Context: an optimization exercise on an open-source flow, tuned for small area and a short achievable clock period. The choices shown serve that exercise and are no tape-out recipe.
RTL that was checked went through simulation tests only; none was proved equivalent to the original.
Some runs may be left out. An edit can pass the tests and still lose a function that they never use.
No functional check of the RTL was part of runs 1 to 5 and 7 to 12.

## flow/design.v in outline (module list and top-level ports)
// module iir_fa: 4 lines
// module iir_ha: 4 lines
// module iir_gp: 4 lines
// module iir_g: 3 lines
// module iir_gpn: 4 lines
// module iir_gn: 3 lines
// module iir_gpi: 4 lines
// module iir_gi: 3 lines
// module iir_xo: 3 lines
// module iir_xn: 3 lines
// module iir_or: 3 lines
// module pipelined_iir: 10733 lines
module pipelined_iir(clk, reset, x, y);
  // ...
==> flow/flow/run.sh <==
#!/bin/bash
set -euo pipefail
export SETUP_SLACK_MARGIN=17
bash standard.sh MATCH_CELL_FOOTPRINT=0 finish > standard.log 2>&1
==> flow/standard.sh <==
#!/bin/bash
# synth_recipe.tcl (not shown) runs the flow's synth.tcl, then flattens the netlist and writes it again
# the make line also repeats each setting of config.mk as NAME=value (left out here)
make -C /OpenROAD-flow-scripts/flow DESIGN_CONFIG=/design/flow/config.mk WORK_HOME=/design/flow/orfs CLKGATE_MAP_FILE= SYNTH_SCRIPT=/design/flow/synth_recipe.tcl "${@:-finish}"
==> flow/config.mk <==
export PLATFORM = sky130hd
export DESIGN_NAME = pipelined_iir
export DESIGN_NICKNAME = pipelined_iir
export VERILOG_FILES = /design/flow/design.v
export SDC_FILE = /design/flow/constraint.sdc
export NUM_CORES = 8
export LEC_CHECK = 0
export CAP_MARGIN = 40
export CORE_MARGIN = 2
export CORE_UTILIZATION = 45
export SLEW_MARGIN = 40
export SYNTH_HIERARCHICAL = 1
export SYNTH_MINIMUM_KEEP_SIZE = 0
==> flow/constraint.sdc <==
create_clock -name core_clock -period 32.0 [get_ports {clk}]
set_input_delay 6.4000 -clock core_clock [delete_from_list [all_inputs] [get_ports {clk}]]
set_output_delay 6.4000 -clock core_clock [all_outputs]
set_load 0.01 [all_outputs]
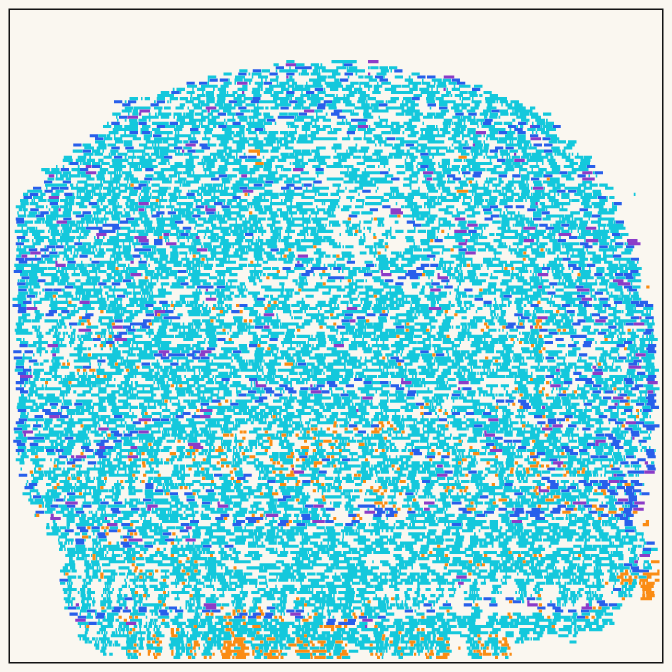
Figure 1: run 1, cell classes on the final placement.
colour	class	cells	share of their area
cyan	combinational and other logic	10173	83%
purple	clock drivers and dummy loads	216	2.5%
blue	flops	829	10%
orange	other buffers and delay cells	724	3.9%

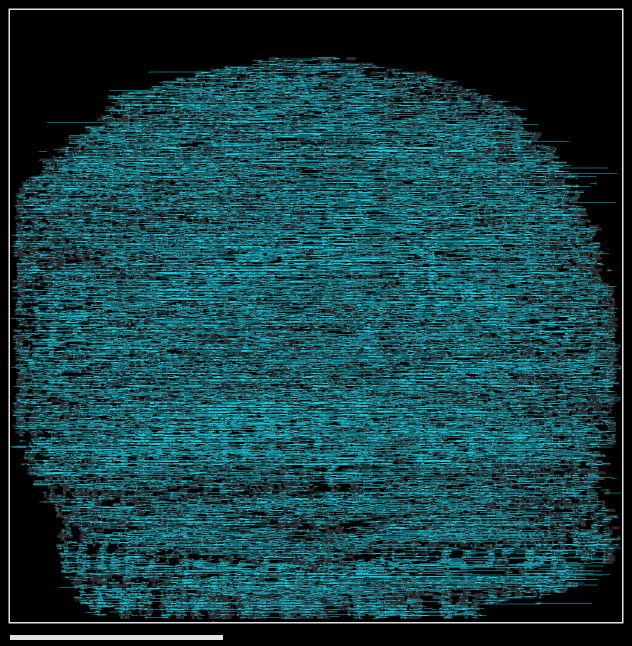
Figure 2: run 1, the metal 1 layer.
The bar under the picture is 200 um long.
nets with wire on the layer	16320
main direction	horizontal

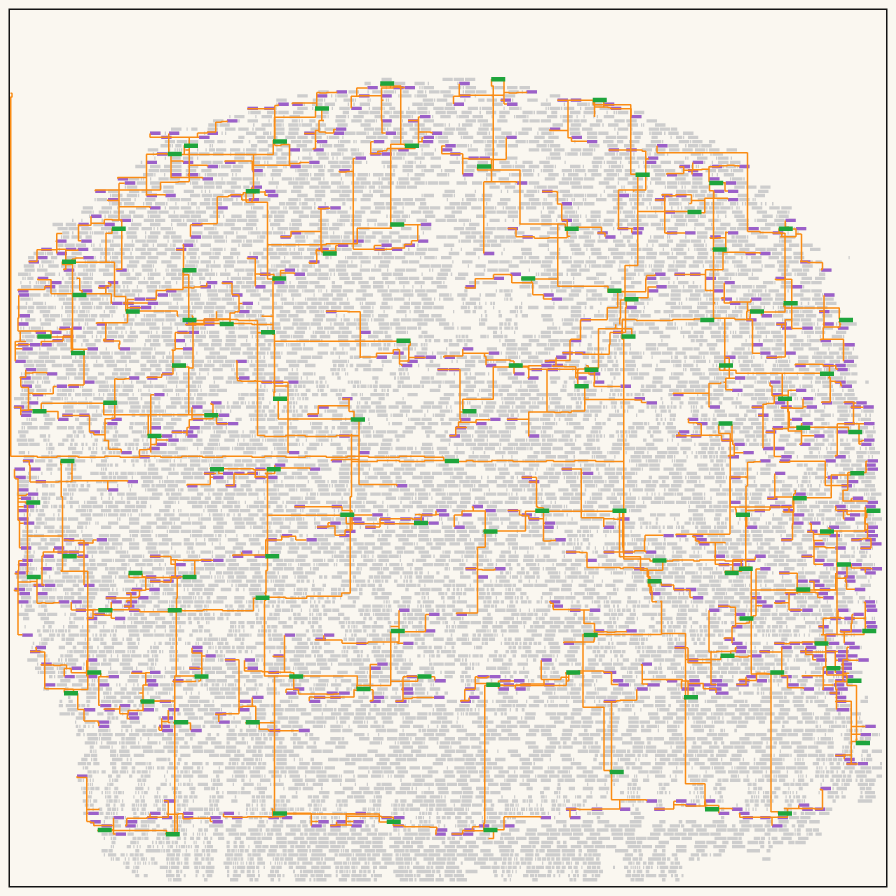
Figure 3: run 1, routed clock nets over the placement.
[purple] flip-flops | count: 829
[green] clock drivers | count: 114
[orange] clock wires | length: 17100 um
routed clock nets	115

==> flow_summary.toml, run 1 <==
[status]
result_of_the_run = "complete, no violations"

[synth]
number_of_unique_standard_cell_types_used_by_synthesis = 76
adder_cell_share_of_the_synthesized_area = 0.734
yosysMostFrequentCell = "fa_1"
postSynth.asyncResetShare = 0
commonest_cells_post_synth = "fa_1 (4830), inv_1 (2049), ha_1 (864), dfxtp_1 (829), nor2_1 (563)"
synth.cell_area_sq_um = 146000
synth_largest_area_cell = "fa_1"
synth_edf_count = 0
syn-instance-count = 11119
largest_family_of_logic_cells_by_synthesized_area = "adder cells"
seq_area_frac_synth = 0.113

[cells_and_area]
layout_clock_buffer_count = 157
drive_gt1_frac = 0.137
flops_and_latches = 829
clock_area_frac = 0.0246
multi_input_area_share = 0.756
design.final.nets = 17570
nonClockInverterCount = 2050
final_common_cell = "fa_1"
layout.area.seq_sq_um = 16700
final_core_utilization = 0.509

[floorplan]
die_outline_height_um = 575
chipWidth_um = 575
tapCellCount = 4325
core_area_sq_um = 324000

[global_route]
gr-usage-all-layers = 0.377

[worst_setup_path]
crit_top_cell = "fa_1"
timing_worst_setup_path_type = "in2out"
worst-endpoint-required_ns = 25.60
max_stage_delay_ns = 0.58
r2r_slack_ns = 17.23
endpoint_kind = "primary output"

[clocking]
cts_tree = "built"
clk_path_buf_depth = 3
clkSinkCount = 829
postCtsHoldBufs = 0
cts.htree.levels = 3
clk_latency_ns = 0.88
clk_pin_slew_ns = 0.06
cts_buffers = 114
cts.repair_timing.setup_buffer_count = 132
clockRootBuffer = "clkbuf_16"

[routing]
drc_errors = 0
top_layer_used = "met5"
vias = 93900
routed_wirelength_mm = 594
initial_drt_markers = 8537
post_drt_wl_per_cell_um = 36.5
met3_routed_wirelength_mm = 63.8

[placed_design]
hpwl_mm = 450
place.port_buffers = 65
placed_area_sq_um = 157000
pre_cts_ws_ns = 13.07
gp_congestion = 1.01

[timing]
final.min_clock_period_ns = 16.87
portion_of_the_clock_cycle_consumed_by_the_worst_path_in_the_final_layout = 0.527
totalNegativeSetupSlack_ns = 0
timing_hold_violations_final = 0
setup_ws_ns = 15.13
max_clock_freq_ghz = 0.0593
Figure 4. Placement view (run 1).
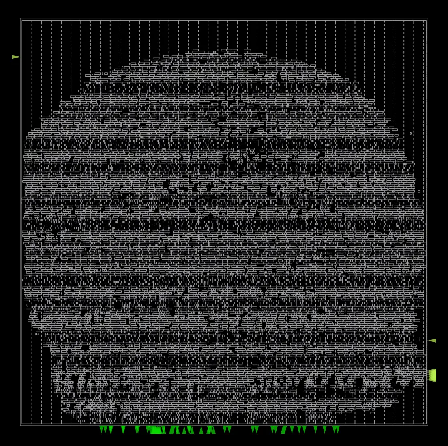

==> run 1 -> run 2 <==
==> flow/flow/run.sh (replaced) <==
#!/bin/bash
set -euo pipefail
export SETUP_SLACK_MARGIN=16
bash standard.sh MATCH_CELL_FOOTPRINT=0 finish > standard.log 2>&1
--- a/flow/config.mk
+++ b/flow/config.mk
@@ -10,2 +10,3 @@
 export CORE_UTILIZATION = 45
+export PLACE_DENSITY = 0.85
 export SLEW_MARGIN = 40
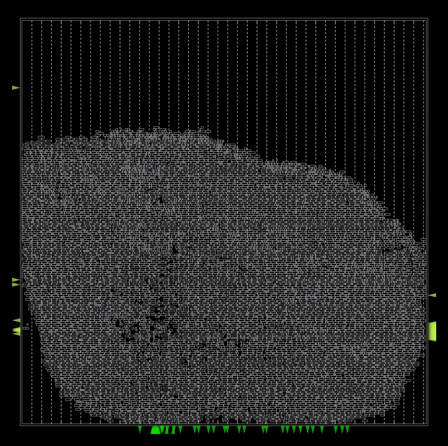
Figure 5: run 2, placement view.
Layout fillers: 25871
final core utilization: 0.511
number of tapcells: 4325
non-filler instance count after layout: 16386
layout sequential cell count: 829

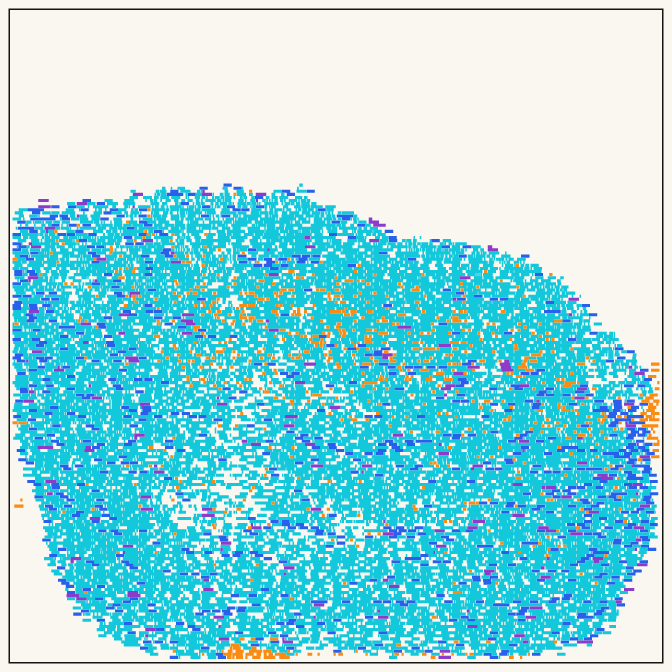
Figure 6: run 2, cell classes on the final placement.
colour	class	cells	share of their area
blue	flops	829	10%
orange	other buffers and delay cells	793	4.3%
purple	clock drivers and dummy loads	197	2.4%
cyan	combinational and other logic	10173	83%

==> run 2 against run 1 <==
Compared with the run above:
- highest routed layer unchanged
- non-clock buffer count is 69 higher
- via count increased by 8.5%
- flip-flop and latch count unchanged
- worst setup slack got worse by 0.62 ns
- critical path depth grew 2
- fmax decreased by 3.6%
- largest cell class unchanged
- die area did not move
==> flow_summary.toml, run 2 <==
[synth]
number_of_unique_standard_cell_types_used_by_synthesis = 76
most_used_dff_post_synth = "dfxtp_1"
adder_cell_share_of_the_synthesized_area = 0.734
synth_area_leaders = "fa_1 (66%), dfxtp_1 (11%), ha_1 (7.4%), inv_1 (5.3%), nor2_1 (1.4%)"
largest_family_of_logic_cells_by_synthesized_area = "adder cells"
synth_largest_area_cell = "fa_1"
synth.ff_latch_count = 829
syn-instance-count = 11119
yosysMostFrequentCell = "fa_1"
post_synth_xor_area_fraction = 0.0196
commonest_cells_post_synth = "fa_1 (4830), inv_1 (2049), ha_1 (864), dfxtp_1 (829), nor2_1 (563)"
share_of_the_synthesized_area_in_compound_gates_ao_oa_aoi_oai = 0.0377
yosysWarnings = 7
synthDominantCellAreaShare = 0.660
synth.cell_area_sq_um = 146000
multiplexer_area_fraction_after_synthesis = 0
synth.avg_cell_area_sq_um = 13.2
synth_edf_count = 0
post_synth_and_or_nand_nor_area_fraction = 0.0387
seq_area_frac_synth = 0.113
postSynth.asyncResetShare = 0

[status]
result_of_the_run = "complete, no violations"

[cells_and_area]
drive_gt1_frac = 0.144
mostFrequentLayoutCells = "fa_1 (4760), inv_1 (2023), ha_1 (831)"
count_of_buffers_not_belonging_to_the_clock_network_in_the_layout = 793
buffer_area_frac = 0.0417
multi_input_comb_area_sq_um = 125000
final_common_cell = "fa_1"
dominant_cells = "multi-input combinational cells"
layout_clock_buffer_count = 139
comb.multi_input.count = 8123
design.final.nets = 17629
seqAreaFraction = 0.101
synthToLayoutAreaGrowth_pct = 13.1
layout.area.seq_sq_um = 16700
clock_area_frac = 0.0231
fin_area_sq_um = 166000
nonClockInverterCount = 2050
multi_input_area_share = 0.754
antenna_cells = 69

[floorplan]
start_util = 0.452
core_area_sq_um = 324000
die_outline_height_um = 575
rows = 209
chipWidth_um = 575
design.die.area_sq_um = 330000
io-pin-count = 66

[global_route]
antenna_found_initial = 66
grtUsageMet2 = 0.503
number_of_global_route_vias_before_repair = 112554
gr-usage-all-layers = 0.376
grt-busiest-layer = "met2"
grt_max_degree = 127
grt_overflow_total = 0
grt_pass1_wl_mm = 847
grt_use_met1 = 0.390
groute.layer.met3.usage = 0.248

[routing]
ant_nets = 0
routed_wirelength_mm = 602
wl_met2_mm = 238
post_drt_wl_per_cell_um = 36.8
drt_first_pass_iters = 9
drc_errors = 0
met1_wl_mm = 169
top_layer_used = "met5"
vias = 101863
initial_drt_markers = 13370
route.detailed.vias_per_inst = 6.22
met3_routed_wirelength_mm = 112

[worst_setup_path]
cp_slowest_cell = "xnor2_4"
crit_top_cell = "buf_12"
timing.critical_path.fanout_max = 7
timing.reg2reg.worst_path_depth = 50
worst-endpoint-required_ns = 25.60
crit_path_cell_trace = "buf_6 -> buf_12 -> buf_6 -> fa_2 -> fa_2 -> fa_1 -> fa_1 -> ha_4 -> nand2_4 -> nor2_4 -> nand2_4 -> o21ai_4 -> a21oi_4 -> buf_12 -> clkinvlp_4 -> buf_12 -> buf_8 -> a21oi_4 -> xnor2_4 -> buf_2"
max_stage_delay_ns = 0.66
r2r_slack_ns = 16.10
timing.critical_path.from_type = "input port"
worst_path_dominant_cell_family = "adder cells"
timing_worst_setup_path_type = "in2out"
cp.buffers_inverters = 8
cp.depth = 20
endpoint_kind = "primary output"
critPathArrivalTime_ns = 11.10

[placed_design]
pre_cts_ws_ns = 12.46
gp_congestion = 1.12
place.port_buffers = 65
dpl.cell_count = 15835
placed_area_sq_um = 157000
hpwl_mm = 437

[clocking]
cts.htree.levels = 3
cts_buffers = 104
clkSinkCount = 829
clockRootBuffer = "clkbuf_16"
cts.repair_timing.setup_buffer_count = 176
clk_path_buf_depth = 3
ctsResizeCount = 518
clk_pin_slew_ns = 0.06
cts_tree = "built"
postCtsHoldBufs = 0
clk_latency_ns = 0.86

[timing]
setup_repair_after_global_routing_missed_its_margin = "yes"
timing_hold_violations_final = 0
slew_viol_final = 0
worst_slew_margin_rel = 0.269
portion_of_the_clock_cycle_consumed_by_the_worst_path_in_the_final_layout = 0.547
setup_ws_ns = 14.50
final.setup_skew_ns = 0.0973
max_clock_freq_ghz = 0.0572
worst-slew-pin-transition_ns = 1.10
final.min_clock_period_ns = 17.50
totalNegativeSetupSlack_ns = 0
setup_violations = 0
hold_slack_ns = 0.368

[run]
cap_violations = 0

[min_path]
worst_hold_path_type = "reg2reg"
min_path_cells = 1
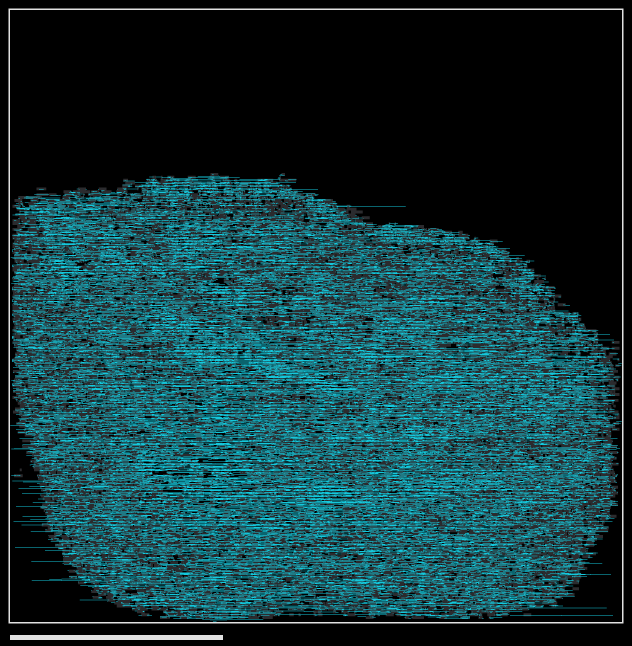
Figure 7: run 2, the metal 1 layer.
The bar under the picture is 200 um long.
longest straight run	167 um
share of all routed wire	28%
main direction	horizontal
nets with wire on the layer	16396

Figure 8. Routed clock nets over the placement (run 2).
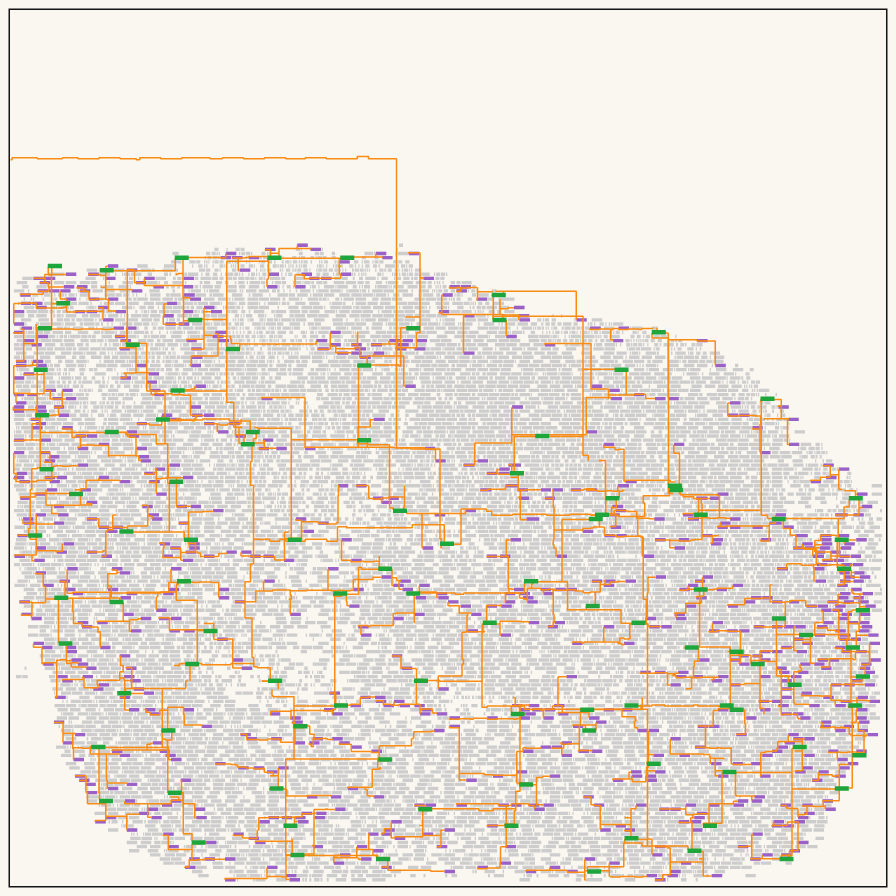

--- run 3: outline of the changes from run 2 ---
flow/design.v: 10771 -> 11515 lines; modules unchanged: 11
  iir_nor: new, 3 lines
  iir_nand: new, 3 lines
  iir_andn: new, 3 lines
  pipelined_iir: edited, 10733 -> 11468 lines
==> module iir_nor as of run 3 <==
module iir_nor(input wire a, input wire b, output wire y);
  assign y = ~(a | b);
endmodule
==> module iir_nand as of run 3 <==
module iir_nand(input wire a, input wire b, output wire y);
  assign y = ~(a & b);
endmodule
==> module iir_andn as of run 3 <==
module iir_andn(input wire a, input wire b, output wire y);
  assign y = ~a & b;
endmodule
--- a/flow/config.mk
+++ b/flow/config.mk
@@ -9,5 +9,5 @@
 export CORE_MARGIN = 2
 export CORE_UTILIZATION = 45
-export PLACE_DENSITY = 0.85
+export PLACE_DENSITY = 0.75
 export SLEW_MARGIN = 40
 export SYNTH_HIERARCHICAL = 1
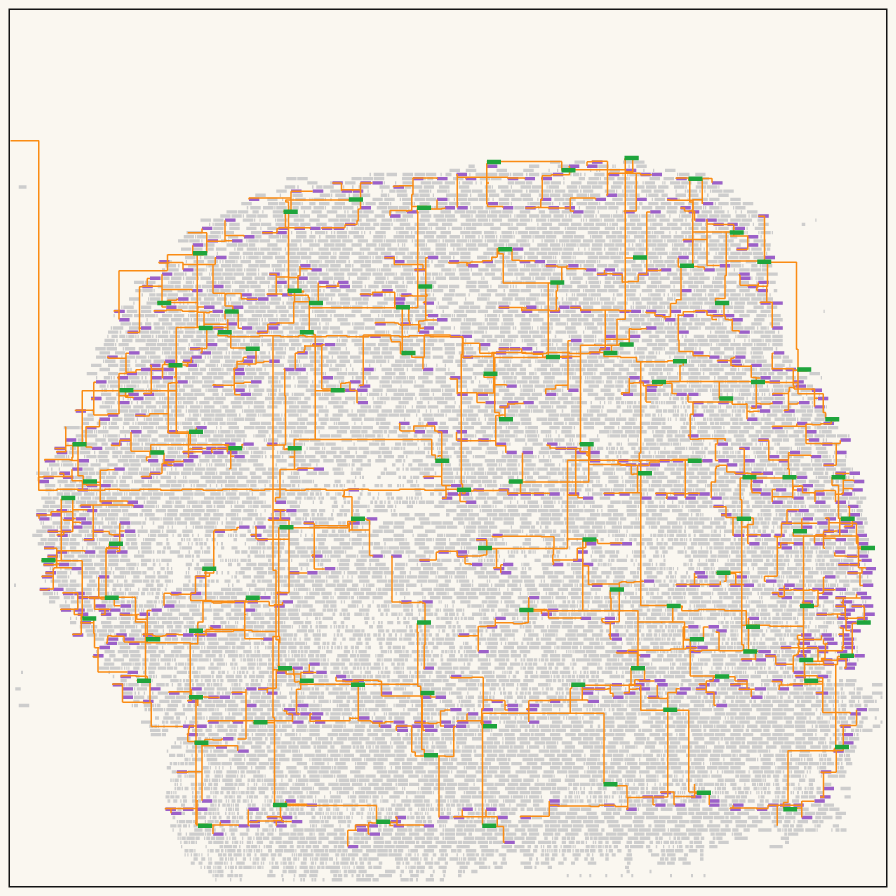
Figure 9: run 3, routed clock nets over the placement.
[orange] clock wires | length: 16300 um
[purple] flip-flops | count: 829
[green] clock drivers | count: 107
routed clock nets	108

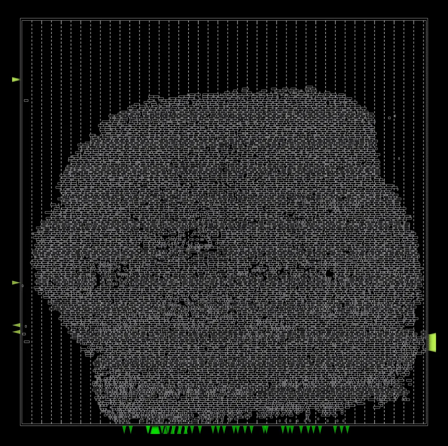
Figure 10: run 3, placement view.
site row count: 209
register fraction of the total cell area: 0.102
non-filler instance count after layout: 16165

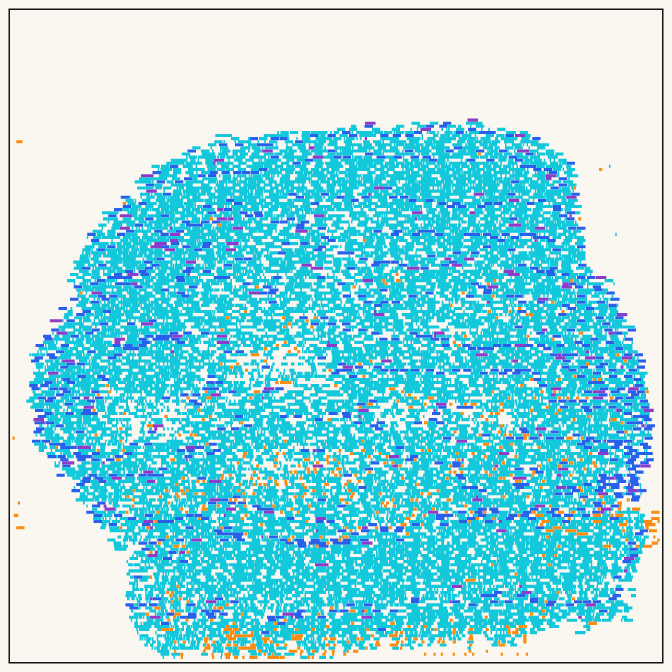
Figure 11: run 3, cell classes on the final placement.
colour	class	cells	share of their area
orange	other buffers and delay cells	612	3.3%
cyan	combinational and other logic	10178	84%
purple	clock drivers and dummy loads	196	2.3%
blue	flops	829	11%

==> run 3 against run 2 <==
Compared with the run above:
- die area barely moved
- area after synthesis is essentially flat
- cell count is 1.3% lower
- critical path depth fell by 1
- non-clock buffer count decreased by 181
- fmax up 2.5%
- clock skew is 0.0078 ns lower
- first-iteration DRC count down 18%
- hold slack worse by 0.0030 ns
==> flow_summary.toml, run 3 <==
[status]
result_of_the_run = "complete, no violations"

[clocking]
postCtsHoldBufs = 0
clkSinkCount = 829
ctsResizeCount = 329
cts.repair_timing.setup_buffer_count = 77
cts_tree = "built"
cts_buffers = 107
clk_latency_ns = 0.89
clk_path_buf_depth = 3
clk_pin_slew_ns = 0.06
clockRootBuffer = "clkbuf_16"
cts.htree.levels = 3

[worst_setup_path]
worst_path_dominant_cell_family = "adder cells"
cp.buffers_inverters = 7
endpoint_kind = "primary output"
timing.critical_path.from_type = "input port"
timing.reg2reg.worst_path_depth = 51
timing_worst_setup_path_type = "in2out"
max_stage_delay_ns = 0.57
crit_path_cell_trace = "buf_12 -> buf_12 -> fa_1 -> fa_2 -> fa_2 -> fa_1 -> ha_4 -> a21oi_4 -> o21ai_4 -> a21oi_4 -> o21ai_2 -> a21oi_4 -> buf_6 -> buf_12 -> clkbuf_16 -> buf_8 -> o21ai_4 -> xor2_4 -> buf_6"
r2r_slack_ns = 16.40
worst-endpoint-required_ns = 25.60
critPathArrivalTime_ns = 10.67
cp.depth = 19
cp_slowest_cell = "fa_1"
timing.critical_path.fanout_max = 5

[synth]
post_synth_and_or_nand_nor_area_fraction = 0.0420
synth_edf_count = 0
post_synth_xor_area_fraction = 0.0196
adder_cell_share_of_the_synthesized_area = 0.734
synth_area_leaders = "fa_1 (66%), dfxtp_1 (11%), ha_1 (7.4%), inv_1 (5.3%), nand2_1 (1.4%)"
commonest_cells_post_synth = "fa_1 (4830), inv_1 (2049), ha_1 (861), dfxtp_1 (829), nand2_1 (545)"
synth.ff_latch_count = 829
postSynth.asyncResetShare = 0
yosysMostFrequentCell = "fa_1"
multiplexer_area_fraction_after_synthesis = 0
synth.cell_area_sq_um = 146000
synth.avg_cell_area_sq_um = 13.2
synthDominantCellAreaShare = 0.661
most_used_dff_post_synth = "dfxtp_1"
largest_family_of_logic_cells_by_synthesized_area = "adder cells"
seq_area_frac_synth = 0.113
syn-instance-count = 11049
number_of_unique_standard_cell_types_used_by_synthesis = 64
synth_largest_area_cell = "fa_1"
yosysWarnings = 7
share_of_the_synthesized_area_in_compound_gates_ao_oa_aoi_oai = 0.0360

[floorplan]
chipWidth_um = 574
io-pin-count = 66
tapCellCount = 4325
die_outline_height_um = 574
start_util = 0.452
design.die.area_sq_um = 330000
core_area_sq_um = 324000

[global_route]
grt_pass1_wl_mm = 787
grt_overflow_total = 0
antenna_found_initial = 39
grt_max_degree = 137
gr-usage-all-layers = 0.350
grtUsageMet2 = 0.485
grt-busiest-layer = "met2"
grt_use_met1 = 0.399
number_of_global_route_vias_before_repair = 104999
groute.layer.met3.usage = 0.181

[min_path]
min_path_cells = 1
worst_hold_path_type = "reg2reg"

[timing]
totalNegativeSetupSlack_ns = 0
final.setup_skew_ns = 0.0896
slew_viol_final = 0
worst_slew_margin_rel = 0.306
setup_ws_ns = 14.93
setup_repair_after_global_routing_missed_its_margin = "yes"
portion_of_the_clock_cycle_consumed_by_the_worst_path_in_the_final_layout = 0.533
hold_slack_ns = 0.365
timing_hold_violations_final = 0
max_clock_freq_ghz = 0.0586
worst-slew-pin-transition_ns = 1.04
final.min_clock_period_ns = 17.07

[cells_and_area]
antenna_cells = 25
count_of_buffers_not_belonging_to_the_clock_network_in_the_layout = 612
buffer_area_frac = 0.0319
comb.multi_input.count = 8129
nonClockInverterCount = 2049
final_common_cell = "fa_1"
flops_and_latches = 829
layout_clock_buffer_count = 145
multi_input_area_share = 0.762
fill_cells = 27015
fin_area_sq_um = 163000
mostFrequentLayoutCells = "fa_1 (4800), inv_1 (2013), ha_1 (836)"
final_core_utilization = 0.503
synthToLayoutAreaGrowth_pct = 11.3
drive_gt1_frac = 0.125
clock_area_frac = 0.0225
dominant_cells = "multi-input combinational cells"
multi_input_comb_area_sq_um = 124000
layout.area.seq_sq_um = 16700
design.final.nets = 17453

[routing]
post_drt_wl_per_cell_um = 34.2
route.detailed.vias_per_inst = 5.89
wl_met2_mm = 228
met1_wl_mm = 171
met3_routed_wirelength_mm = 89.0
ant_nets = 0
initial_drt_markers = 10909
top_layer_used = "met5"
vias = 95142
drc_errors = 0
drt_first_pass_iters = 25
routed_wirelength_mm = 553

[placed_design]
dpl.cell_count = 15830
place.port_buffers = 65
gp_congestion = 1.04
pre_cts_ws_ns = 12.99
hpwl_mm = 403

[run]
cap_violations = 0
Figure 12. The metal 1 layer (run 3).
The bar under the picture is 200 um long.
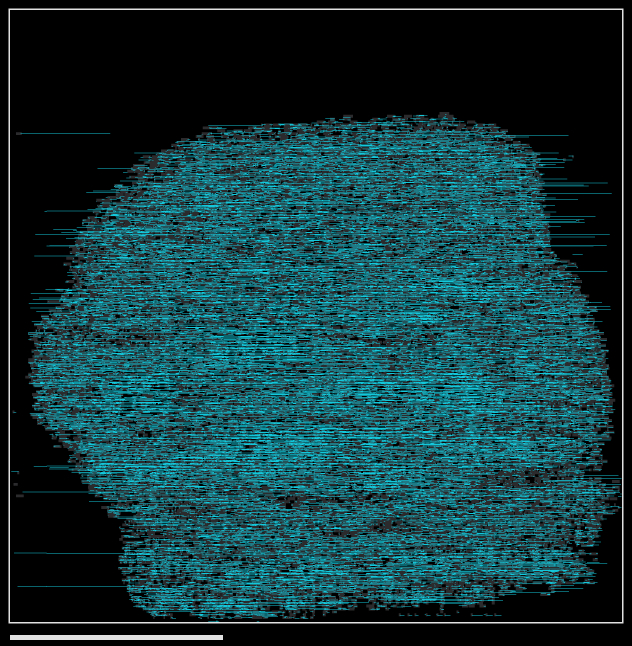

==> run 3 -> run 4 <==
--- a/flow/config.mk
+++ b/flow/config.mk
@@ -9,4 +9,4 @@
 export CORE_MARGIN = 2
-export CORE_UTILIZATION = 45
-export PLACE_DENSITY = 0.75
+export CORE_UTILIZATION = 60
+export PLACE_DENSITY = 0.8
 export SLEW_MARGIN = 40
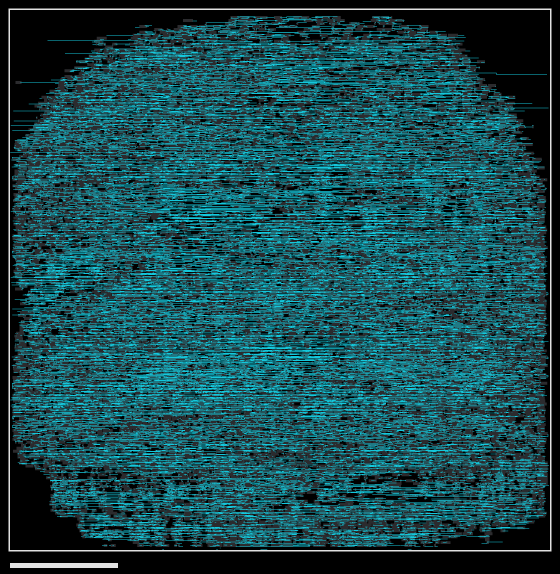
Figure 13: run 4, the metal 1 layer.
The bar under the picture is 100 um long.
nets with wire on the layer	16233
wire length on this layer	173 mm
longest straight run	148 um

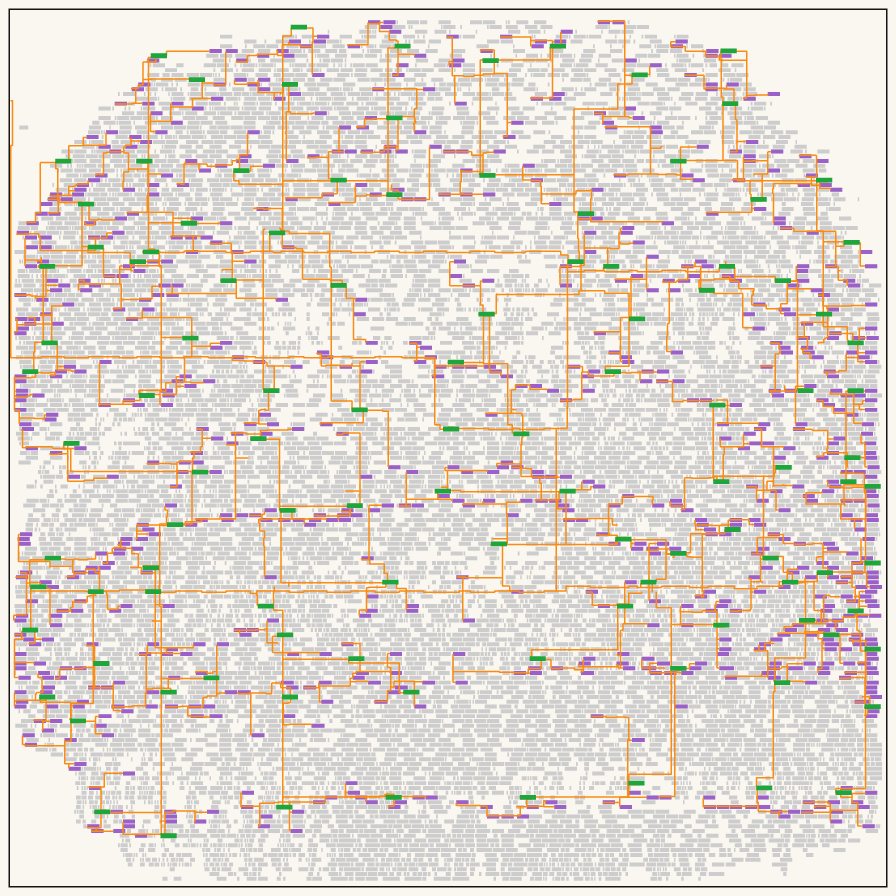
Figure 14: run 4, routed clock nets over the placement.
[purple] flip-flops | count: 829
[green] clock drivers | count: 110
[orange] clock wires | length: 16400 um
routed clock nets	111
flops lie	all over the die

==> run 4 against run 3 <==
Compared with the run above:
- global-route usage increased by 15 points
- first-iteration DRC count is 2.5% higher
- clock skew shrank 0.027 ns
- flip-flop and latch count is the same
- via count grew 3.3%
- count of clock-buffer cells in the layout is 12 higher
- sequential share of layout area about the same
- hold slack got worse by 0.00080 ns
- highest routed layer unchanged
==> flow_summary.toml, run 4 <==
[synth]
postSynth.asyncResetShare = 0
synth.ff_latch_count = 829
share_of_the_synthesized_area_in_compound_gates_ao_oa_aoi_oai = 0.0360
synth.avg_cell_area_sq_um = 13.2
adder_cell_share_of_the_synthesized_area = 0.734
syn-instance-count = 11049
multiplexer_area_fraction_after_synthesis = 0
post_synth_xor_area_fraction = 0.0196
synthDominantCellAreaShare = 0.661
yosysWarnings = 7
post_synth_and_or_nand_nor_area_fraction = 0.0420
largest_family_of_logic_cells_by_synthesized_area = "adder cells"
seq_area_frac_synth = 0.113
synth_largest_area_cell = "fa_1"
commonest_cells_post_synth = "fa_1 (4830), inv_1 (2049), ha_1 (861), dfxtp_1 (829), nand2_1 (545)"
most_used_dff_post_synth = "dfxtp_1"
yosysMostFrequentCell = "fa_1"
synth_edf_count = 0

[floorplan]
io-pin-count = 66
tapCellCount = 3202
core_area_sq_um = 243000
chipWidth_um = 498
design.die.area_sq_um = 248000
die_outline_height_um = 498
rows = 181
start_util = 0.602

[cells_and_area]
nonClockInverterCount = 2049
comb.multi_input.count = 8129
multi_input_comb_area_sq_um = 124000
mostFrequentLayoutCells = "fa_1 (4770), inv_1 (2023), ha_1 (834)"
antenna_cells = 44
final_core_utilization = 0.669
design.final.nets = 17517
flops_and_latches = 829
dominant_cells = "multi-input combinational cells"
count_of_buffers_not_belonging_to_the_clock_network_in_the_layout = 673
fill_cells = 17254
drive_gt1_frac = 0.132
fin_area_sq_um = 163000
synthToLayoutAreaGrowth_pct = 11.1
layout_clock_buffer_count = 157
buffer_area_frac = 0.0356
post_layout_nonfiller_instances = 15133
seqAreaFraction = 0.102
multi_input_area_share = 0.765

[routing]
met1_wl_mm = 173
post_drt_wl_per_cell_um = 38.4
drc_errors = 0
initial_drt_markers = 11180
top_layer_used = "met5"
ant_nets = 0
routed_wirelength_mm = 581
route.detailed.vias_per_inst = 6.50
met3_routed_wirelength_mm = 89.0
wl_met2_mm = 243
drt_first_pass_iters = 8

[global_route]
grtUsageMet2 = 0.687
antenna_found_initial = 50
grt_max_degree = 135
grt_overflow_total = 0
number_of_global_route_vias_before_repair = 111494
grt_pass1_wl_mm = 831
groute.layer.met3.usage = 0.255
gr-usage-all-layers = 0.496
grt-busiest-layer = "met2"
grt_use_met1 = 0.554

[min_path]
worst_hold_path_type = "reg2reg"
min_path_cells = 1

[worst_setup_path]
worst-endpoint-required_ns = 25.60
critPathArrivalTime_ns = 10.52
cp_slowest_cell = "fa_1"
timing.critical_path.fanout_max = 10
crit_path_cell_trace = "buf_6 -> buf_12 -> fa_2 -> fa_1 -> fa_1 -> fa_1 -> ha_4 -> a21oi_4 -> o21ai_4 -> a21oi_2 -> o21ai_2 -> a21oi_4 -> clkinvlp_4 -> buf_12 -> a21oi_4 -> xnor2_1 -> buf_2"
worst_path_dominant_cell_family = "adder cells"
timing.critical_path.from_type = "input port"
r2r_slack_ns = 16.26
cp.depth = 17
cp.buffers_inverters = 5
timing_worst_setup_path_type = "in2out"

[clocking]
clkSinkCount = 829
cts.htree.levels = 3
ctsResizeCount = 427
clk_path_buf_depth = 3
cts_buffers = 110
cts.repair_timing.setup_buffer_count = 119
postCtsHoldBufs = 0
cts_tree = "built"
clockRootBuffer = "clkbuf_16"
clk_pin_slew_ns = 0.06

[timing]
worst-slew-pin-transition_ns = 0.965
final.min_clock_period_ns = 16.92
final.setup_skew_ns = 0.0622
setup_ws_ns = 15.08
worst_slew_margin_rel = 0.356
hold_slack_ns = 0.364
portion_of_the_clock_cycle_consumed_by_the_worst_path_in_the_final_layout = 0.529
max_clock_freq_ghz = 0.0591
totalNegativeSetupSlack_ns = 0
timing_hold_violations_final = 0
setup_repair_after_global_routing_missed_its_margin = "yes"

[run]
cap_violations = 0

[placed_design]
pre_cts_ws_ns = 13.22

[status]
result_of_the_run = "complete, no violations"
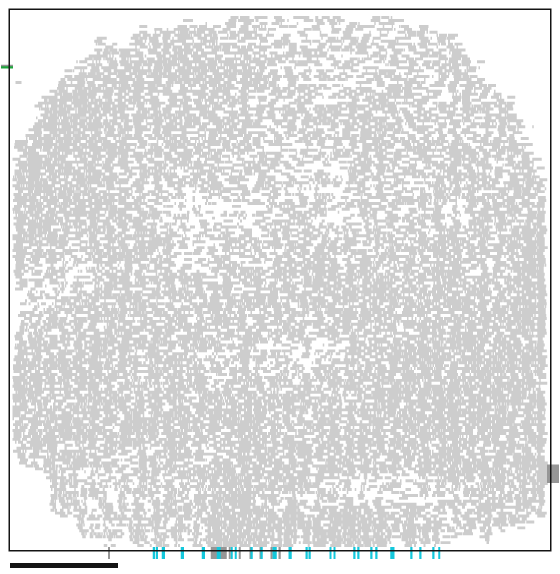
Figure 15: run 4, pin placement.
The bar under the picture is 100 um long. Pins as bars across the die edge, other pins in grey.
colour	port	pins	direction	edge
green	`reset`	1	input	west
cyan	`y`	32	output	south

Figure 16. Placement view (run 4).
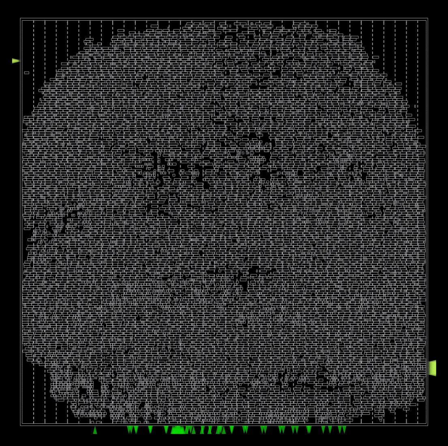

==> run 4 -> run 5 <==
--- a/flow/config.mk
+++ b/flow/config.mk
@@ -9,3 +9,3 @@
 export CORE_MARGIN = 2
-export CORE_UTILIZATION = 60
+export CORE_UTILIZATION = 70
 export PLACE_DENSITY = 0.8
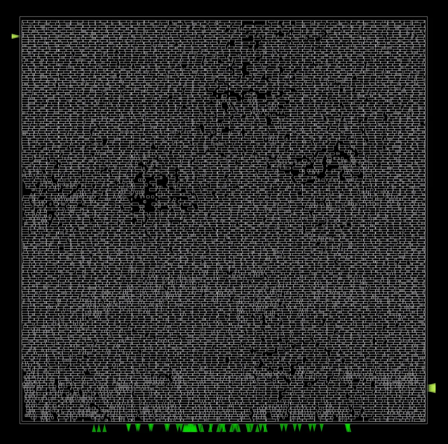
Figure 17: run 5, placement view.
site row count: 167
register fraction of the total cell area: 0.103

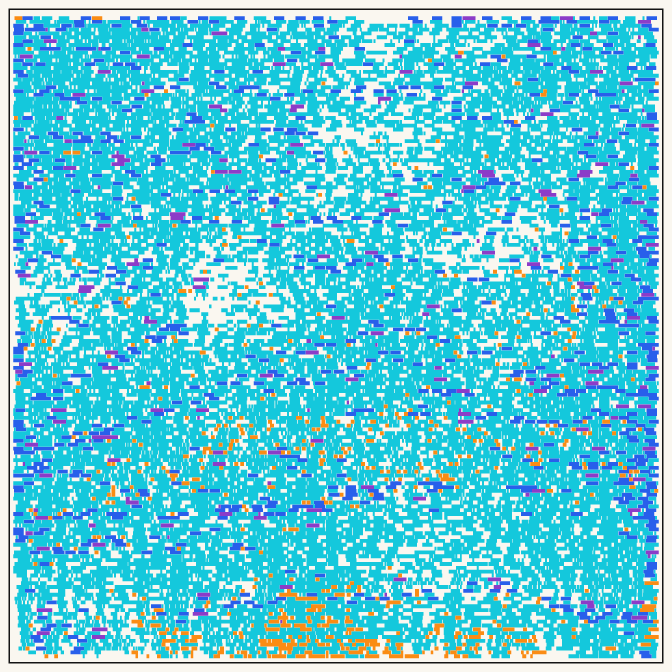
Figure 18: run 5, cell classes on the final placement.
colour	class	cells	share of their area
orange	other buffers and delay cells	660	3.6%
purple	clock drivers and dummy loads	205	2.5%
blue	flops	829	11%
cyan	combinational and other logic	10178	83%

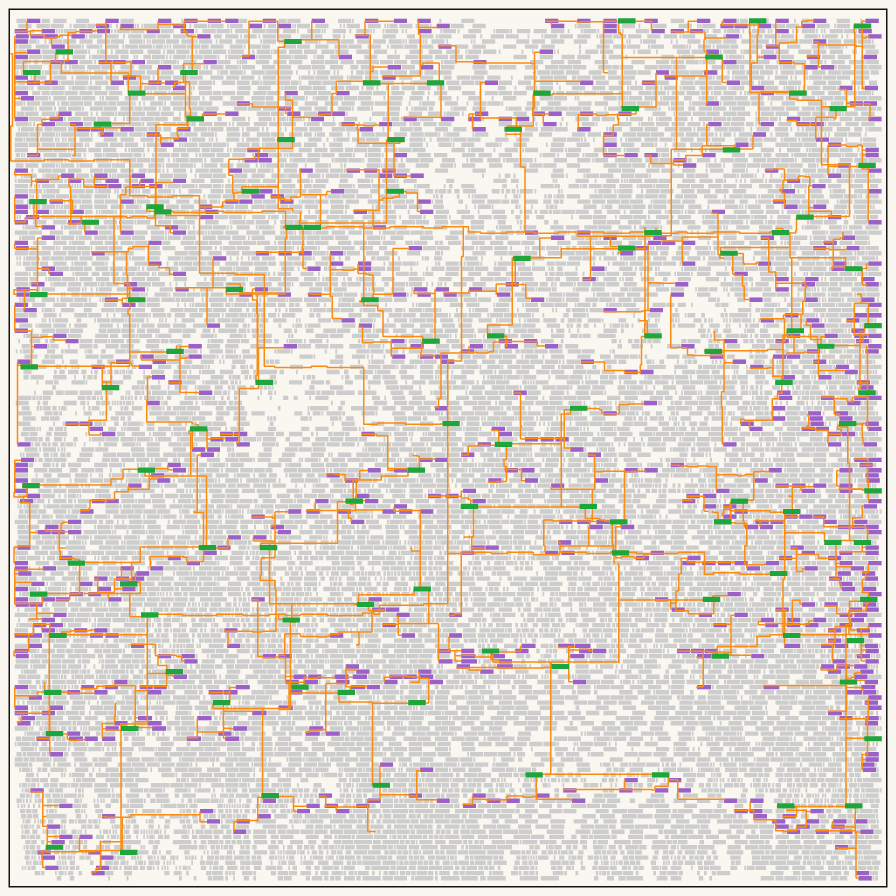
Figure 19: run 5, routed clock nets over the placement.
[green] clock drivers | count: 109
[purple] flip-flops | count: 829
[orange] clock wires | length: 15800 um
routed clock nets	110
flops lie	all over the die

==> run 5 against run 4 <==
Compared with the run above:
- critical path type unchanged
- hold slack better by 0.0092 ns
- flip-flop and latch count is the same
- register-to-register slack lost 0.08 ns
- sequential share of layout area is essentially flat
- worst setup slack improved by 0.10 ns
==> flow_summary.toml, run 5 <==
[status]
result_of_the_run = "complete, no violations"

[worst_setup_path]
r2r_slack_ns = 16.18
timing_worst_setup_path_type = "in2out"
endpoint_kind = "primary output"
critPathArrivalTime_ns = 10.42
crit_path_cell_trace = "buf_2 -> buf_12 -> buf_6 -> fa_2 -> fa_2 -> fa_1 -> fa_1 -> ha_4 -> nand2_4 -> o21ai_4 -> a21oi_4 -> buf_4 -> o21ai_4 -> clkinvlp_4 -> o21ai_2 -> a21oi_4 -> xnor2_1 -> buf_2"
timing.reg2reg.worst_path_depth = 50
worst_path_dominant_cell_family = "adder cells"
worst-endpoint-required_ns = 25.60
cp_slowest_cell = "fa_1"
timing.critical_path.from_type = "input port"
cp.buffers_inverters = 6
cp.depth = 18
timing.critical_path.fanout_max = 4

[synth]
adder_cell_share_of_the_synthesized_area = 0.734
yosysMostFrequentCell = "fa_1"
share_of_the_synthesized_area_in_compound_gates_ao_oa_aoi_oai = 0.0360
post_synth_and_or_nand_nor_area_fraction = 0.0420
synth_largest_area_cell = "fa_1"
largest_family_of_logic_cells_by_synthesized_area = "adder cells"
synth.avg_cell_area_sq_um = 13.2
syn-instance-count = 11049
most_used_dff_post_synth = "dfxtp_1"
synth_edf_count = 0
multiplexer_area_fraction_after_synthesis = 0
post_synth_xor_area_fraction = 0.0196
synth.ff_latch_count = 829
synth_area_leaders = "fa_1 (66%), dfxtp_1 (11%), ha_1 (7.4%), inv_1 (5.3%), nand2_1 (1.4%)"
synthDominantCellAreaShare = 0.661
commonest_cells_post_synth = "fa_1 (4830), inv_1 (2049), ha_1 (861), dfxtp_1 (829), nand2_1 (545)"
yosysWarnings = 7
seq_area_frac_synth = 0.113
postSynth.asyncResetShare = 0

[clocking]
clockRootBuffer = "clkbuf_16"
clk_pin_slew_ns = 0.06
clkSinkCount = 829
clk_path_buf_depth = 3
cts_tree = "built"
postCtsHoldBufs = 0
ctsResizeCount = 354
cts_buffers = 109
cts.htree.levels = 3
cts.repair_timing.setup_buffer_count = 82

[placed_design]
dpl.cell_count = 14284
place.port_buffers = 65
pre_cts_ws_ns = 13.34

[global_route]
antenna_found_initial = 46
grtUsageMet2 = 0.773
groute.layer.met3.usage = 0.366
gr-usage-all-layers = 0.588
grt-busiest-layer = "met2"
grt_overflow_total = 0
grt_max_degree = 122
grt_use_met1 = 0.651
number_of_global_route_vias_before_repair = 112557
grt_pass1_wl_mm = 833

[timing]
hold_slack_ns = 0.373
worst-slew-pin-transition_ns = 0.982
setup_repair_after_global_routing_missed_its_margin = "yes"
max_clock_freq_ghz = 0.0594
worst_slew_margin_rel = 0.345
setup_violations = 0
final.setup_skew_ns = 0.0625
portion_of_the_clock_cycle_consumed_by_the_worst_path_in_the_final_layout = 0.526
final.min_clock_period_ns = 16.82
setup_ws_ns = 15.18
totalNegativeSetupSlack_ns = 0
timing_hold_violations_final = 0

[cells_and_area]
flops_and_latches = 829
synthToLayoutAreaGrowth_pct = 10.6
fin_area_sq_um = 162000
post_layout_nonfiller_instances = 14706
count_of_buffers_not_belonging_to_the_clock_network_in_the_layout = 660
nonClockInverterCount = 2049
antenna_cells = 46
drive_gt1_frac = 0.129
layout.area.seq_sq_um = 16700
mostFrequentLayoutCells = "fa_1 (4777), inv_1 (2022), ha_1 (833)"
multi_input_area_share = 0.768
buffer_area_frac = 0.0353
design.final.nets = 17503
dominant_cells = "multi-input combinational cells"
final_core_utilization = 0.780
multi_input_comb_area_sq_um = 124000
fill_cells = 12274
layout_clock_buffer_count = 156
comb.multi_input.count = 8129

[floorplan]
die_outline_height_um = 461
chipWidth_um = 461
start_util = 0.706
core_area_sq_um = 207000
design.die.area_sq_um = 213000
tapCellCount = 2788
io-pin-count = 66

[routing]
post_drt_wl_per_cell_um = 39.8
route.detailed.vias_per_inst = 6.87
met3_routed_wirelength_mm = 102
initial_drt_markers = 12589
drt_first_pass_iters = 9
met1_wl_mm = 169
routed_wirelength_mm = 586
drc_errors = 0
ant_nets = 0
top_layer_used = "met5"

[min_path]
min_path_cells = 1
worst_hold_path_type = "reg2reg"

[run]
cap_violations = 0
Figure 20. Pin placement (run 5).
The bar under the picture is 100 um long. Pins as bars across the die edge, other pins in grey.
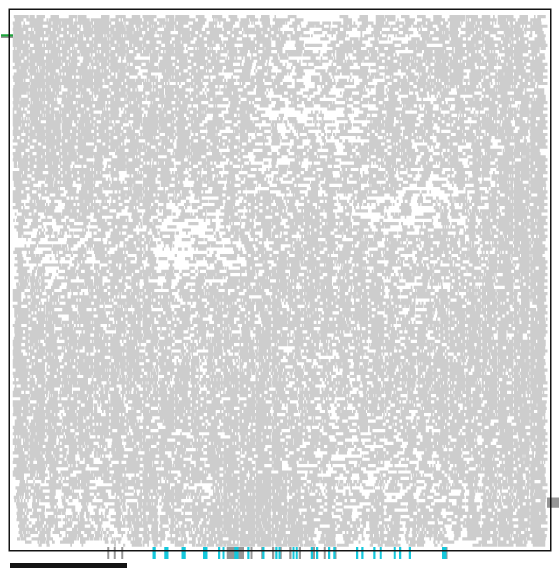

==> run 5 -> run 6 <==
--- a/flow/design.v
+++ b/flow/design.v
@@ -38,2 +38,9 @@
 endmodule
+module iir_gpa(input wire gh, input wire ph, input wire gl, input wire pl, output wire g, output wire p);
+  assign g = gh & (ph | gl);
+  assign p = ph | pl;
+endmodule
+module iir_ga(input wire gh, input wire ph, input wire gl, output wire g);
+  assign g = gh & (ph | gl);
+endmodule
 module iir_xo(input wire a, input wire b, output wire y);
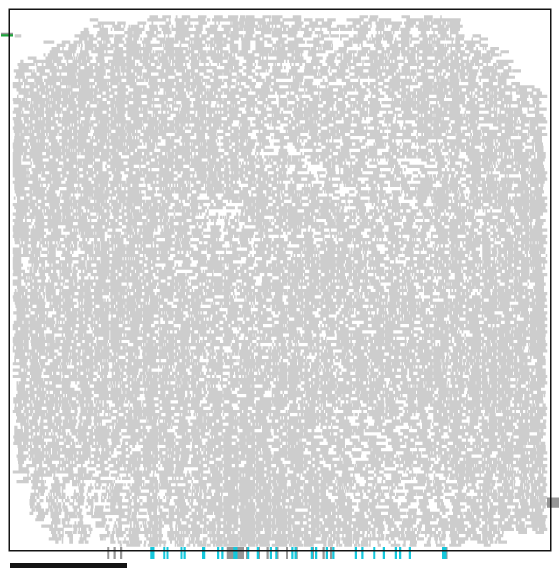
Figure 21: run 6, pin placement.
The bar under the picture is 100 um long. Pins as bars across the die edge, other pins in grey.
colour	port	pins	direction	edge
cyan	`y`	32	output	south
green	`reset`	1	input	west

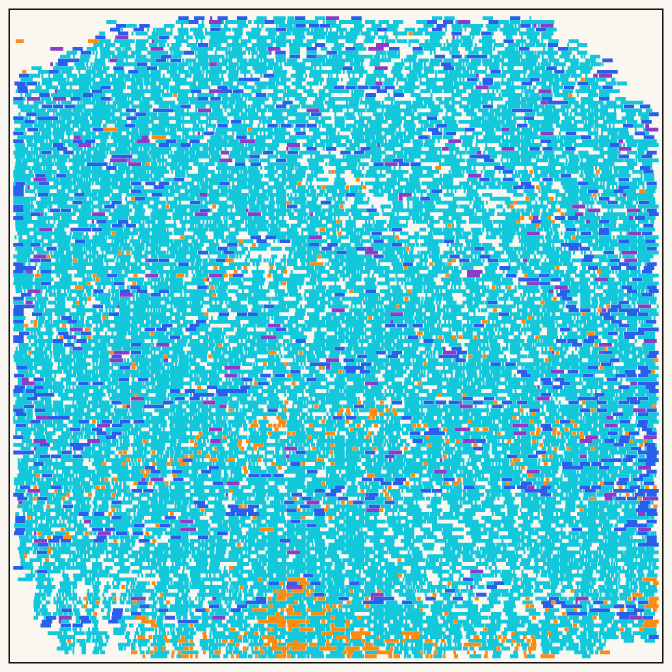
Figure 22: run 6, cell classes on the final placement.
colour	class	cells	share of their area
orange	other buffers and delay cells	644	3.6%
blue	flops	829	11%
cyan	combinational and other logic	10155	84%
purple	clock drivers and dummy loads	205	2.4%

==> run 6 against run 5 <==
Compared with the run above:
- still clean
- register-to-register slack lost 0.07 ns
- die area barely moved
- wire length shrank 3.3%
- critical path depth stayed put
- area after synthesis hardly changed
- worst setup slack worse by 0.041 ns
- flip-flop and latch count unchanged
- fmax is 0.24% lower
==> flow_summary.toml, run 6 <==
[placed_design]
place.port_buffers = 65
placed_area_sq_um = 155000
dpl.cell_count = 14245
pre_cts_ws_ns = 13.14
gp_congestion = 1.09
hpwl_mm = 413

[synth]
number_of_unique_standard_cell_types_used_by_synthesis = 70
synth.cell_area_sq_um = 146000
yosysMostFrequentCell = "fa_1"
synth_area_leaders = "fa_1 (66%), dfxtp_1 (11%), ha_1 (7.4%), inv_1 (5.2%), nor2_1 (1.4%)"
seq_area_frac_synth = 0.113
synth.avg_cell_area_sq_um = 13.3
adder_cell_share_of_the_synthesized_area = 0.734
most_used_dff_post_synth = "dfxtp_1"
syn-instance-count = 11017
synthDominantCellAreaShare = 0.660
yosysWarnings = 7
post_synth_and_or_nand_nor_area_fraction = 0.0416
synth_edf_count = 0
synth_largest_area_cell = "fa_1"
multiplexer_area_fraction_after_synthesis = 0
postSynth.asyncResetShare = 0
commonest_cells_post_synth = "fa_1 (4830), inv_1 (2037), ha_1 (861), dfxtp_1 (829), nor2_1 (541)"
post_synth_xor_area_fraction = 0.0196
largest_family_of_logic_cells_by_synthesized_area = "adder cells"
share_of_the_synthesized_area_in_compound_gates_ao_oa_aoi_oai = 0.0371
synth.ff_latch_count = 829

[cells_and_area]
flops_and_latches = 829
post_layout_nonfiller_instances = 14676
clock_area_frac = 0.0231
mostFrequentLayoutCells = "fa_1 (4761), inv_1 (2014), ha_1 (834)"
multi_input_comb_area_sq_um = 125000
final_core_utilization = 0.780
design.final.nets = 17465
fin_area_sq_um = 162000
count_of_buffers_not_belonging_to_the_clock_network_in_the_layout = 644
comb.multi_input.count = 8116
multi_input_area_share = 0.769
buffer_area_frac = 0.0350
fill_cells = 12287
nonClockInverterCount = 2039
dominant_cells = "multi-input combinational cells"
layout_clock_buffer_count = 150
layout.area.seq_sq_um = 16600
antenna_cells = 55
final_common_cell = "fa_1"
seqAreaFraction = 0.103
synthToLayoutAreaGrowth_pct = 10.6
drive_gt1_frac = 0.130

[floorplan]
start_util = 0.706
rows = 167
chipWidth_um = 461
die_outline_height_um = 461
tapCellCount = 2788
io-pin-count = 66
core_area_sq_um = 207000
design.die.area_sq_um = 213000

[timing]
worst-slew-pin-transition_ns = 1.01
setup_violations = 0
setup_repair_after_global_routing_missed_its_margin = "yes"
slew_viol_final = 0
final.min_clock_period_ns = 16.86
worst_slew_margin_rel = 0.326
setup_ws_ns = 15.14
portion_of_the_clock_cycle_consumed_by_the_worst_path_in_the_final_layout = 0.527
max_clock_freq_ghz = 0.0593
totalNegativeSetupSlack_ns = 0
timing_hold_violations_final = 0
final.setup_skew_ns = 0.0613
hold_slack_ns = 0.369

[worst_setup_path]
cp.buffers_inverters = 6
crit_path_cell_trace = "buf_2 -> buf_12 -> buf_4 -> fa_2 -> ha_1 -> fa_1 -> fa_1 -> ha_4 -> nand2_2 -> o21ai_2 -> a21oi_4 -> buf_6 -> o21ai_4 -> clkinvlp_4 -> o21ai_4 -> a21oi_4 -> xnor2_1 -> buf_2"
cp_slowest_cell = "fa_1"
worst_path_dominant_cell_family = "adder cells"
timing.reg2reg.worst_path_depth = 49
endpoint_kind = "primary output"
max_stage_delay_ns = 0.65
critPathArrivalTime_ns = 10.46
r2r_slack_ns = 16.11
timing.critical_path.from_type = "input port"
worst-endpoint-required_ns = 25.60
cp.depth = 18
timing_worst_setup_path_type = "in2out"
timing.critical_path.fanout_max = 6

[clocking]
cts_tree = "built"
clkSinkCount = 829
clockRootBuffer = "clkbuf_16"
clk_latency_ns = 0.87
clk_pin_slew_ns = 0.06
ctsResizeCount = 411
postCtsHoldBufs = 0
cts.htree.levels = 3
cts.repair_timing.setup_buffer_count = 104
clk_path_buf_depth = 3
cts_buffers = 110

[routing]
initial_drt_markers = 12917
drc_errors = 0
route.detailed.vias_per_inst = 6.88
routed_wirelength_mm = 566
vias = 100940
wl_met2_mm = 229
top_layer_used = "met5"
drt_first_pass_iters = 10
ant_nets = 0
met3_routed_wirelength_mm = 100
post_drt_wl_per_cell_um = 38.6
met1_wl_mm = 159

[global_route]
grt_pass1_wl_mm = 813
antenna_found_initial = 47
grt-busiest-layer = "met2"
groute.layer.met3.usage = 0.362
grt_max_degree = 138
grtUsageMet2 = 0.751
gr-usage-all-layers = 0.570
grt_overflow_total = 0
grt_use_met1 = 0.624
number_of_global_route_vias_before_repair = 112964

[min_path]
min_path_cells = 1
worst_hold_path_type = "reg2reg"

[status]
result_of_the_run = "complete, no violations"

[run]
cap_violations = 0
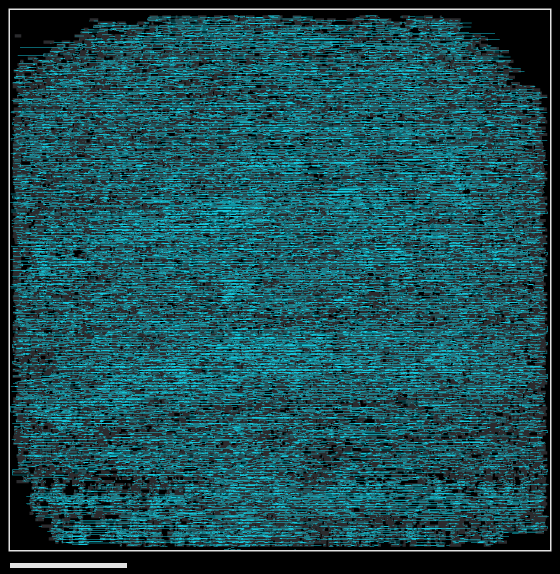
Figure 23: run 6, the metal 1 layer.
The bar under the picture is 100 um long.
longest straight run	113 um
nets with wire on the layer	16239
wire length on this layer	159 mm

Figure 24. Routed clock nets over the placement (run 6).
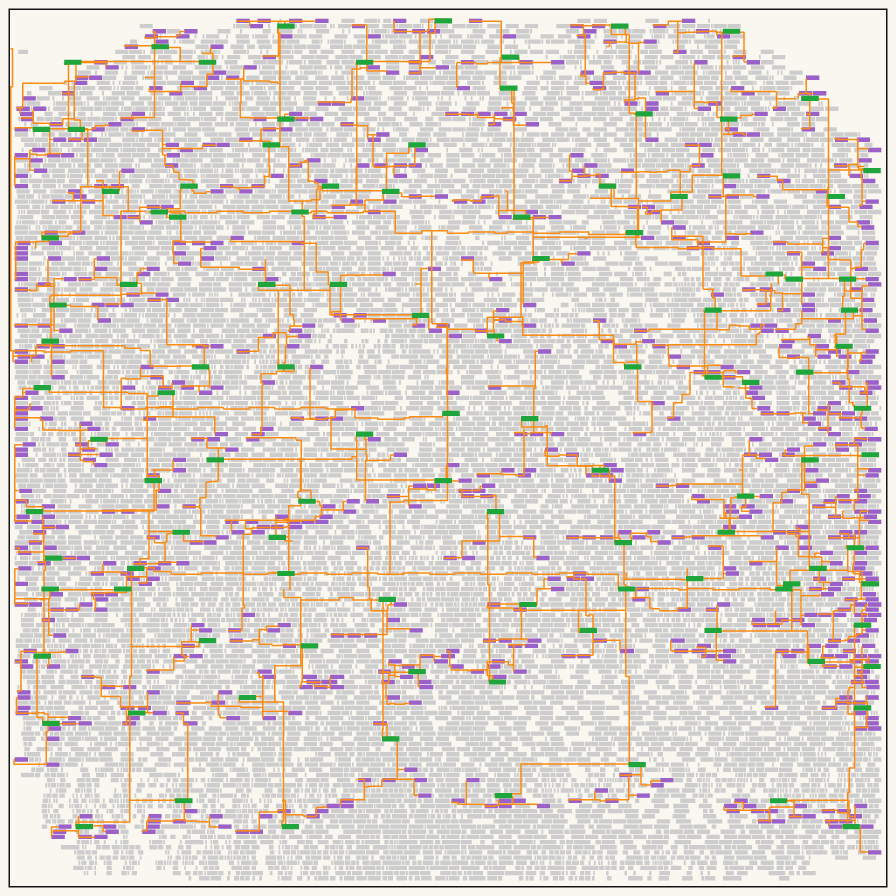

==> run 6 -> run 7 <==
--- a/flow/design.v
+++ b/flow/design.v
@@ -38,9 +38,2 @@
 endmodule
-module iir_gpa(input wire gh, input wire ph, input wire gl, input wire pl, output wire g, output wire p);
-  assign g = gh & (ph | gl);
-  assign p = ph | pl;
-endmodule
-module iir_ga(input wire gh, input wire ph, input wire gl, output wire g);
-  assign g = gh & (ph | gl);
-endmodule
 module iir_xo(input wire a, input wire b, output wire y);
==> flow/flow/run.sh (replaced) <==
#!/bin/bash
set -euo pipefail
export SETUP_SLACK_MARGIN=16
bash standard.sh MATCH_CELL_FOOTPRINT=0 IO_CONSTRAINTS=$PWD/flow/io.tcl  finish > standard.log 2>&1
==> flow/flow/io.tcl (new file) <==
# keep the data pins together on one edge, so that the input-to-output logic sits next to both
set_io_pin_constraint -pin_names {x[*] y[*]} -region bottom:*
--- a/flow/config.mk
+++ b/flow/config.mk
@@ -9,4 +9,4 @@
 export CORE_MARGIN = 2
-export CORE_UTILIZATION = 70
-export PLACE_DENSITY = 0.8
+export CORE_UTILIZATION = 45
+export PLACE_DENSITY = 0.75
 export SLEW_MARGIN = 40
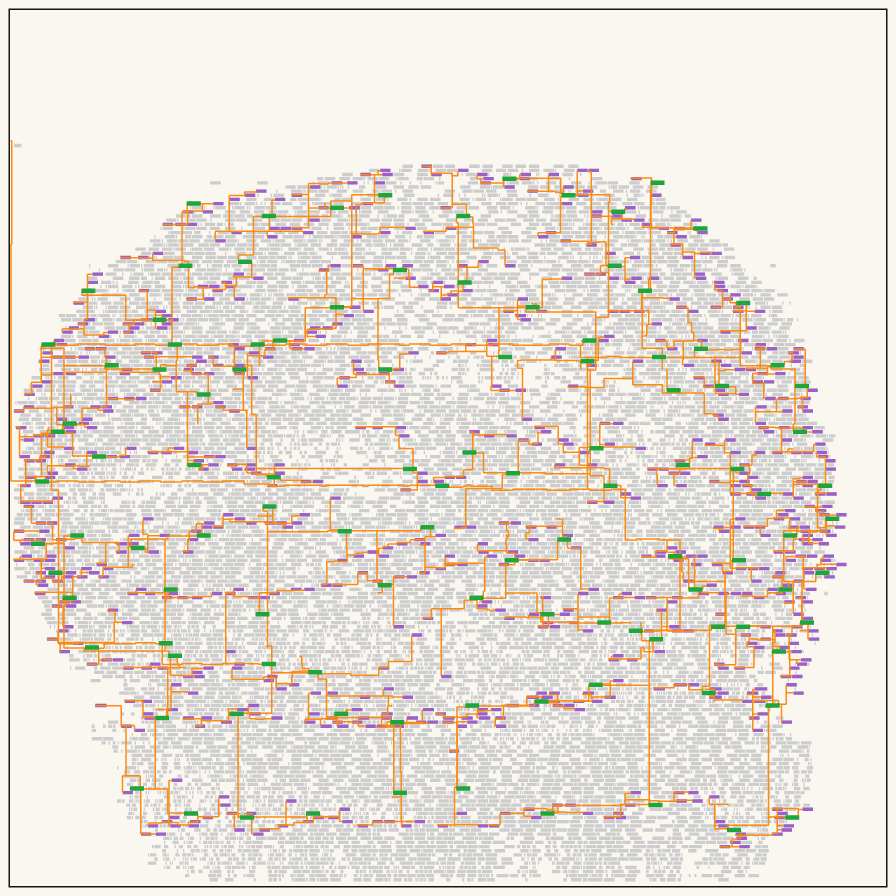
Figure 25: run 7, routed clock nets over the placement.
[green] clock drivers | count: 110
[orange] clock wires | length: 16200 um
[purple] flip-flops | count: 829
routed clock nets	111

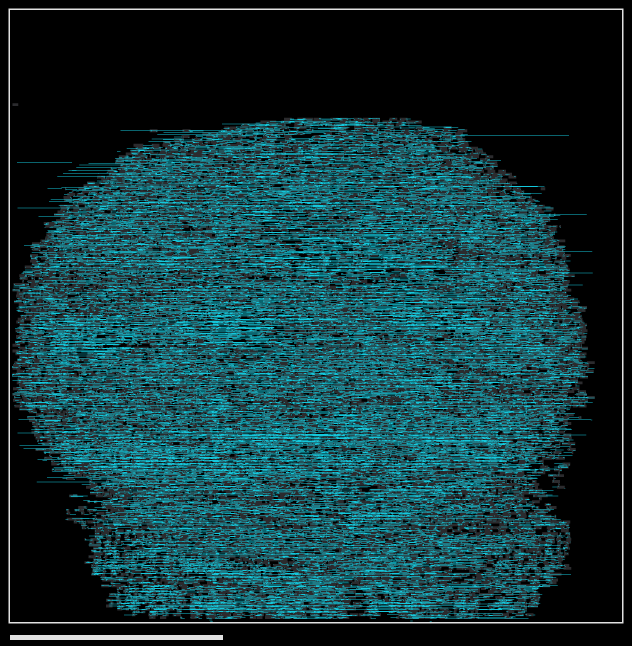
Figure 26: run 7, the metal 1 layer.
The bar under the picture is 200 um long.
wire length on this layer	168 mm
main direction	horizontal

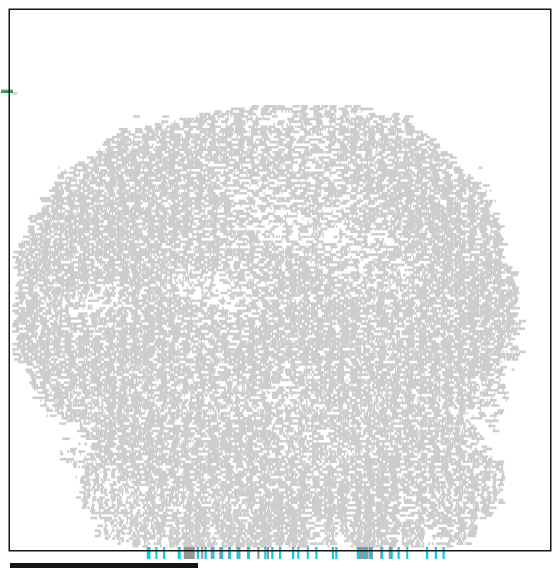
Figure 27: run 7, pin placement.
The bar under the picture is 200 um long. Pins as bars across the die edge, other pins in grey.
colour	port	pins	direction	edge
green	`reset`	1	input	west
cyan	`y`	32	output	south
all pins by edge	64 south, 2 west

==> run 7 against run 6 <==
Compared with the run above:
- critical path depth unchanged
- area after synthesis hardly changed
- cell area increased by 1.3%
- critical path type unchanged
- hold slack worse by 0.0051 ns
- worst setup slack got worse by 0.10 ns
- flip-flop and latch count is the same
- wire length down 1.7%
==> flow_summary.toml, run 7 <==
[timing]
hold_slack_ns = 0.364
setup_violations = 0
final.min_clock_period_ns = 16.97
timing_hold_violations_final = 0
max_clock_freq_ghz = 0.0589
worst-slew-pin-transition_ns = 0.990
final.setup_skew_ns = 0.0796
setup_repair_after_global_routing_missed_its_margin = "yes"

[cells_and_area]
dominant_cells = "multi-input combinational cells"
comb.multi_input.count = 8129
post_layout_nonfiller_instances = 16242
clock_area_frac = 0.0239
synthToLayoutAreaGrowth_pct = 12.1
mostFrequentLayoutCells = "fa_1 (4767), inv_1 (2027), ha_1 (835)"
count_of_buffers_not_belonging_to_the_clock_network_in_the_layout = 680
buffer_area_frac = 0.0354
final_common_cell = "fa_1"
multi_input_comb_area_sq_um = 124000
drive_gt1_frac = 0.133
fill_cells = 26994

[routing]
met3_routed_wirelength_mm = 87.5
ant_nets = 0
top_layer_used = "met5"
route.detailed.vias_per_inst = 5.89
drc_errors = 0
vias = 95698

[clocking]
cts_buffers = 110
clk_path_buf_depth = 3
cts_tree = "built"
cts.htree.levels = 3
clockRootBuffer = "clkbuf_16"

[synth]
synth_largest_area_cell = "fa_1"
share_of_the_synthesized_area_in_compound_gates_ao_oa_aoi_oai = 0.0360
synth.ff_latch_count = 829
seq_area_frac_synth = 0.113
commonest_cells_post_synth = "fa_1 (4830), inv_1 (2049), ha_1 (861), dfxtp_1 (829), nand2_1 (545)"
synth_area_leaders = "fa_1 (66%), dfxtp_1 (11%), ha_1 (7.4%), inv_1 (5.3%), nand2_1 (1.4%)"
post_synth_xor_area_fraction = 0.0196

[global_route]
grt_max_degree = 146
grt_use_met1 = 0.389
grt-busiest-layer = "met2"
grt_overflow_total = 0

[worst_setup_path]
cp_slowest_cell = "fa_1"
timing.critical_path.fanout_max = 5
cp.buffers_inverters = 6
crit_path_cell_trace = "buf_8 -> buf_12 -> buf_6 -> fa_2 -> fa_2 -> fa_1 -> fa_1 -> ha_4 -> a21oi_4 -> o21ai_4 -> a21oi_4 -> o21ai_2 -> a21oi_4 -> clkinvlp_4 -> clkbuf_16 -> a21oi_4 -> xnor2_2 -> buf_2"

[min_path]
min_path_cells = 1
worst_hold_path_type = "reg2reg"

[placed_design]
pre_cts_ws_ns = 13.01
dpl.cell_count = 15822

[floorplan]
tapCellCount = 4325
start_util = 0.452
io-pin-count = 66

[run]
cap_violations = 0

[status]
result_of_the_run = "complete, no violations"
Figure 28. Cell classes on the final placement (run 7).
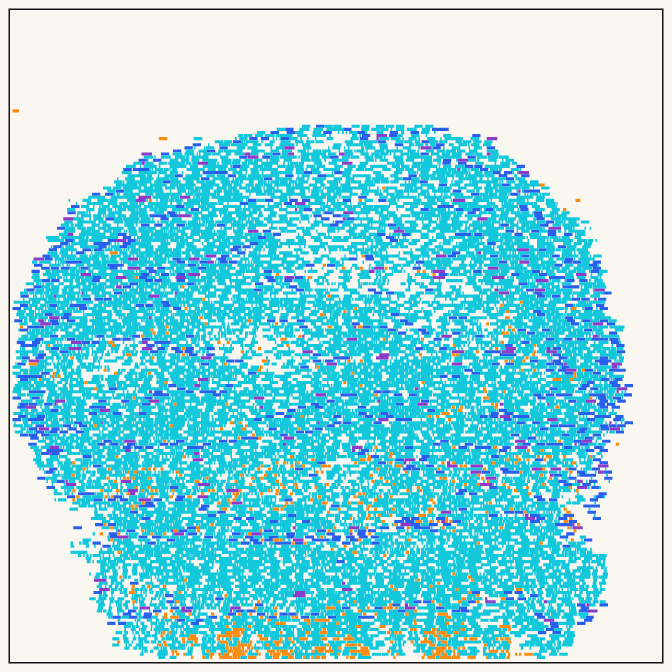

--- run 8: outline of the changes from run 7 ---
flow/design.v: 11515 -> 11692 lines; modules unchanged: 14
  pipelined_iir: edited, 11468 -> 11645 lines
==> flow/flow/run.sh (replaced) <==
#!/bin/bash
set -euo pipefail
export SETUP_SLACK_MARGIN=16
bash standard.sh MATCH_CELL_FOOTPRINT=0 finish > standard.log 2>&1
removed: flow/flow/io.tcl
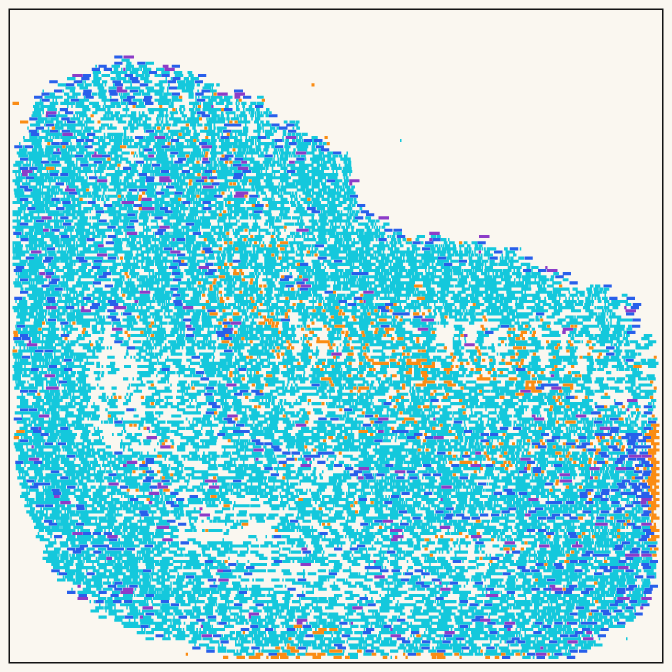
Figure 29: run 8, cell classes on the final placement.
colour	class	cells	share of their area
cyan	combinational and other logic	10246	83%
purple	clock drivers and dummy loads	217	2.6%
orange	other buffers and delay cells	784	4.4%
blue	flops	829	10%

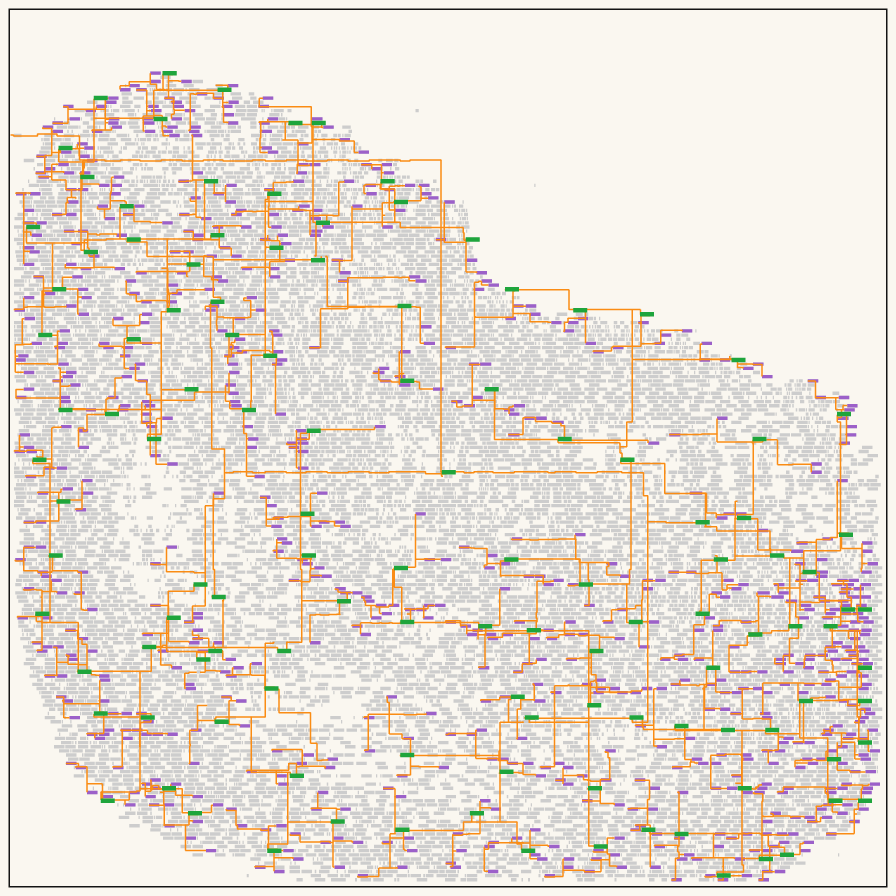
Figure 30: run 8, routed clock nets over the placement.
[green] clock drivers | count: 120
[orange] clock wires | length: 17700 um
[purple] flip-flops | count: 829
routed clock nets	121

==> run 8 against run 7 <==
Compared with the run above:
- hold slack better by 0.0059 ns
- flip-flop and latch count unchanged
- cell count up 1.1%
- die area down 0.45%
- largest cell class unchanged
- clock skew up 0.068 ns
- fmax down 2.1%
- critical path type unchanged
- area after synthesis down 0.45%
- critical endpoint is now y[30]
- sequential share of layout area down 0.11 points
- utilization up 0.93 points
- via count up 1.1%
==> flow_summary.toml, run 8 <==
[status]
result_of_the_run = "complete, no violations"

[timing]
final.setup_skew_ns = 0.148
hold_slack_ns = 0.370
worst_slew_margin_rel = 0.348
setup_ws_ns = 14.67
final.min_clock_period_ns = 17.33
worst-slew-pin-transition_ns = 0.972
timing_hold_violations_final = 0
totalNegativeSetupSlack_ns = 0
setup_violations = 0
setup_repair_after_global_routing_missed_its_margin = "yes"
max_clock_freq_ghz = 0.0577
slew_viol_final = 0
portion_of_the_clock_cycle_consumed_by_the_worst_path_in_the_final_layout = 0.541

[cells_and_area]
dominant_cells = "multi-input combinational cells"
layout_clock_buffer_count = 164
buffer_area_frac = 0.0426
fin_area_sq_um = 166000
mostFrequentLayoutCells = "fa_1 (4637), inv_1 (2051), ha_1 (863)"
final_core_utilization = 0.516
count_of_buffers_not_belonging_to_the_clock_network_in_the_layout = 784
post_layout_nonfiller_instances = 16413
multi_input_comb_area_sq_um = 125000
clock_area_frac = 0.0250
synthToLayoutAreaGrowth_pct = 13.8
multi_input_area_share = 0.752
design.final.nets = 17642
fill_cells = 27048
antenna_cells = 32
nonClockInverterCount = 2080
comb.multi_input.count = 8166
flops_and_latches = 829
final_common_cell = "fa_1"
layout.area.seq_sq_um = 16700
seqAreaFraction = 0.100
drive_gt1_frac = 0.149

[synth]
postSynth.asyncResetShare = 0
post_synth_and_or_nand_nor_area_fraction = 0.0443
number_of_unique_standard_cell_types_used_by_synthesis = 75
synth.avg_cell_area_sq_um = 13.1
post_synth_xor_area_fraction = 0.0203
largest_family_of_logic_cells_by_synthesized_area = "adder cells"
yosysMostFrequentCell = "fa_1"
most_used_dff_post_synth = "dfxtp_1"
adder_cell_share_of_the_synthesized_area = 0.727
synthDominantCellAreaShare = 0.650
commonest_cells_post_synth = "fa_1 (4732), inv_1 (2079), ha_1 (895), dfxtp_1 (829), nand2_1 (547)"
synth.ff_latch_count = 829
synth_edf_count = 0
synth_largest_area_cell = "fa_1"
multiplexer_area_fraction_after_synthesis = 0
share_of_the_synthesized_area_in_compound_gates_ao_oa_aoi_oai = 0.0389
seq_area_frac_synth = 0.114
yosysWarnings = 7
synth.cell_area_sq_um = 146000
syn-instance-count = 11112
synth_area_leaders = "fa_1 (65%), dfxtp_1 (11%), ha_1 (7.7%), inv_1 (5.4%), nand2_1 (1.4%)"

[routing]
vias = 96723
initial_drt_markers = 11392
drc_errors = 0
route.detailed.vias_per_inst = 5.89
drt_first_pass_iters = 7
top_layer_used = "met5"
routed_wirelength_mm = 610
post_drt_wl_per_cell_um = 37.1
ant_nets = 0
wl_met2_mm = 249
met1_wl_mm = 192
met3_routed_wirelength_mm = 97.6

[min_path]
min_path_cells = 1
worst_hold_path_type = "reg2reg"

[worst_setup_path]
crit_path_cell_trace = "buf_12 -> buf_12 -> buf_6 -> fa_2 -> fa_1 -> fa_1 -> fa_1 -> ha_4 -> nand2_4 -> o21ai_4 -> a21oi_4 -> o21ai_4 -> clkinvlp_4 -> o21ai_2 -> a21oi_4 -> xnor2_4 -> buf_2"
timing.reg2reg.worst_path_depth = 51
max_stage_delay_ns = 0.55
endpoint_kind = "primary output"
cp.depth = 17
worst_path_dominant_cell_family = "adder cells"
cp.buffers_inverters = 5
timing_worst_setup_path_type = "in2out"
timing.critical_path.from_type = "input port"
r2r_slack_ns = 16.25
worst-endpoint-required_ns = 25.60
crit_top_cell = "fa_1"
critPathArrivalTime_ns = 10.93
cp_slowest_cell = "fa_1"
timing.critical_path.fanout_max = 5

[clocking]
cts_buffers = 120
clk_path_buf_depth = 4
clockRootBuffer = "clkbuf_16"
clkSinkCount = 829
postCtsHoldBufs = 0
cts.htree.levels = 3
clk_pin_slew_ns = 0.06
ctsResizeCount = 579
cts_tree = "built"
cts.repair_timing.setup_buffer_count = 187
clk_latency_ns = 0.99

[global_route]
number_of_global_route_vias_before_repair = 107613
groute.layer.met3.usage = 0.194
antenna_found_initial = 40
grt_overflow_total = 0
grtUsageMet2 = 0.535
grt_max_degree = 95
grt_use_met1 = 0.438
gr-usage-all-layers = 0.384
grt_pass1_wl_mm = 855
grt-busiest-layer = "met2"

[floorplan]
tapCellCount = 4305
io-pin-count = 66
core_area_sq_um = 322000
die_outline_height_um = 573
start_util = 0.453
chipWidth_um = 573
rows = 208
design.die.area_sq_um = 328000

[placed_design]
pre_cts_ws_ns = 12.49
placed_area_sq_um = 157000
hpwl_mm = 467
place.port_buffers = 65
gp_congestion = 1.06
dpl.cell_count = 15924

[run]
cap_violations = 0
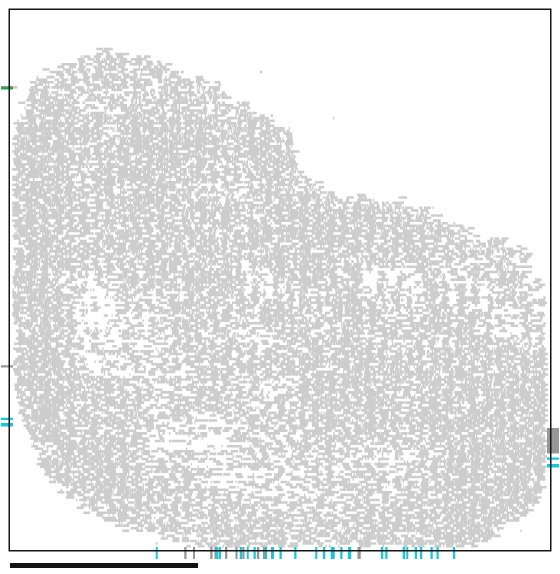
Figure 31: run 8, pin placement.
The bar under the picture is 200 um long. Pins as bars across the die edge, other pins in grey.
colour	port	pins	direction	edge
green	`reset`	1	input	west
cyan	`y`	32	output	26 south, 3 east, 3 west
all pins by edge	38 south, 22 east, 6 west

Figure 32. The metal 1 layer (run 8).
The bar under the picture is 200 um long.
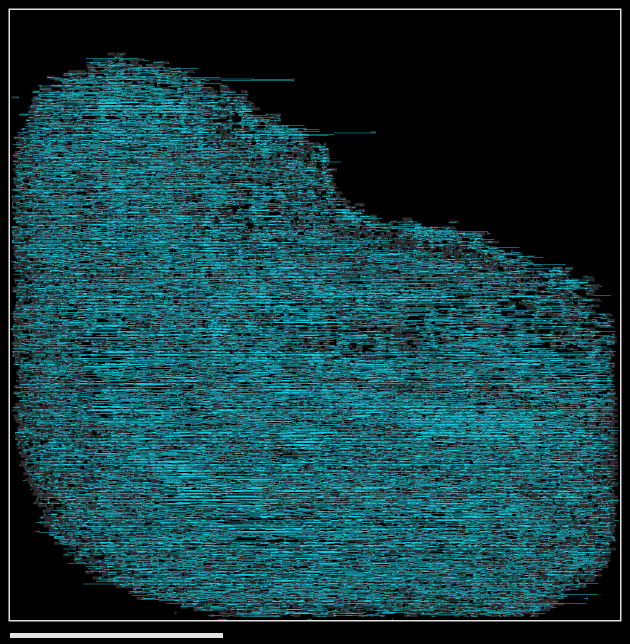

==> run 8 -> run 9 <==
--- a/flow/config.mk
+++ b/flow/config.mk
@@ -7,3 +7,3 @@
 export LEC_CHECK = 0
-export CAP_MARGIN = 40
+export CAP_MARGIN = 15
 export CORE_MARGIN = 2
@@ -11,3 +11,3 @@
 export PLACE_DENSITY = 0.75
-export SLEW_MARGIN = 40
+export SLEW_MARGIN = 15
 export SYNTH_HIERARCHICAL = 1
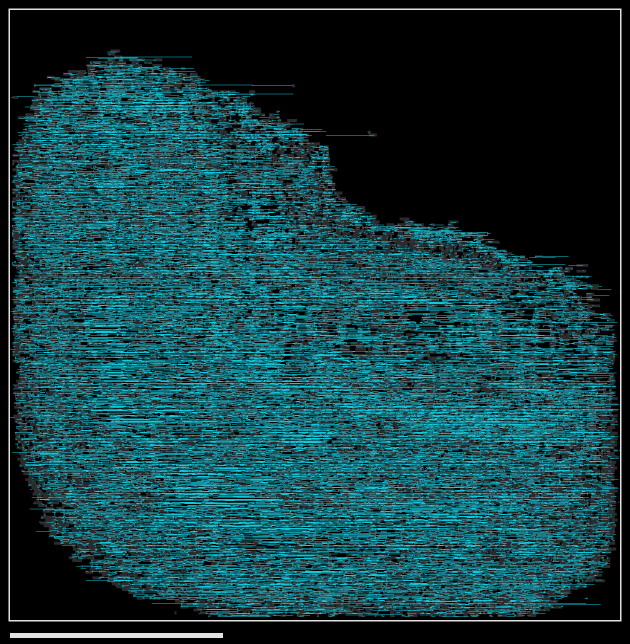
Figure 33: run 9, the metal 1 layer.
The bar under the picture is 200 um long.
nets with wire on the layer	16318
wire length on this layer	193 mm

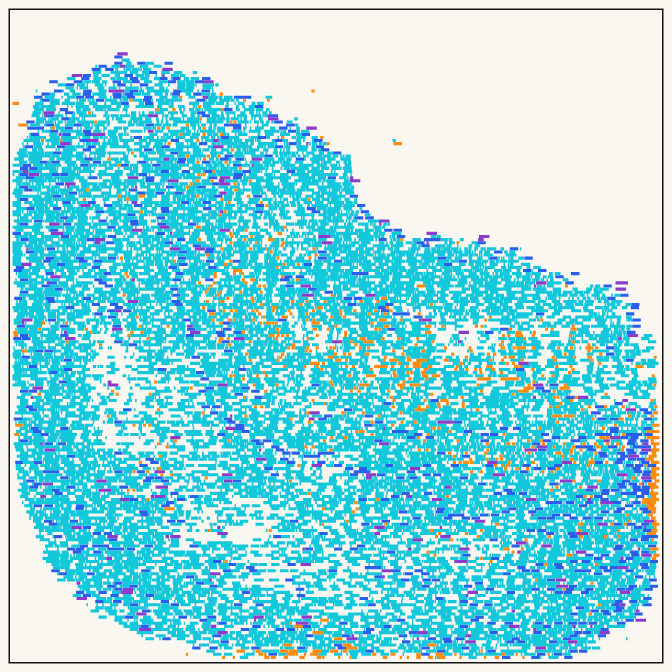
Figure 34: run 9, cell classes on the final placement.
colour	class	cells	share of their area
purple	clock drivers and dummy loads	218	2.6%
cyan	combinational and other logic	10246	83%
blue	flops	829	10%
orange	other buffers and delay cells	766	4.3%

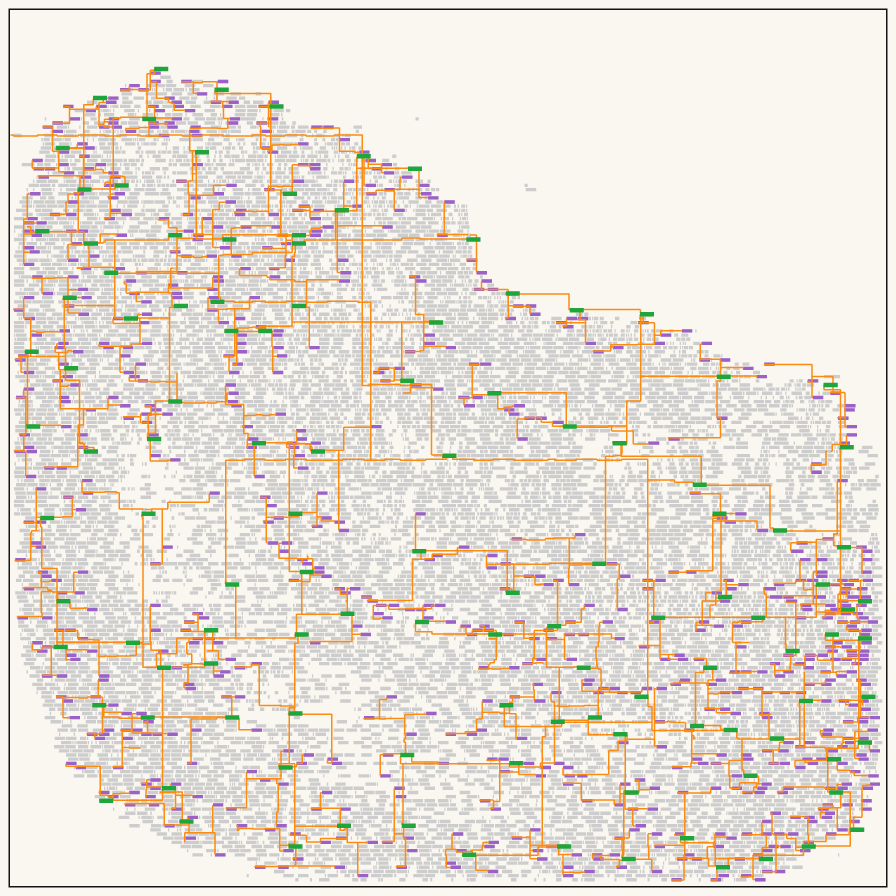
Figure 35: run 9, routed clock nets over the placement.
[purple] flip-flops | count: 829
[green] clock drivers | count: 118
[orange] clock wires | length: 17700 um
routed clock nets	119
flops lie	all over the die

==> run 9 against run 8 <==
Compared with the run above:
- worst setup slack lost 0.0073 ns
- largest cell class unchanged
- critical path depth grew 1
- sequential share of layout area about the same
- count of clock-buffer cells in the layout decreased by 2
- cell area down 0.28%
- utilization is 0.15 points lower
- global-route usage hardly changed
- flip-flop and latch count stayed put
- area after synthesis is the same
- synthesized cell count is the same
- wire length is 0.29% higher
- still clean
==> flow_summary.toml, run 9 <==
[timing]
hold_slack_ns = 0.366
slew_viol_final = 0
totalNegativeSetupSlack_ns = 0
portion_of_the_clock_cycle_consumed_by_the_worst_path_in_the_final_layout = 0.542
timing_hold_violations_final = 0
worst_slew_margin_rel = 0.0761
setup_repair_after_global_routing_missed_its_margin = "yes"
setup_ws_ns = 14.67
setup_violations = 0

[cells_and_area]
seqAreaFraction = 0.101
nonClockInverterCount = 2080
buffer_area_frac = 0.0415
comb.multi_input.count = 8166
flops_and_latches = 829
drive_gt1_frac = 0.145
design.final.nets = 17622
post_layout_nonfiller_instances = 16396
fin_area_sq_um = 165000
layout_clock_buffer_count = 162
final_core_utilization = 0.514
multi_input_comb_area_sq_um = 124000
layout.area.seq_sq_um = 16700
clock_area_frac = 0.0253
antenna_cells = 32
count_of_buffers_not_belonging_to_the_clock_network_in_the_layout = 766
mostFrequentLayoutCells = "fa_1 (4647), inv_1 (2066), ha_1 (863)"
fill_cells = 27157

[floorplan]
start_util = 0.453
rows = 208
die_outline_height_um = 573
io-pin-count = 66

[routing]
wl_met2_mm = 249
ant_nets = 0
post_drt_wl_per_cell_um = 37.3
route.detailed.vias_per_inst = 5.94
met3_routed_wirelength_mm = 97.8
vias = 97420
initial_drt_markers = 11648
drc_errors = 0

[clocking]
cts_buffers = 118
clk_pin_slew_ns = 0.06
cts_tree = "built"
ctsResizeCount = 618
clk_latency_ns = 0.98
cts.htree.levels = 3
clockRootBuffer = "clkbuf_16"
cts.repair_timing.setup_buffer_count = 178
clkSinkCount = 829

[worst_setup_path]
critPathArrivalTime_ns = 10.93
cp_slowest_cell = "fa_1"
cp.depth = 18
max_stage_delay_ns = 0.50
timing.critical_path.fanout_max = 4
r2r_slack_ns = 16.19
timing.critical_path.from_type = "input port"
cp.buffers_inverters = 6
timing_worst_setup_path_type = "in2out"
crit_path_cell_trace = "buf_12 -> buf_12 -> buf_12 -> fa_1 -> fa_2 -> fa_1 -> fa_2 -> ha_4 -> nand2_2 -> nor2_4 -> nand2_2 -> o21ai_4 -> clkinvlp_4 -> buf_6 -> o21ai_2 -> a21oi_2 -> xnor2_4 -> buf_6"

[global_route]
grtUsageMet2 = 0.534
number_of_global_route_vias_before_repair = 107776
grt_pass1_wl_mm = 855
grt_use_met1 = 0.442
gr-usage-all-layers = 0.385
groute.layer.met3.usage = 0.190
grt_max_degree = 95
grt-busiest-layer = "met2"
antenna_found_initial = 50

[synth]
share_of_the_synthesized_area_in_compound_gates_ao_oa_aoi_oai = 0.0389
seq_area_frac_synth = 0.114
synthDominantCellAreaShare = 0.650
yosysMostFrequentCell = "fa_1"
post_synth_and_or_nand_nor_area_fraction = 0.0443
synth_edf_count = 0
multiplexer_area_fraction_after_synthesis = 0
synth.ff_latch_count = 829
postSynth.asyncResetShare = 0
adder_cell_share_of_the_synthesized_area = 0.727
commonest_cells_post_synth = "fa_1 (4732), inv_1 (2079), ha_1 (895), dfxtp_1 (829), nand2_1 (547)"
largest_family_of_logic_cells_by_synthesized_area = "adder cells"
synth.cell_area_sq_um = 146000

[status]
result_of_the_run = "complete, no violations"

[placed_design]
placed_area_sq_um = 157000
gp_congestion = 1.06
Figure 36. Pin placement (run 9).
The bar under the picture is 200 um long. Pins as bars across the die edge, other pins in grey.
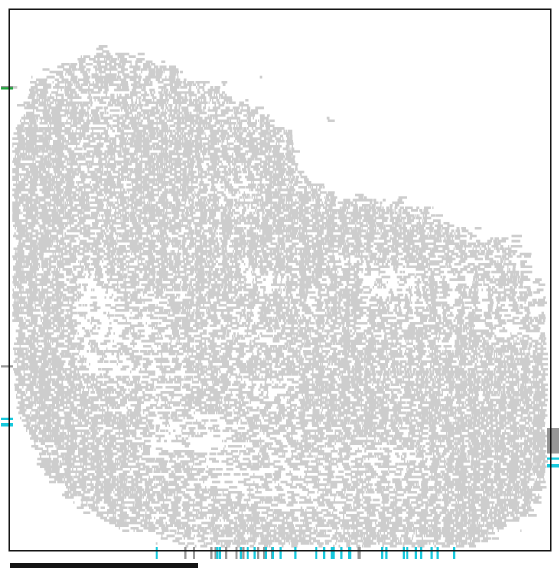

==> run 10: too many edits to list; what changed since run 9 <==
flow/design.v: 11692 -> 11647 lines; modules unchanged: 14
  iir_gpa: new, 4 lines
  iir_ga: new, 3 lines
  pipelined_iir: edited, 11645 -> 11593 lines
==> module iir_gpa as of run 10 <==
module iir_gpa(input wire gh, input wire ph, input wire gl, input wire pl, output wire g, output wire p);
  assign g = gh & (ph | gl);
  assign p = ph | pl;
endmodule
==> module iir_ga as of run 10 <==
module iir_ga(input wire gh, input wire ph, input wire gl, output wire g);
  assign g = gh & (ph | gl);
endmodule
==> flow/flow/run.sh (replaced) <==
#!/bin/bash
set -euo pipefail
export SETUP_SLACK_MARGIN=16
bash standard.sh MATCH_CELL_FOOTPRINT=0   finish > standard.log 2>&1
--- a/flow/config.mk
+++ b/flow/config.mk
@@ -6,9 +6,9 @@
 export NUM_CORES = 8
 export LEC_CHECK = 0
-export CAP_MARGIN = 15
+export CAP_MARGIN = 40
 export CORE_MARGIN = 2
 export CORE_UTILIZATION = 45
 export PLACE_DENSITY = 0.75
-export SLEW_MARGIN = 15
+export SLEW_MARGIN = 40
 export SYNTH_HIERARCHICAL = 1
 export SYNTH_MINIMUM_KEEP_SIZE = 0
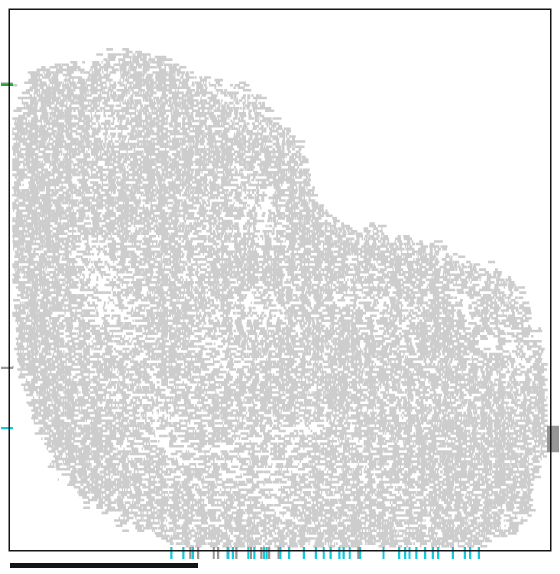
Figure 37: run 10, pin placement.
The bar under the picture is 200 um long. Pins as bars across the die edge, other pins in grey.
colour	port	pins	direction	edge
green	`reset`	1	input	west
cyan	`y`	32	output	31 south, 1 west
all pins by edge	42 south, 20 east, 4 west

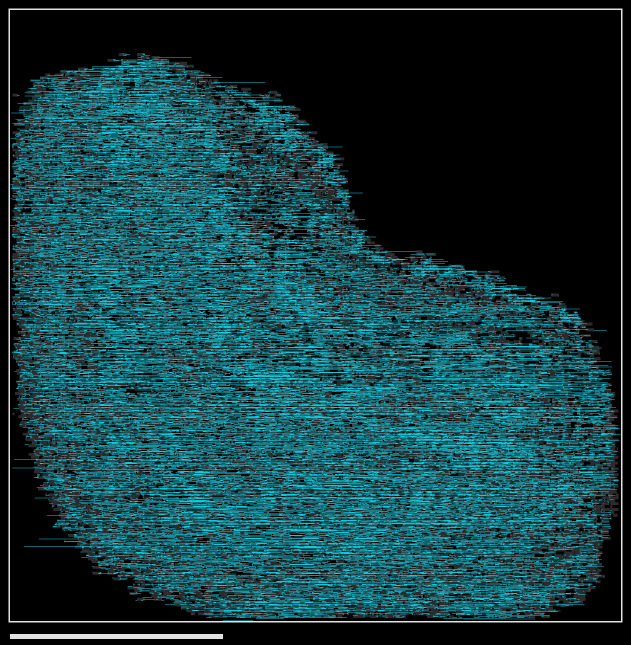
Figure 38: run 10, the metal 1 layer.
The bar under the picture is 200 um long.
share of all routed wire	31%
main direction	horizontal
wire length on this layer	187 mm
nets with wire on the layer	16286

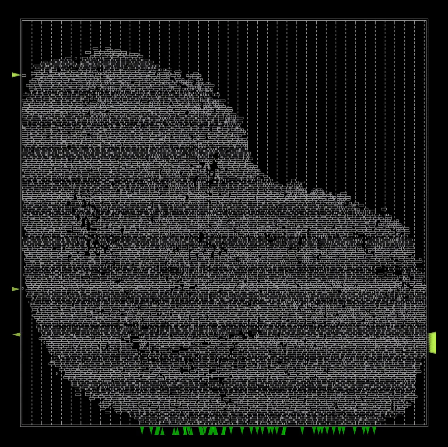
Figure 39: run 10, placement view.
Core Box Area: 323000 sq um
non-filler instance count after layout: 16411

==> run 10 against run 9 <==
Compared with the run above:
- critical path depth decreased by 1
- hold slack improved by 0.00054 ns
- critical path type unchanged
- critical endpoint unchanged
==> flow_summary.toml, run 10 <==
[status]
result_of_the_run = "complete, no violations"

[global_route]
gr-usage-all-layers = 0.382
grt_max_degree = 118
groute.layer.met3.usage = 0.216
antenna_found_initial = 46
grt-busiest-layer = "met2"
grt_overflow_total = 0
grtUsageMet2 = 0.522
grt_pass1_wl_mm = 853
number_of_global_route_vias_before_repair = 109472
grt_use_met1 = 0.424

[synth]
most_used_dff_post_synth = "dfxtp_1"
adder_cell_share_of_the_synthesized_area = 0.726
synth.cell_area_sq_um = 146000
synth_edf_count = 0
synth_area_leaders = "fa_1 (65%), dfxtp_1 (11%), ha_1 (7.7%), inv_1 (5.1%), nand2_1 (1.4%)"
yosysMostFrequentCell = "fa_1"
multiplexer_area_fraction_after_synthesis = 0
post_synth_xor_area_fraction = 0.0202
synthDominantCellAreaShare = 0.649
seq_area_frac_synth = 0.114
share_of_the_synthesized_area_in_compound_gates_ao_oa_aoi_oai = 0.0421
synth.avg_cell_area_sq_um = 13.2
synth.ff_latch_count = 829
postSynth.asyncResetShare = 0
number_of_unique_standard_cell_types_used_by_synthesis = 81
synth_largest_area_cell = "fa_1"
yosysWarnings = 7
largest_family_of_logic_cells_by_synthesized_area = "adder cells"
commonest_cells_post_synth = "fa_1 (4732), inv_1 (1985), ha_1 (895), dfxtp_1 (829), nand2_1 (533)"
post_synth_and_or_nand_nor_area_fraction = 0.0451

[timing]
timing_hold_violations_final = 0
setup_ws_ns = 14.91
setup_repair_after_global_routing_missed_its_margin = "yes"
slew_viol_final = 0
max_clock_freq_ghz = 0.0585
hold_slack_ns = 0.366
setup_violations = 0
portion_of_the_clock_cycle_consumed_by_the_worst_path_in_the_final_layout = 0.534
worst-slew-pin-transition_ns = 1.03
final.setup_skew_ns = 0.117
worst_slew_margin_rel = 0.308
final.min_clock_period_ns = 17.09
totalNegativeSetupSlack_ns = 0

[clocking]
clockRootBuffer = "clkbuf_16"
clk_pin_slew_ns = 0.06
cts.htree.levels = 3
clkSinkCount = 829
clk_path_buf_depth = 4
clk_latency_ns = 0.96
cts_tree = "built"
cts_buffers = 115
postCtsHoldBufs = 0
ctsResizeCount = 563
cts.repair_timing.setup_buffer_count = 194

[cells_and_area]
fill_cells = 27001
multi_input_area_share = 0.755
multi_input_comb_area_sq_um = 125000
count_of_buffers_not_belonging_to_the_clock_network_in_the_layout = 777
buffer_area_frac = 0.0420
nonClockInverterCount = 1987
clock_area_frac = 0.0247
layout.area.seq_sq_um = 16700
layout_clock_buffer_count = 153
mostFrequentLayoutCells = "fa_1 (4653), inv_1 (1962), ha_1 (861)"
flops_and_latches = 829
comb.multi_input.count = 8237
drive_gt1_frac = 0.149
antenna_cells = 45
fin_area_sq_um = 166000
final_core_utilization = 0.514
final_common_cell = "fa_1"
seqAreaFraction = 0.100
synthToLayoutAreaGrowth_pct = 13.8
design.final.nets = 17608
dominant_cells = "multi-input combinational cells"

[worst_setup_path]
max_stage_delay_ns = 0.53
timing.critical_path.fanout_max = 6
critPathArrivalTime_ns = 10.69
crit_path_cell_trace = "buf_4 -> buf_12 -> buf_12 -> fa_2 -> fa_1 -> fa_1 -> fa_1 -> ha_4 -> nand2_4 -> o21ai_4 -> a21oi_4 -> o21a_4 -> buf_4 -> o21ai_4 -> a21oi_4 -> xnor2_4 -> buf_6"
worst-endpoint-required_ns = 25.60
endpoint_kind = "primary output"
cp_slowest_cell = "fa_1"
timing.reg2reg.worst_path_depth = 44
r2r_slack_ns = 16.34
timing_worst_setup_path_type = "in2out"
timing.critical_path.from_type = "input port"
cp.buffers_inverters = 5
cp.depth = 17

[placed_design]
hpwl_mm = 459
placed_area_sq_um = 158000
dpl.cell_count = 15913
gp_congestion = 1.05
place.port_buffers = 65
pre_cts_ws_ns = 13.02

[floorplan]
die_outline_height_um = 574
chipWidth_um = 574
design.die.area_sq_um = 329000
rows = 209
io-pin-count = 66
start_util = 0.451
tapCellCount = 4325

[routing]
top_layer_used = "met5"
initial_drt_markers = 11579
ant_nets = 0
route.detailed.vias_per_inst = 6.00
routed_wirelength_mm = 606
drc_errors = 0
post_drt_wl_per_cell_um = 36.9
wl_met2_mm = 243
met3_routed_wirelength_mm = 103
vias = 98442
met1_wl_mm = 187

[run]
cap_violations = 0

[min_path]
worst_hold_path_type = "reg2reg"
min_path_cells = 1
Figure 40. Cell classes on the final placement (run 10).
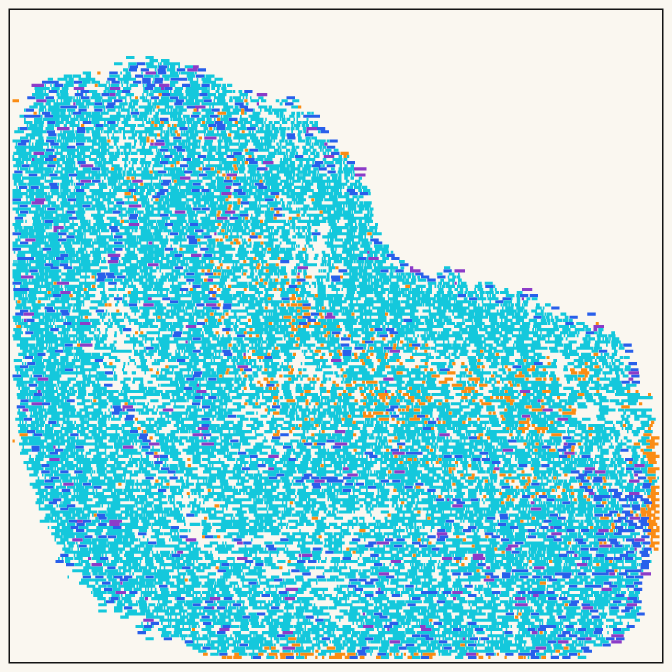

==> run 10 -> run 11 <==
--- a/flow/config.mk
+++ b/flow/config.mk
@@ -9,4 +9,4 @@
 export CORE_MARGIN = 2
-export CORE_UTILIZATION = 45
-export PLACE_DENSITY = 0.75
+export CORE_UTILIZATION = 70
+export PLACE_DENSITY = 0.8
 export SLEW_MARGIN = 40
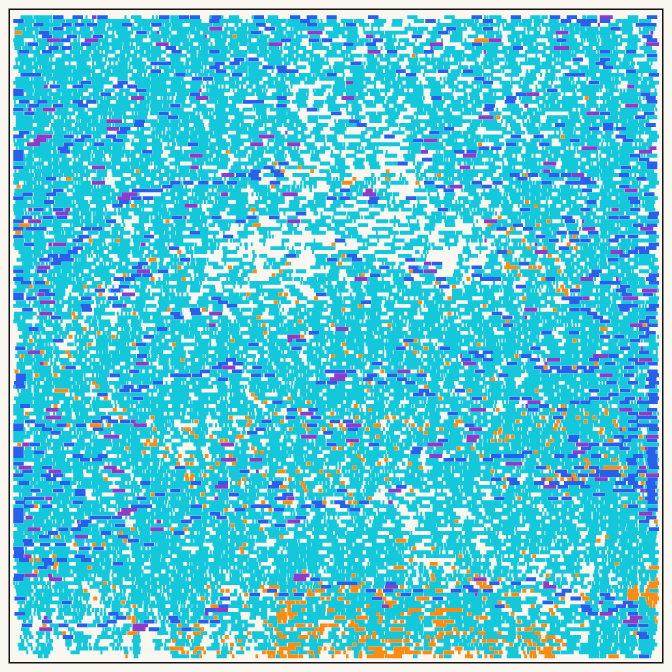
Figure 41: run 11, cell classes on the final placement.
colour	class	cells	share of their area
purple	clock drivers and dummy loads	209	2.6%
orange	other buffers and delay cells	745	4.0%
cyan	combinational and other logic	10225	83%
blue	flops	829	10%

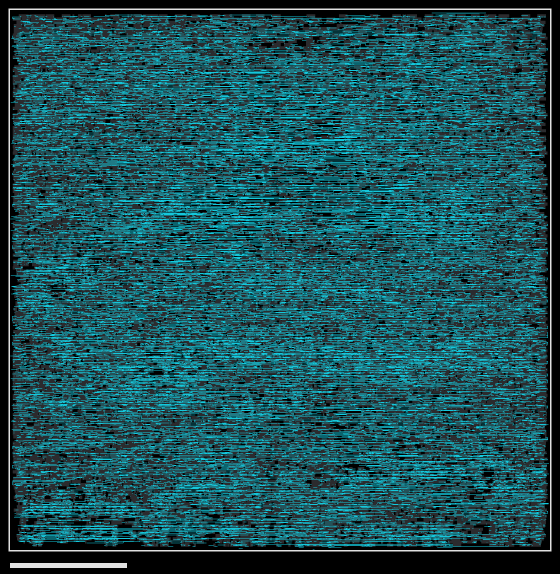
Figure 42: run 11, the metal 1 layer.
The bar under the picture is 100 um long.
longest straight run	157 um
nets with wire on the layer	16387

==> run 11 against run 10 <==
Compared with the run above:
- still clean on timing, DRC and antenna
- first-iteration DRC count up 16%
- via count up 4.8%
- fmax up 1.7%
- non-clock buffer count down 32
- hold slack better by 0.0041 ns
- wire length down 1.1%
==> flow_summary.toml, run 11 <==
[routing]
ant_nets = 0
top_layer_used = "met5"
vias = 103124
drt_first_pass_iters = 9
met3_routed_wirelength_mm = 108
routed_wirelength_mm = 600
met1_wl_mm = 171
drc_errors = 0
post_drt_wl_per_cell_um = 40.4
wl_met2_mm = 240
route.detailed.vias_per_inst = 6.94
initial_drt_markers = 13478

[placed_design]
gp_congestion = 1.11
hpwl_mm = 436
place.port_buffers = 65
placed_area_sq_um = 155000
pre_cts_ws_ns = 13.75
dpl.cell_count = 14361

[clocking]
clk_latency_ns = 0.86
cts_tree = "built"
ctsResizeCount = 440
clkSinkCount = 829
cts.repair_timing.setup_buffer_count = 179
postCtsHoldBufs = 0
clk_pin_slew_ns = 0.06
clockRootBuffer = "clkbuf_16"
cts_buffers = 111
cts.htree.levels = 3
clk_path_buf_depth = 3

[cells_and_area]
multi_input_area_share = 0.765
final_common_cell = "fa_1"
flops_and_latches = 829
antenna_cells = 54
clock_area_frac = 0.0253
comb.multi_input.count = 8238
synthToLayoutAreaGrowth_pct = 11.7
mostFrequentLayoutCells = "fa_1 (4645), inv_1 (1958), ha_1 (862)"
final_core_utilization = 0.787
buffer_area_frac = 0.0390
count_of_buffers_not_belonging_to_the_clock_network_in_the_layout = 745
nonClockInverterCount = 1987
fin_area_sq_um = 163000
drive_gt1_frac = 0.144
seqAreaFraction = 0.102
dominant_cells = "multi-input combinational cells"
layout_clock_buffer_count = 148
design.final.nets = 17573
post_layout_nonfiller_instances = 14850
multi_input_comb_area_sq_um = 125000
fill_cells = 12236
layout.area.seq_sq_um = 16700

[synth]
synth_largest_area_cell = "fa_1"
synth.cell_area_sq_um = 146000
synth.avg_cell_area_sq_um = 13.2
seq_area_frac_synth = 0.114
yosysWarnings = 7
number_of_unique_standard_cell_types_used_by_synthesis = 81
post_synth_xor_area_fraction = 0.0202
post_synth_and_or_nand_nor_area_fraction = 0.0451
share_of_the_synthesized_area_in_compound_gates_ao_oa_aoi_oai = 0.0421
largest_family_of_logic_cells_by_synthesized_area = "adder cells"
synthDominantCellAreaShare = 0.649
multiplexer_area_fraction_after_synthesis = 0
commonest_cells_post_synth = "fa_1 (4732), inv_1 (1985), ha_1 (895), dfxtp_1 (829), nand2_1 (533)"
syn-instance-count = 11093
most_used_dff_post_synth = "dfxtp_1"
synth_edf_count = 0
adder_cell_share_of_the_synthesized_area = 0.726
synth.ff_latch_count = 829
postSynth.asyncResetShare = 0
yosysMostFrequentCell = "fa_1"
synth_area_leaders = "fa_1 (65%), dfxtp_1 (11%), ha_1 (7.7%), inv_1 (5.1%), nand2_1 (1.4%)"

[worst_setup_path]
cp.depth = 18
timing.reg2reg.worst_path_depth = 44
crit_path_cell_trace = "dlymetal6s2s_1 -> buf_12 -> fa_2 -> fa_2 -> fa_1 -> fa_1 -> ha_4 -> nand2_4 -> nor2_4 -> buf_6 -> a21oi_4 -> o21ai_4 -> buf_4 -> a21o_4 -> buf_6 -> a21oi_4 -> xnor2_1 -> buf_2"
worst_path_dominant_cell_family = "adder cells"
cp.buffers_inverters = 6
timing_worst_setup_path_type = "in2out"
max_stage_delay_ns = 0.55
critPathArrivalTime_ns = 10.41
timing.critical_path.from_type = "input port"
timing.critical_path.fanout_max = 7
cp_slowest_cell = "fa_2"
endpoint_kind = "primary output"
r2r_slack_ns = 15.98
worst-endpoint-required_ns = 25.60

[status]
result_of_the_run = "complete, no violations"

[global_route]
gr-usage-all-layers = 0.605
grt_max_degree = 135
grt_pass1_wl_mm = 855
number_of_global_route_vias_before_repair = 114980
antenna_found_initial = 52
groute.layer.met3.usage = 0.389
grt_overflow_total = 0
grt_use_met1 = 0.663
grt-busiest-layer = "met2"
grtUsageMet2 = 0.793

[floorplan]
die_outline_height_um = 461
core_area_sq_um = 207000
io-pin-count = 66
chipWidth_um = 461
design.die.area_sq_um = 212000
rows = 167
tapCellCount = 2788
start_util = 0.704

[timing]
setup_violations = 0
portion_of_the_clock_cycle_consumed_by_the_worst_path_in_the_final_layout = 0.525
hold_slack_ns = 0.370
timing_hold_violations_final = 0
max_clock_freq_ghz = 0.0595
slew_viol_final = 0
totalNegativeSetupSlack_ns = 0
setup_repair_after_global_routing_missed_its_margin = "yes"
worst-slew-pin-transition_ns = 1.09
worst_slew_margin_rel = 0.269
final.setup_skew_ns = 0.0387
final.min_clock_period_ns = 16.81
setup_ws_ns = 15.19

[run]
cap_violations = 0

[min_path]
min_path_cells = 1
worst_hold_path_type = "reg2reg"
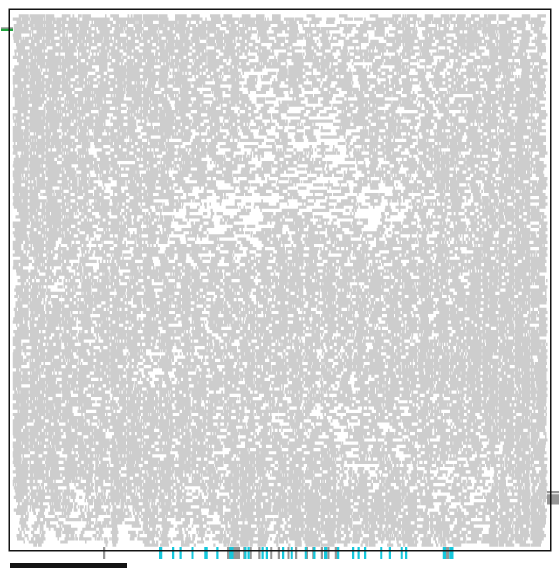
Figure 43: run 11, pin placement.
The bar under the picture is 100 um long. Pins as bars across the die edge, other pins in grey.
colour	port	pins	direction	edge
cyan	`y`	32	output	south
green	`reset`	1	input	west
all pins by edge	57 south, 7 east, 2 west

Figure 44. Placement view (run 11).
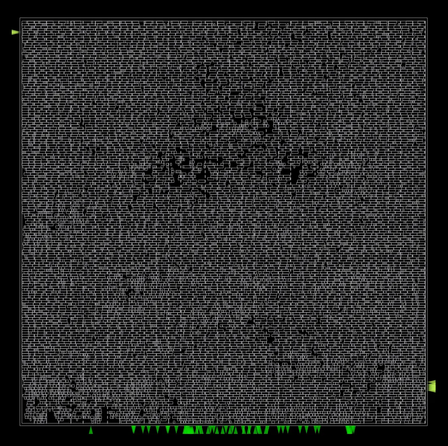

==> run 12: too many edits to list; what changed since run 11 <==
flow/design.v: 11647 -> 11478 lines; modules unchanged: 16
  pipelined_iir: edited, 11593 -> 11424 lines
--- a/flow/config.mk
+++ b/flow/config.mk
@@ -8,6 +8,6 @@
 export CAP_MARGIN = 40
 export CORE_MARGIN = 2
-export CORE_UTILIZATION = 70
-export PLACE_DENSITY = 0.8
+export CORE_UTILIZATION = 45
+export PLACE_DENSITY = 0.75
 export SLEW_MARGIN = 40
 export SYNTH_HIERARCHICAL = 1
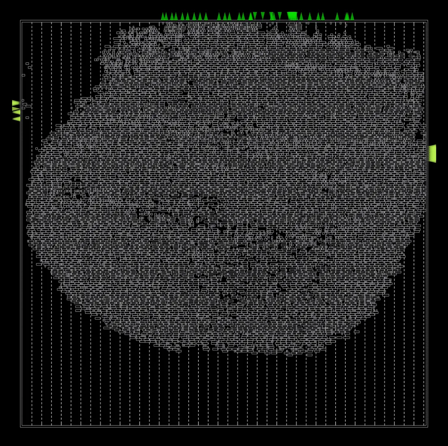
Figure 45: run 12, placement view.
non-filler instance count after layout: 16126
site row count: 209
Core Box Area: 324000 sq um

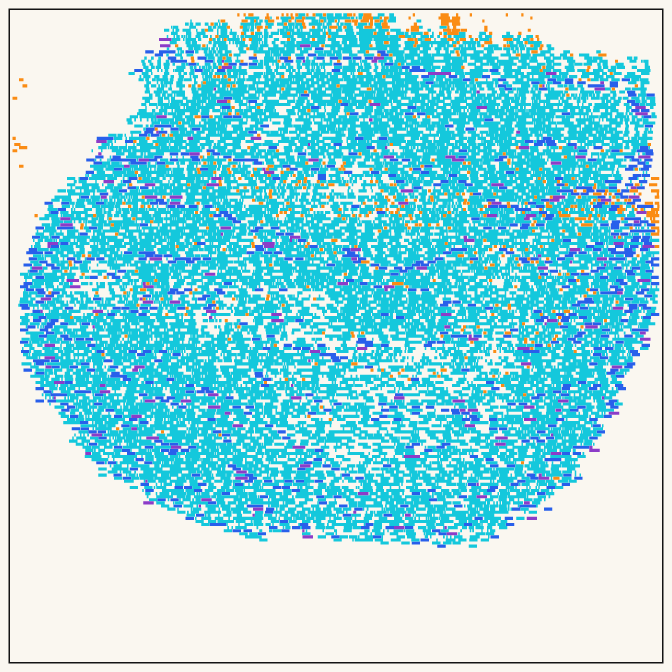
Figure 46: run 12, cell classes on the final placement.
colour	class	cells	share of their area
orange	other buffers and delay cells	647	3.4%
purple	clock drivers and dummy loads	202	2.5%
cyan	combinational and other logic	10103	84%
blue	flops	829	11%

==> run 12 against run 11 <==
Compared with the run above:
- still clean on timing, DRC and antenna
- wire length fell by 7.0%
- critical path depth did not move
- fmax fell by 1.1%
- critical endpoint is now y[28]
==> flow_summary.toml, run 12 <==
[global_route]
grtUsageMet2 = 0.496
grt_overflow_total = 0
antenna_found_initial = 27
grt_pass1_wl_mm = 801
grt_use_met1 = 0.401
grt_max_degree = 120

[cells_and_area]
mostFrequentLayoutCells = "fa_1 (4775), inv_1 (1961), ha_1 (823)"
dominant_cells = "multi-input combinational cells"
nonClockInverterCount = 1985
antenna_cells = 20
final_core_utilization = 0.505
design.final.nets = 17407
fin_area_sq_um = 164000
final_common_cell = "fa_1"
flops_and_latches = 829
buffer_area_frac = 0.0332
seqAreaFraction = 0.102
count_of_buffers_not_belonging_to_the_clock_network_in_the_layout = 647

[worst_setup_path]
timing_worst_setup_path_type = "in2out"
cp.buffers_inverters = 6
crit_path_cell_trace = "buf_2 -> buf_12 -> fa_1 -> fa_2 -> fa_2 -> fa_1 -> ha_4 -> a21oi_4 -> o21ai_4 -> a21oi_4 -> o21ai_4 -> a21oi_4 -> buf_12 -> clkinvlp_4 -> buf_12 -> a21oi_4 -> xnor2_4 -> buf_6"
timing.reg2reg.worst_path_depth = 47
worst_path_dominant_cell_family = "adder cells"
timing.critical_path.from_type = "input port"
cp_slowest_cell = "fa_1"
r2r_slack_ns = 16.25
critPathArrivalTime_ns = 10.59
worst-endpoint-required_ns = 25.60
max_stage_delay_ns = 0.55
cp.depth = 18
timing.critical_path.fanout_max = 7

[routing]
vias = 95129
ant_nets = 0
drt_first_pass_iters = 8
initial_drt_markers = 10504
met3_routed_wirelength_mm = 85.5
wl_met2_mm = 231
routed_wirelength_mm = 558

[timing]
portion_of_the_clock_cycle_consumed_by_the_worst_path_in_the_final_layout = 0.531
slew_viol_final = 0
final.min_clock_period_ns = 16.99
worst-slew-pin-transition_ns = 1.00
hold_slack_ns = 0.364
setup_repair_after_global_routing_missed_its_margin = "yes"
max_clock_freq_ghz = 0.0588
totalNegativeSetupSlack_ns = 0
final.setup_skew_ns = 0.0741

[synth]
synth.avg_cell_area_sq_um = 13.3
synthDominantCellAreaShare = 0.661
share_of_the_synthesized_area_in_compound_gates_ao_oa_aoi_oai = 0.0376
yosysWarnings = 7
multiplexer_area_fraction_after_synthesis = 0
synth.cell_area_sq_um = 146000
syn-instance-count = 10972
synth_area_leaders = "fa_1 (66%), dfxtp_1 (11%), ha_1 (7.3%), inv_1 (5.1%), nand2_1 (1.4%)"
seq_area_frac_synth = 0.113
post_synth_xor_area_fraction = 0.0199
number_of_unique_standard_cell_types_used_by_synthesis = 70
postSynth.asyncResetShare = 0
commonest_cells_post_synth = "fa_1 (4831), inv_1 (1982), ha_1 (853), dfxtp_1 (829), nand2_1 (528)"
largest_family_of_logic_cells_by_synthesized_area = "adder cells"

[clocking]
clk_path_buf_depth = 3
clk_pin_slew_ns = 0.06
postCtsHoldBufs = 0
cts_tree = "built"
clk_latency_ns = 0.87
cts.htree.levels = 3
ctsResizeCount = 384

[floorplan]
tapCellCount = 4325
io-pin-count = 66
die_outline_height_um = 574
start_util = 0.452
design.die.area_sq_um = 330000

[placed_design]
pre_cts_ws_ns = 12.80
dpl.cell_count = 15756
hpwl_mm = 418

[status]
result_of_the_run = "complete, no violations"
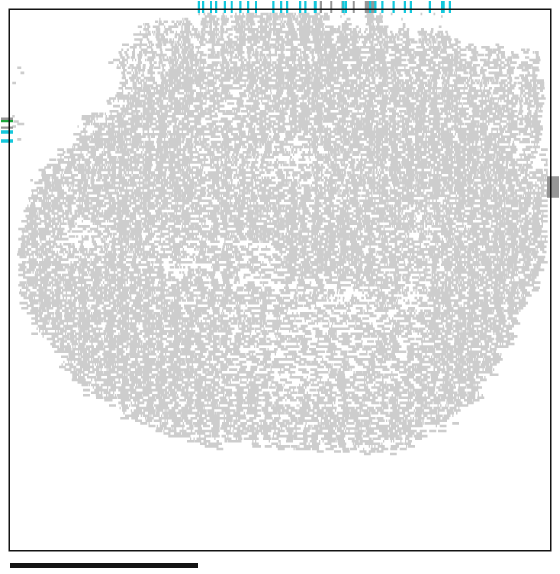
Figure 47: run 12, pin placement.
The bar under the picture is 200 um long. Pins as bars across the die edge, other pins in grey.
colour	port	pins	direction	edge
cyan	`y`	32	output	28 north, 4 west
green	`reset`	1	input	west


==> notes/layouts.md <==
Pictures saved along the way, in no particular order.

Placement view.
(a)
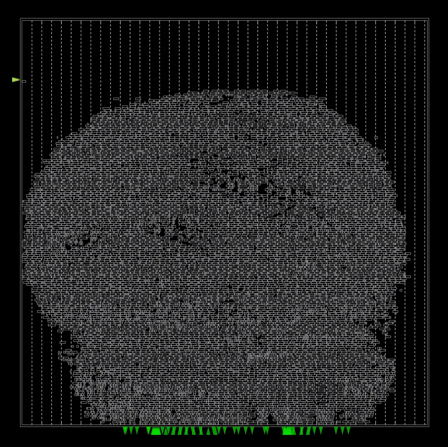
(b)
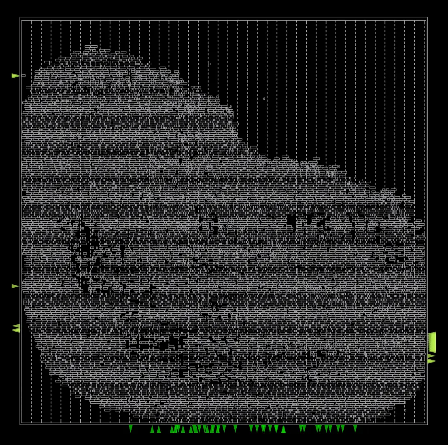
(c)
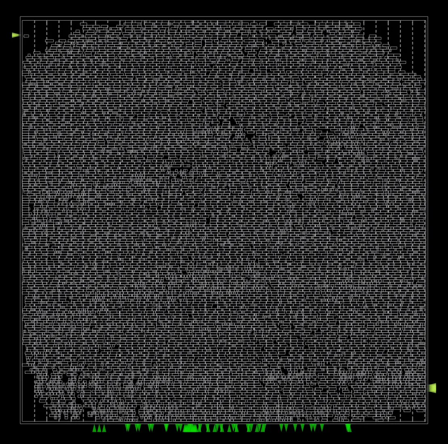
Of these, highest utilization: (c)
- run 8 = (b)
- run 6 = (c)
- run 7 = (a)

separate check: timing with driven ports:
Ports are ideal in the flow. The routed layouts listed here were re-timed in OpenROAD.
Step 1, drivers: a clkbuf_16 drives clk and a buf_2 each remaining input, both assumed.
Step 2 times the ports against the registers' clock, not the clock port: input delays grow and output delays shrink by t, the midpoint of the rising clock arrivals with the driver on.
a / b / c = ideal / step 1 / step 2; a / b = the first two.
| run | shift t [ns] | setup WS [ns] | pins driven straight from the clock port |
|---|---|---|---|
| run 1 | 0.945 | 15.126 / 15.067 / 15.067 | 1 |
| run 2 | 0.920 | 14.504 / 14.410 / 14.410 | 1 |
| run 3 | 0.962 | 14.930 / 14.838 / 14.838 | 1 |
| run 4 | 0.961 | 15.077 / 15.005 / 15.005 | 1 |
| run 5 | 0.943 | 15.178 / 15.094 / 15.094 | 1 |
| run 6 | 0.941 | 15.137 / 15.087 / 15.087 | 1 |
| run 7 | 0.982 | 15.033 / 14.995 / 14.995 | 1 |
| run 8 | 1.024 | 14.673 / 14.615 / 14.615 | 1 |
| run 9 | 1.022 | 14.666 / 14.599 / 14.599 | 1 |
| run 10 | 1.008 | 14.912 / 14.843 / 14.843 | 1 |
| run 11 | 0.948 | 15.192 / 15.146 / 15.146 | 1 |
| run 12 | 0.926 | 15.007 / 14.940 / 14.940 | 1 |
After both steps every run listed still meets setup and hold. The setup slack of run 2, which loses most, moves by -0.094 ns with the drivers and by -0.094 ns with both steps.
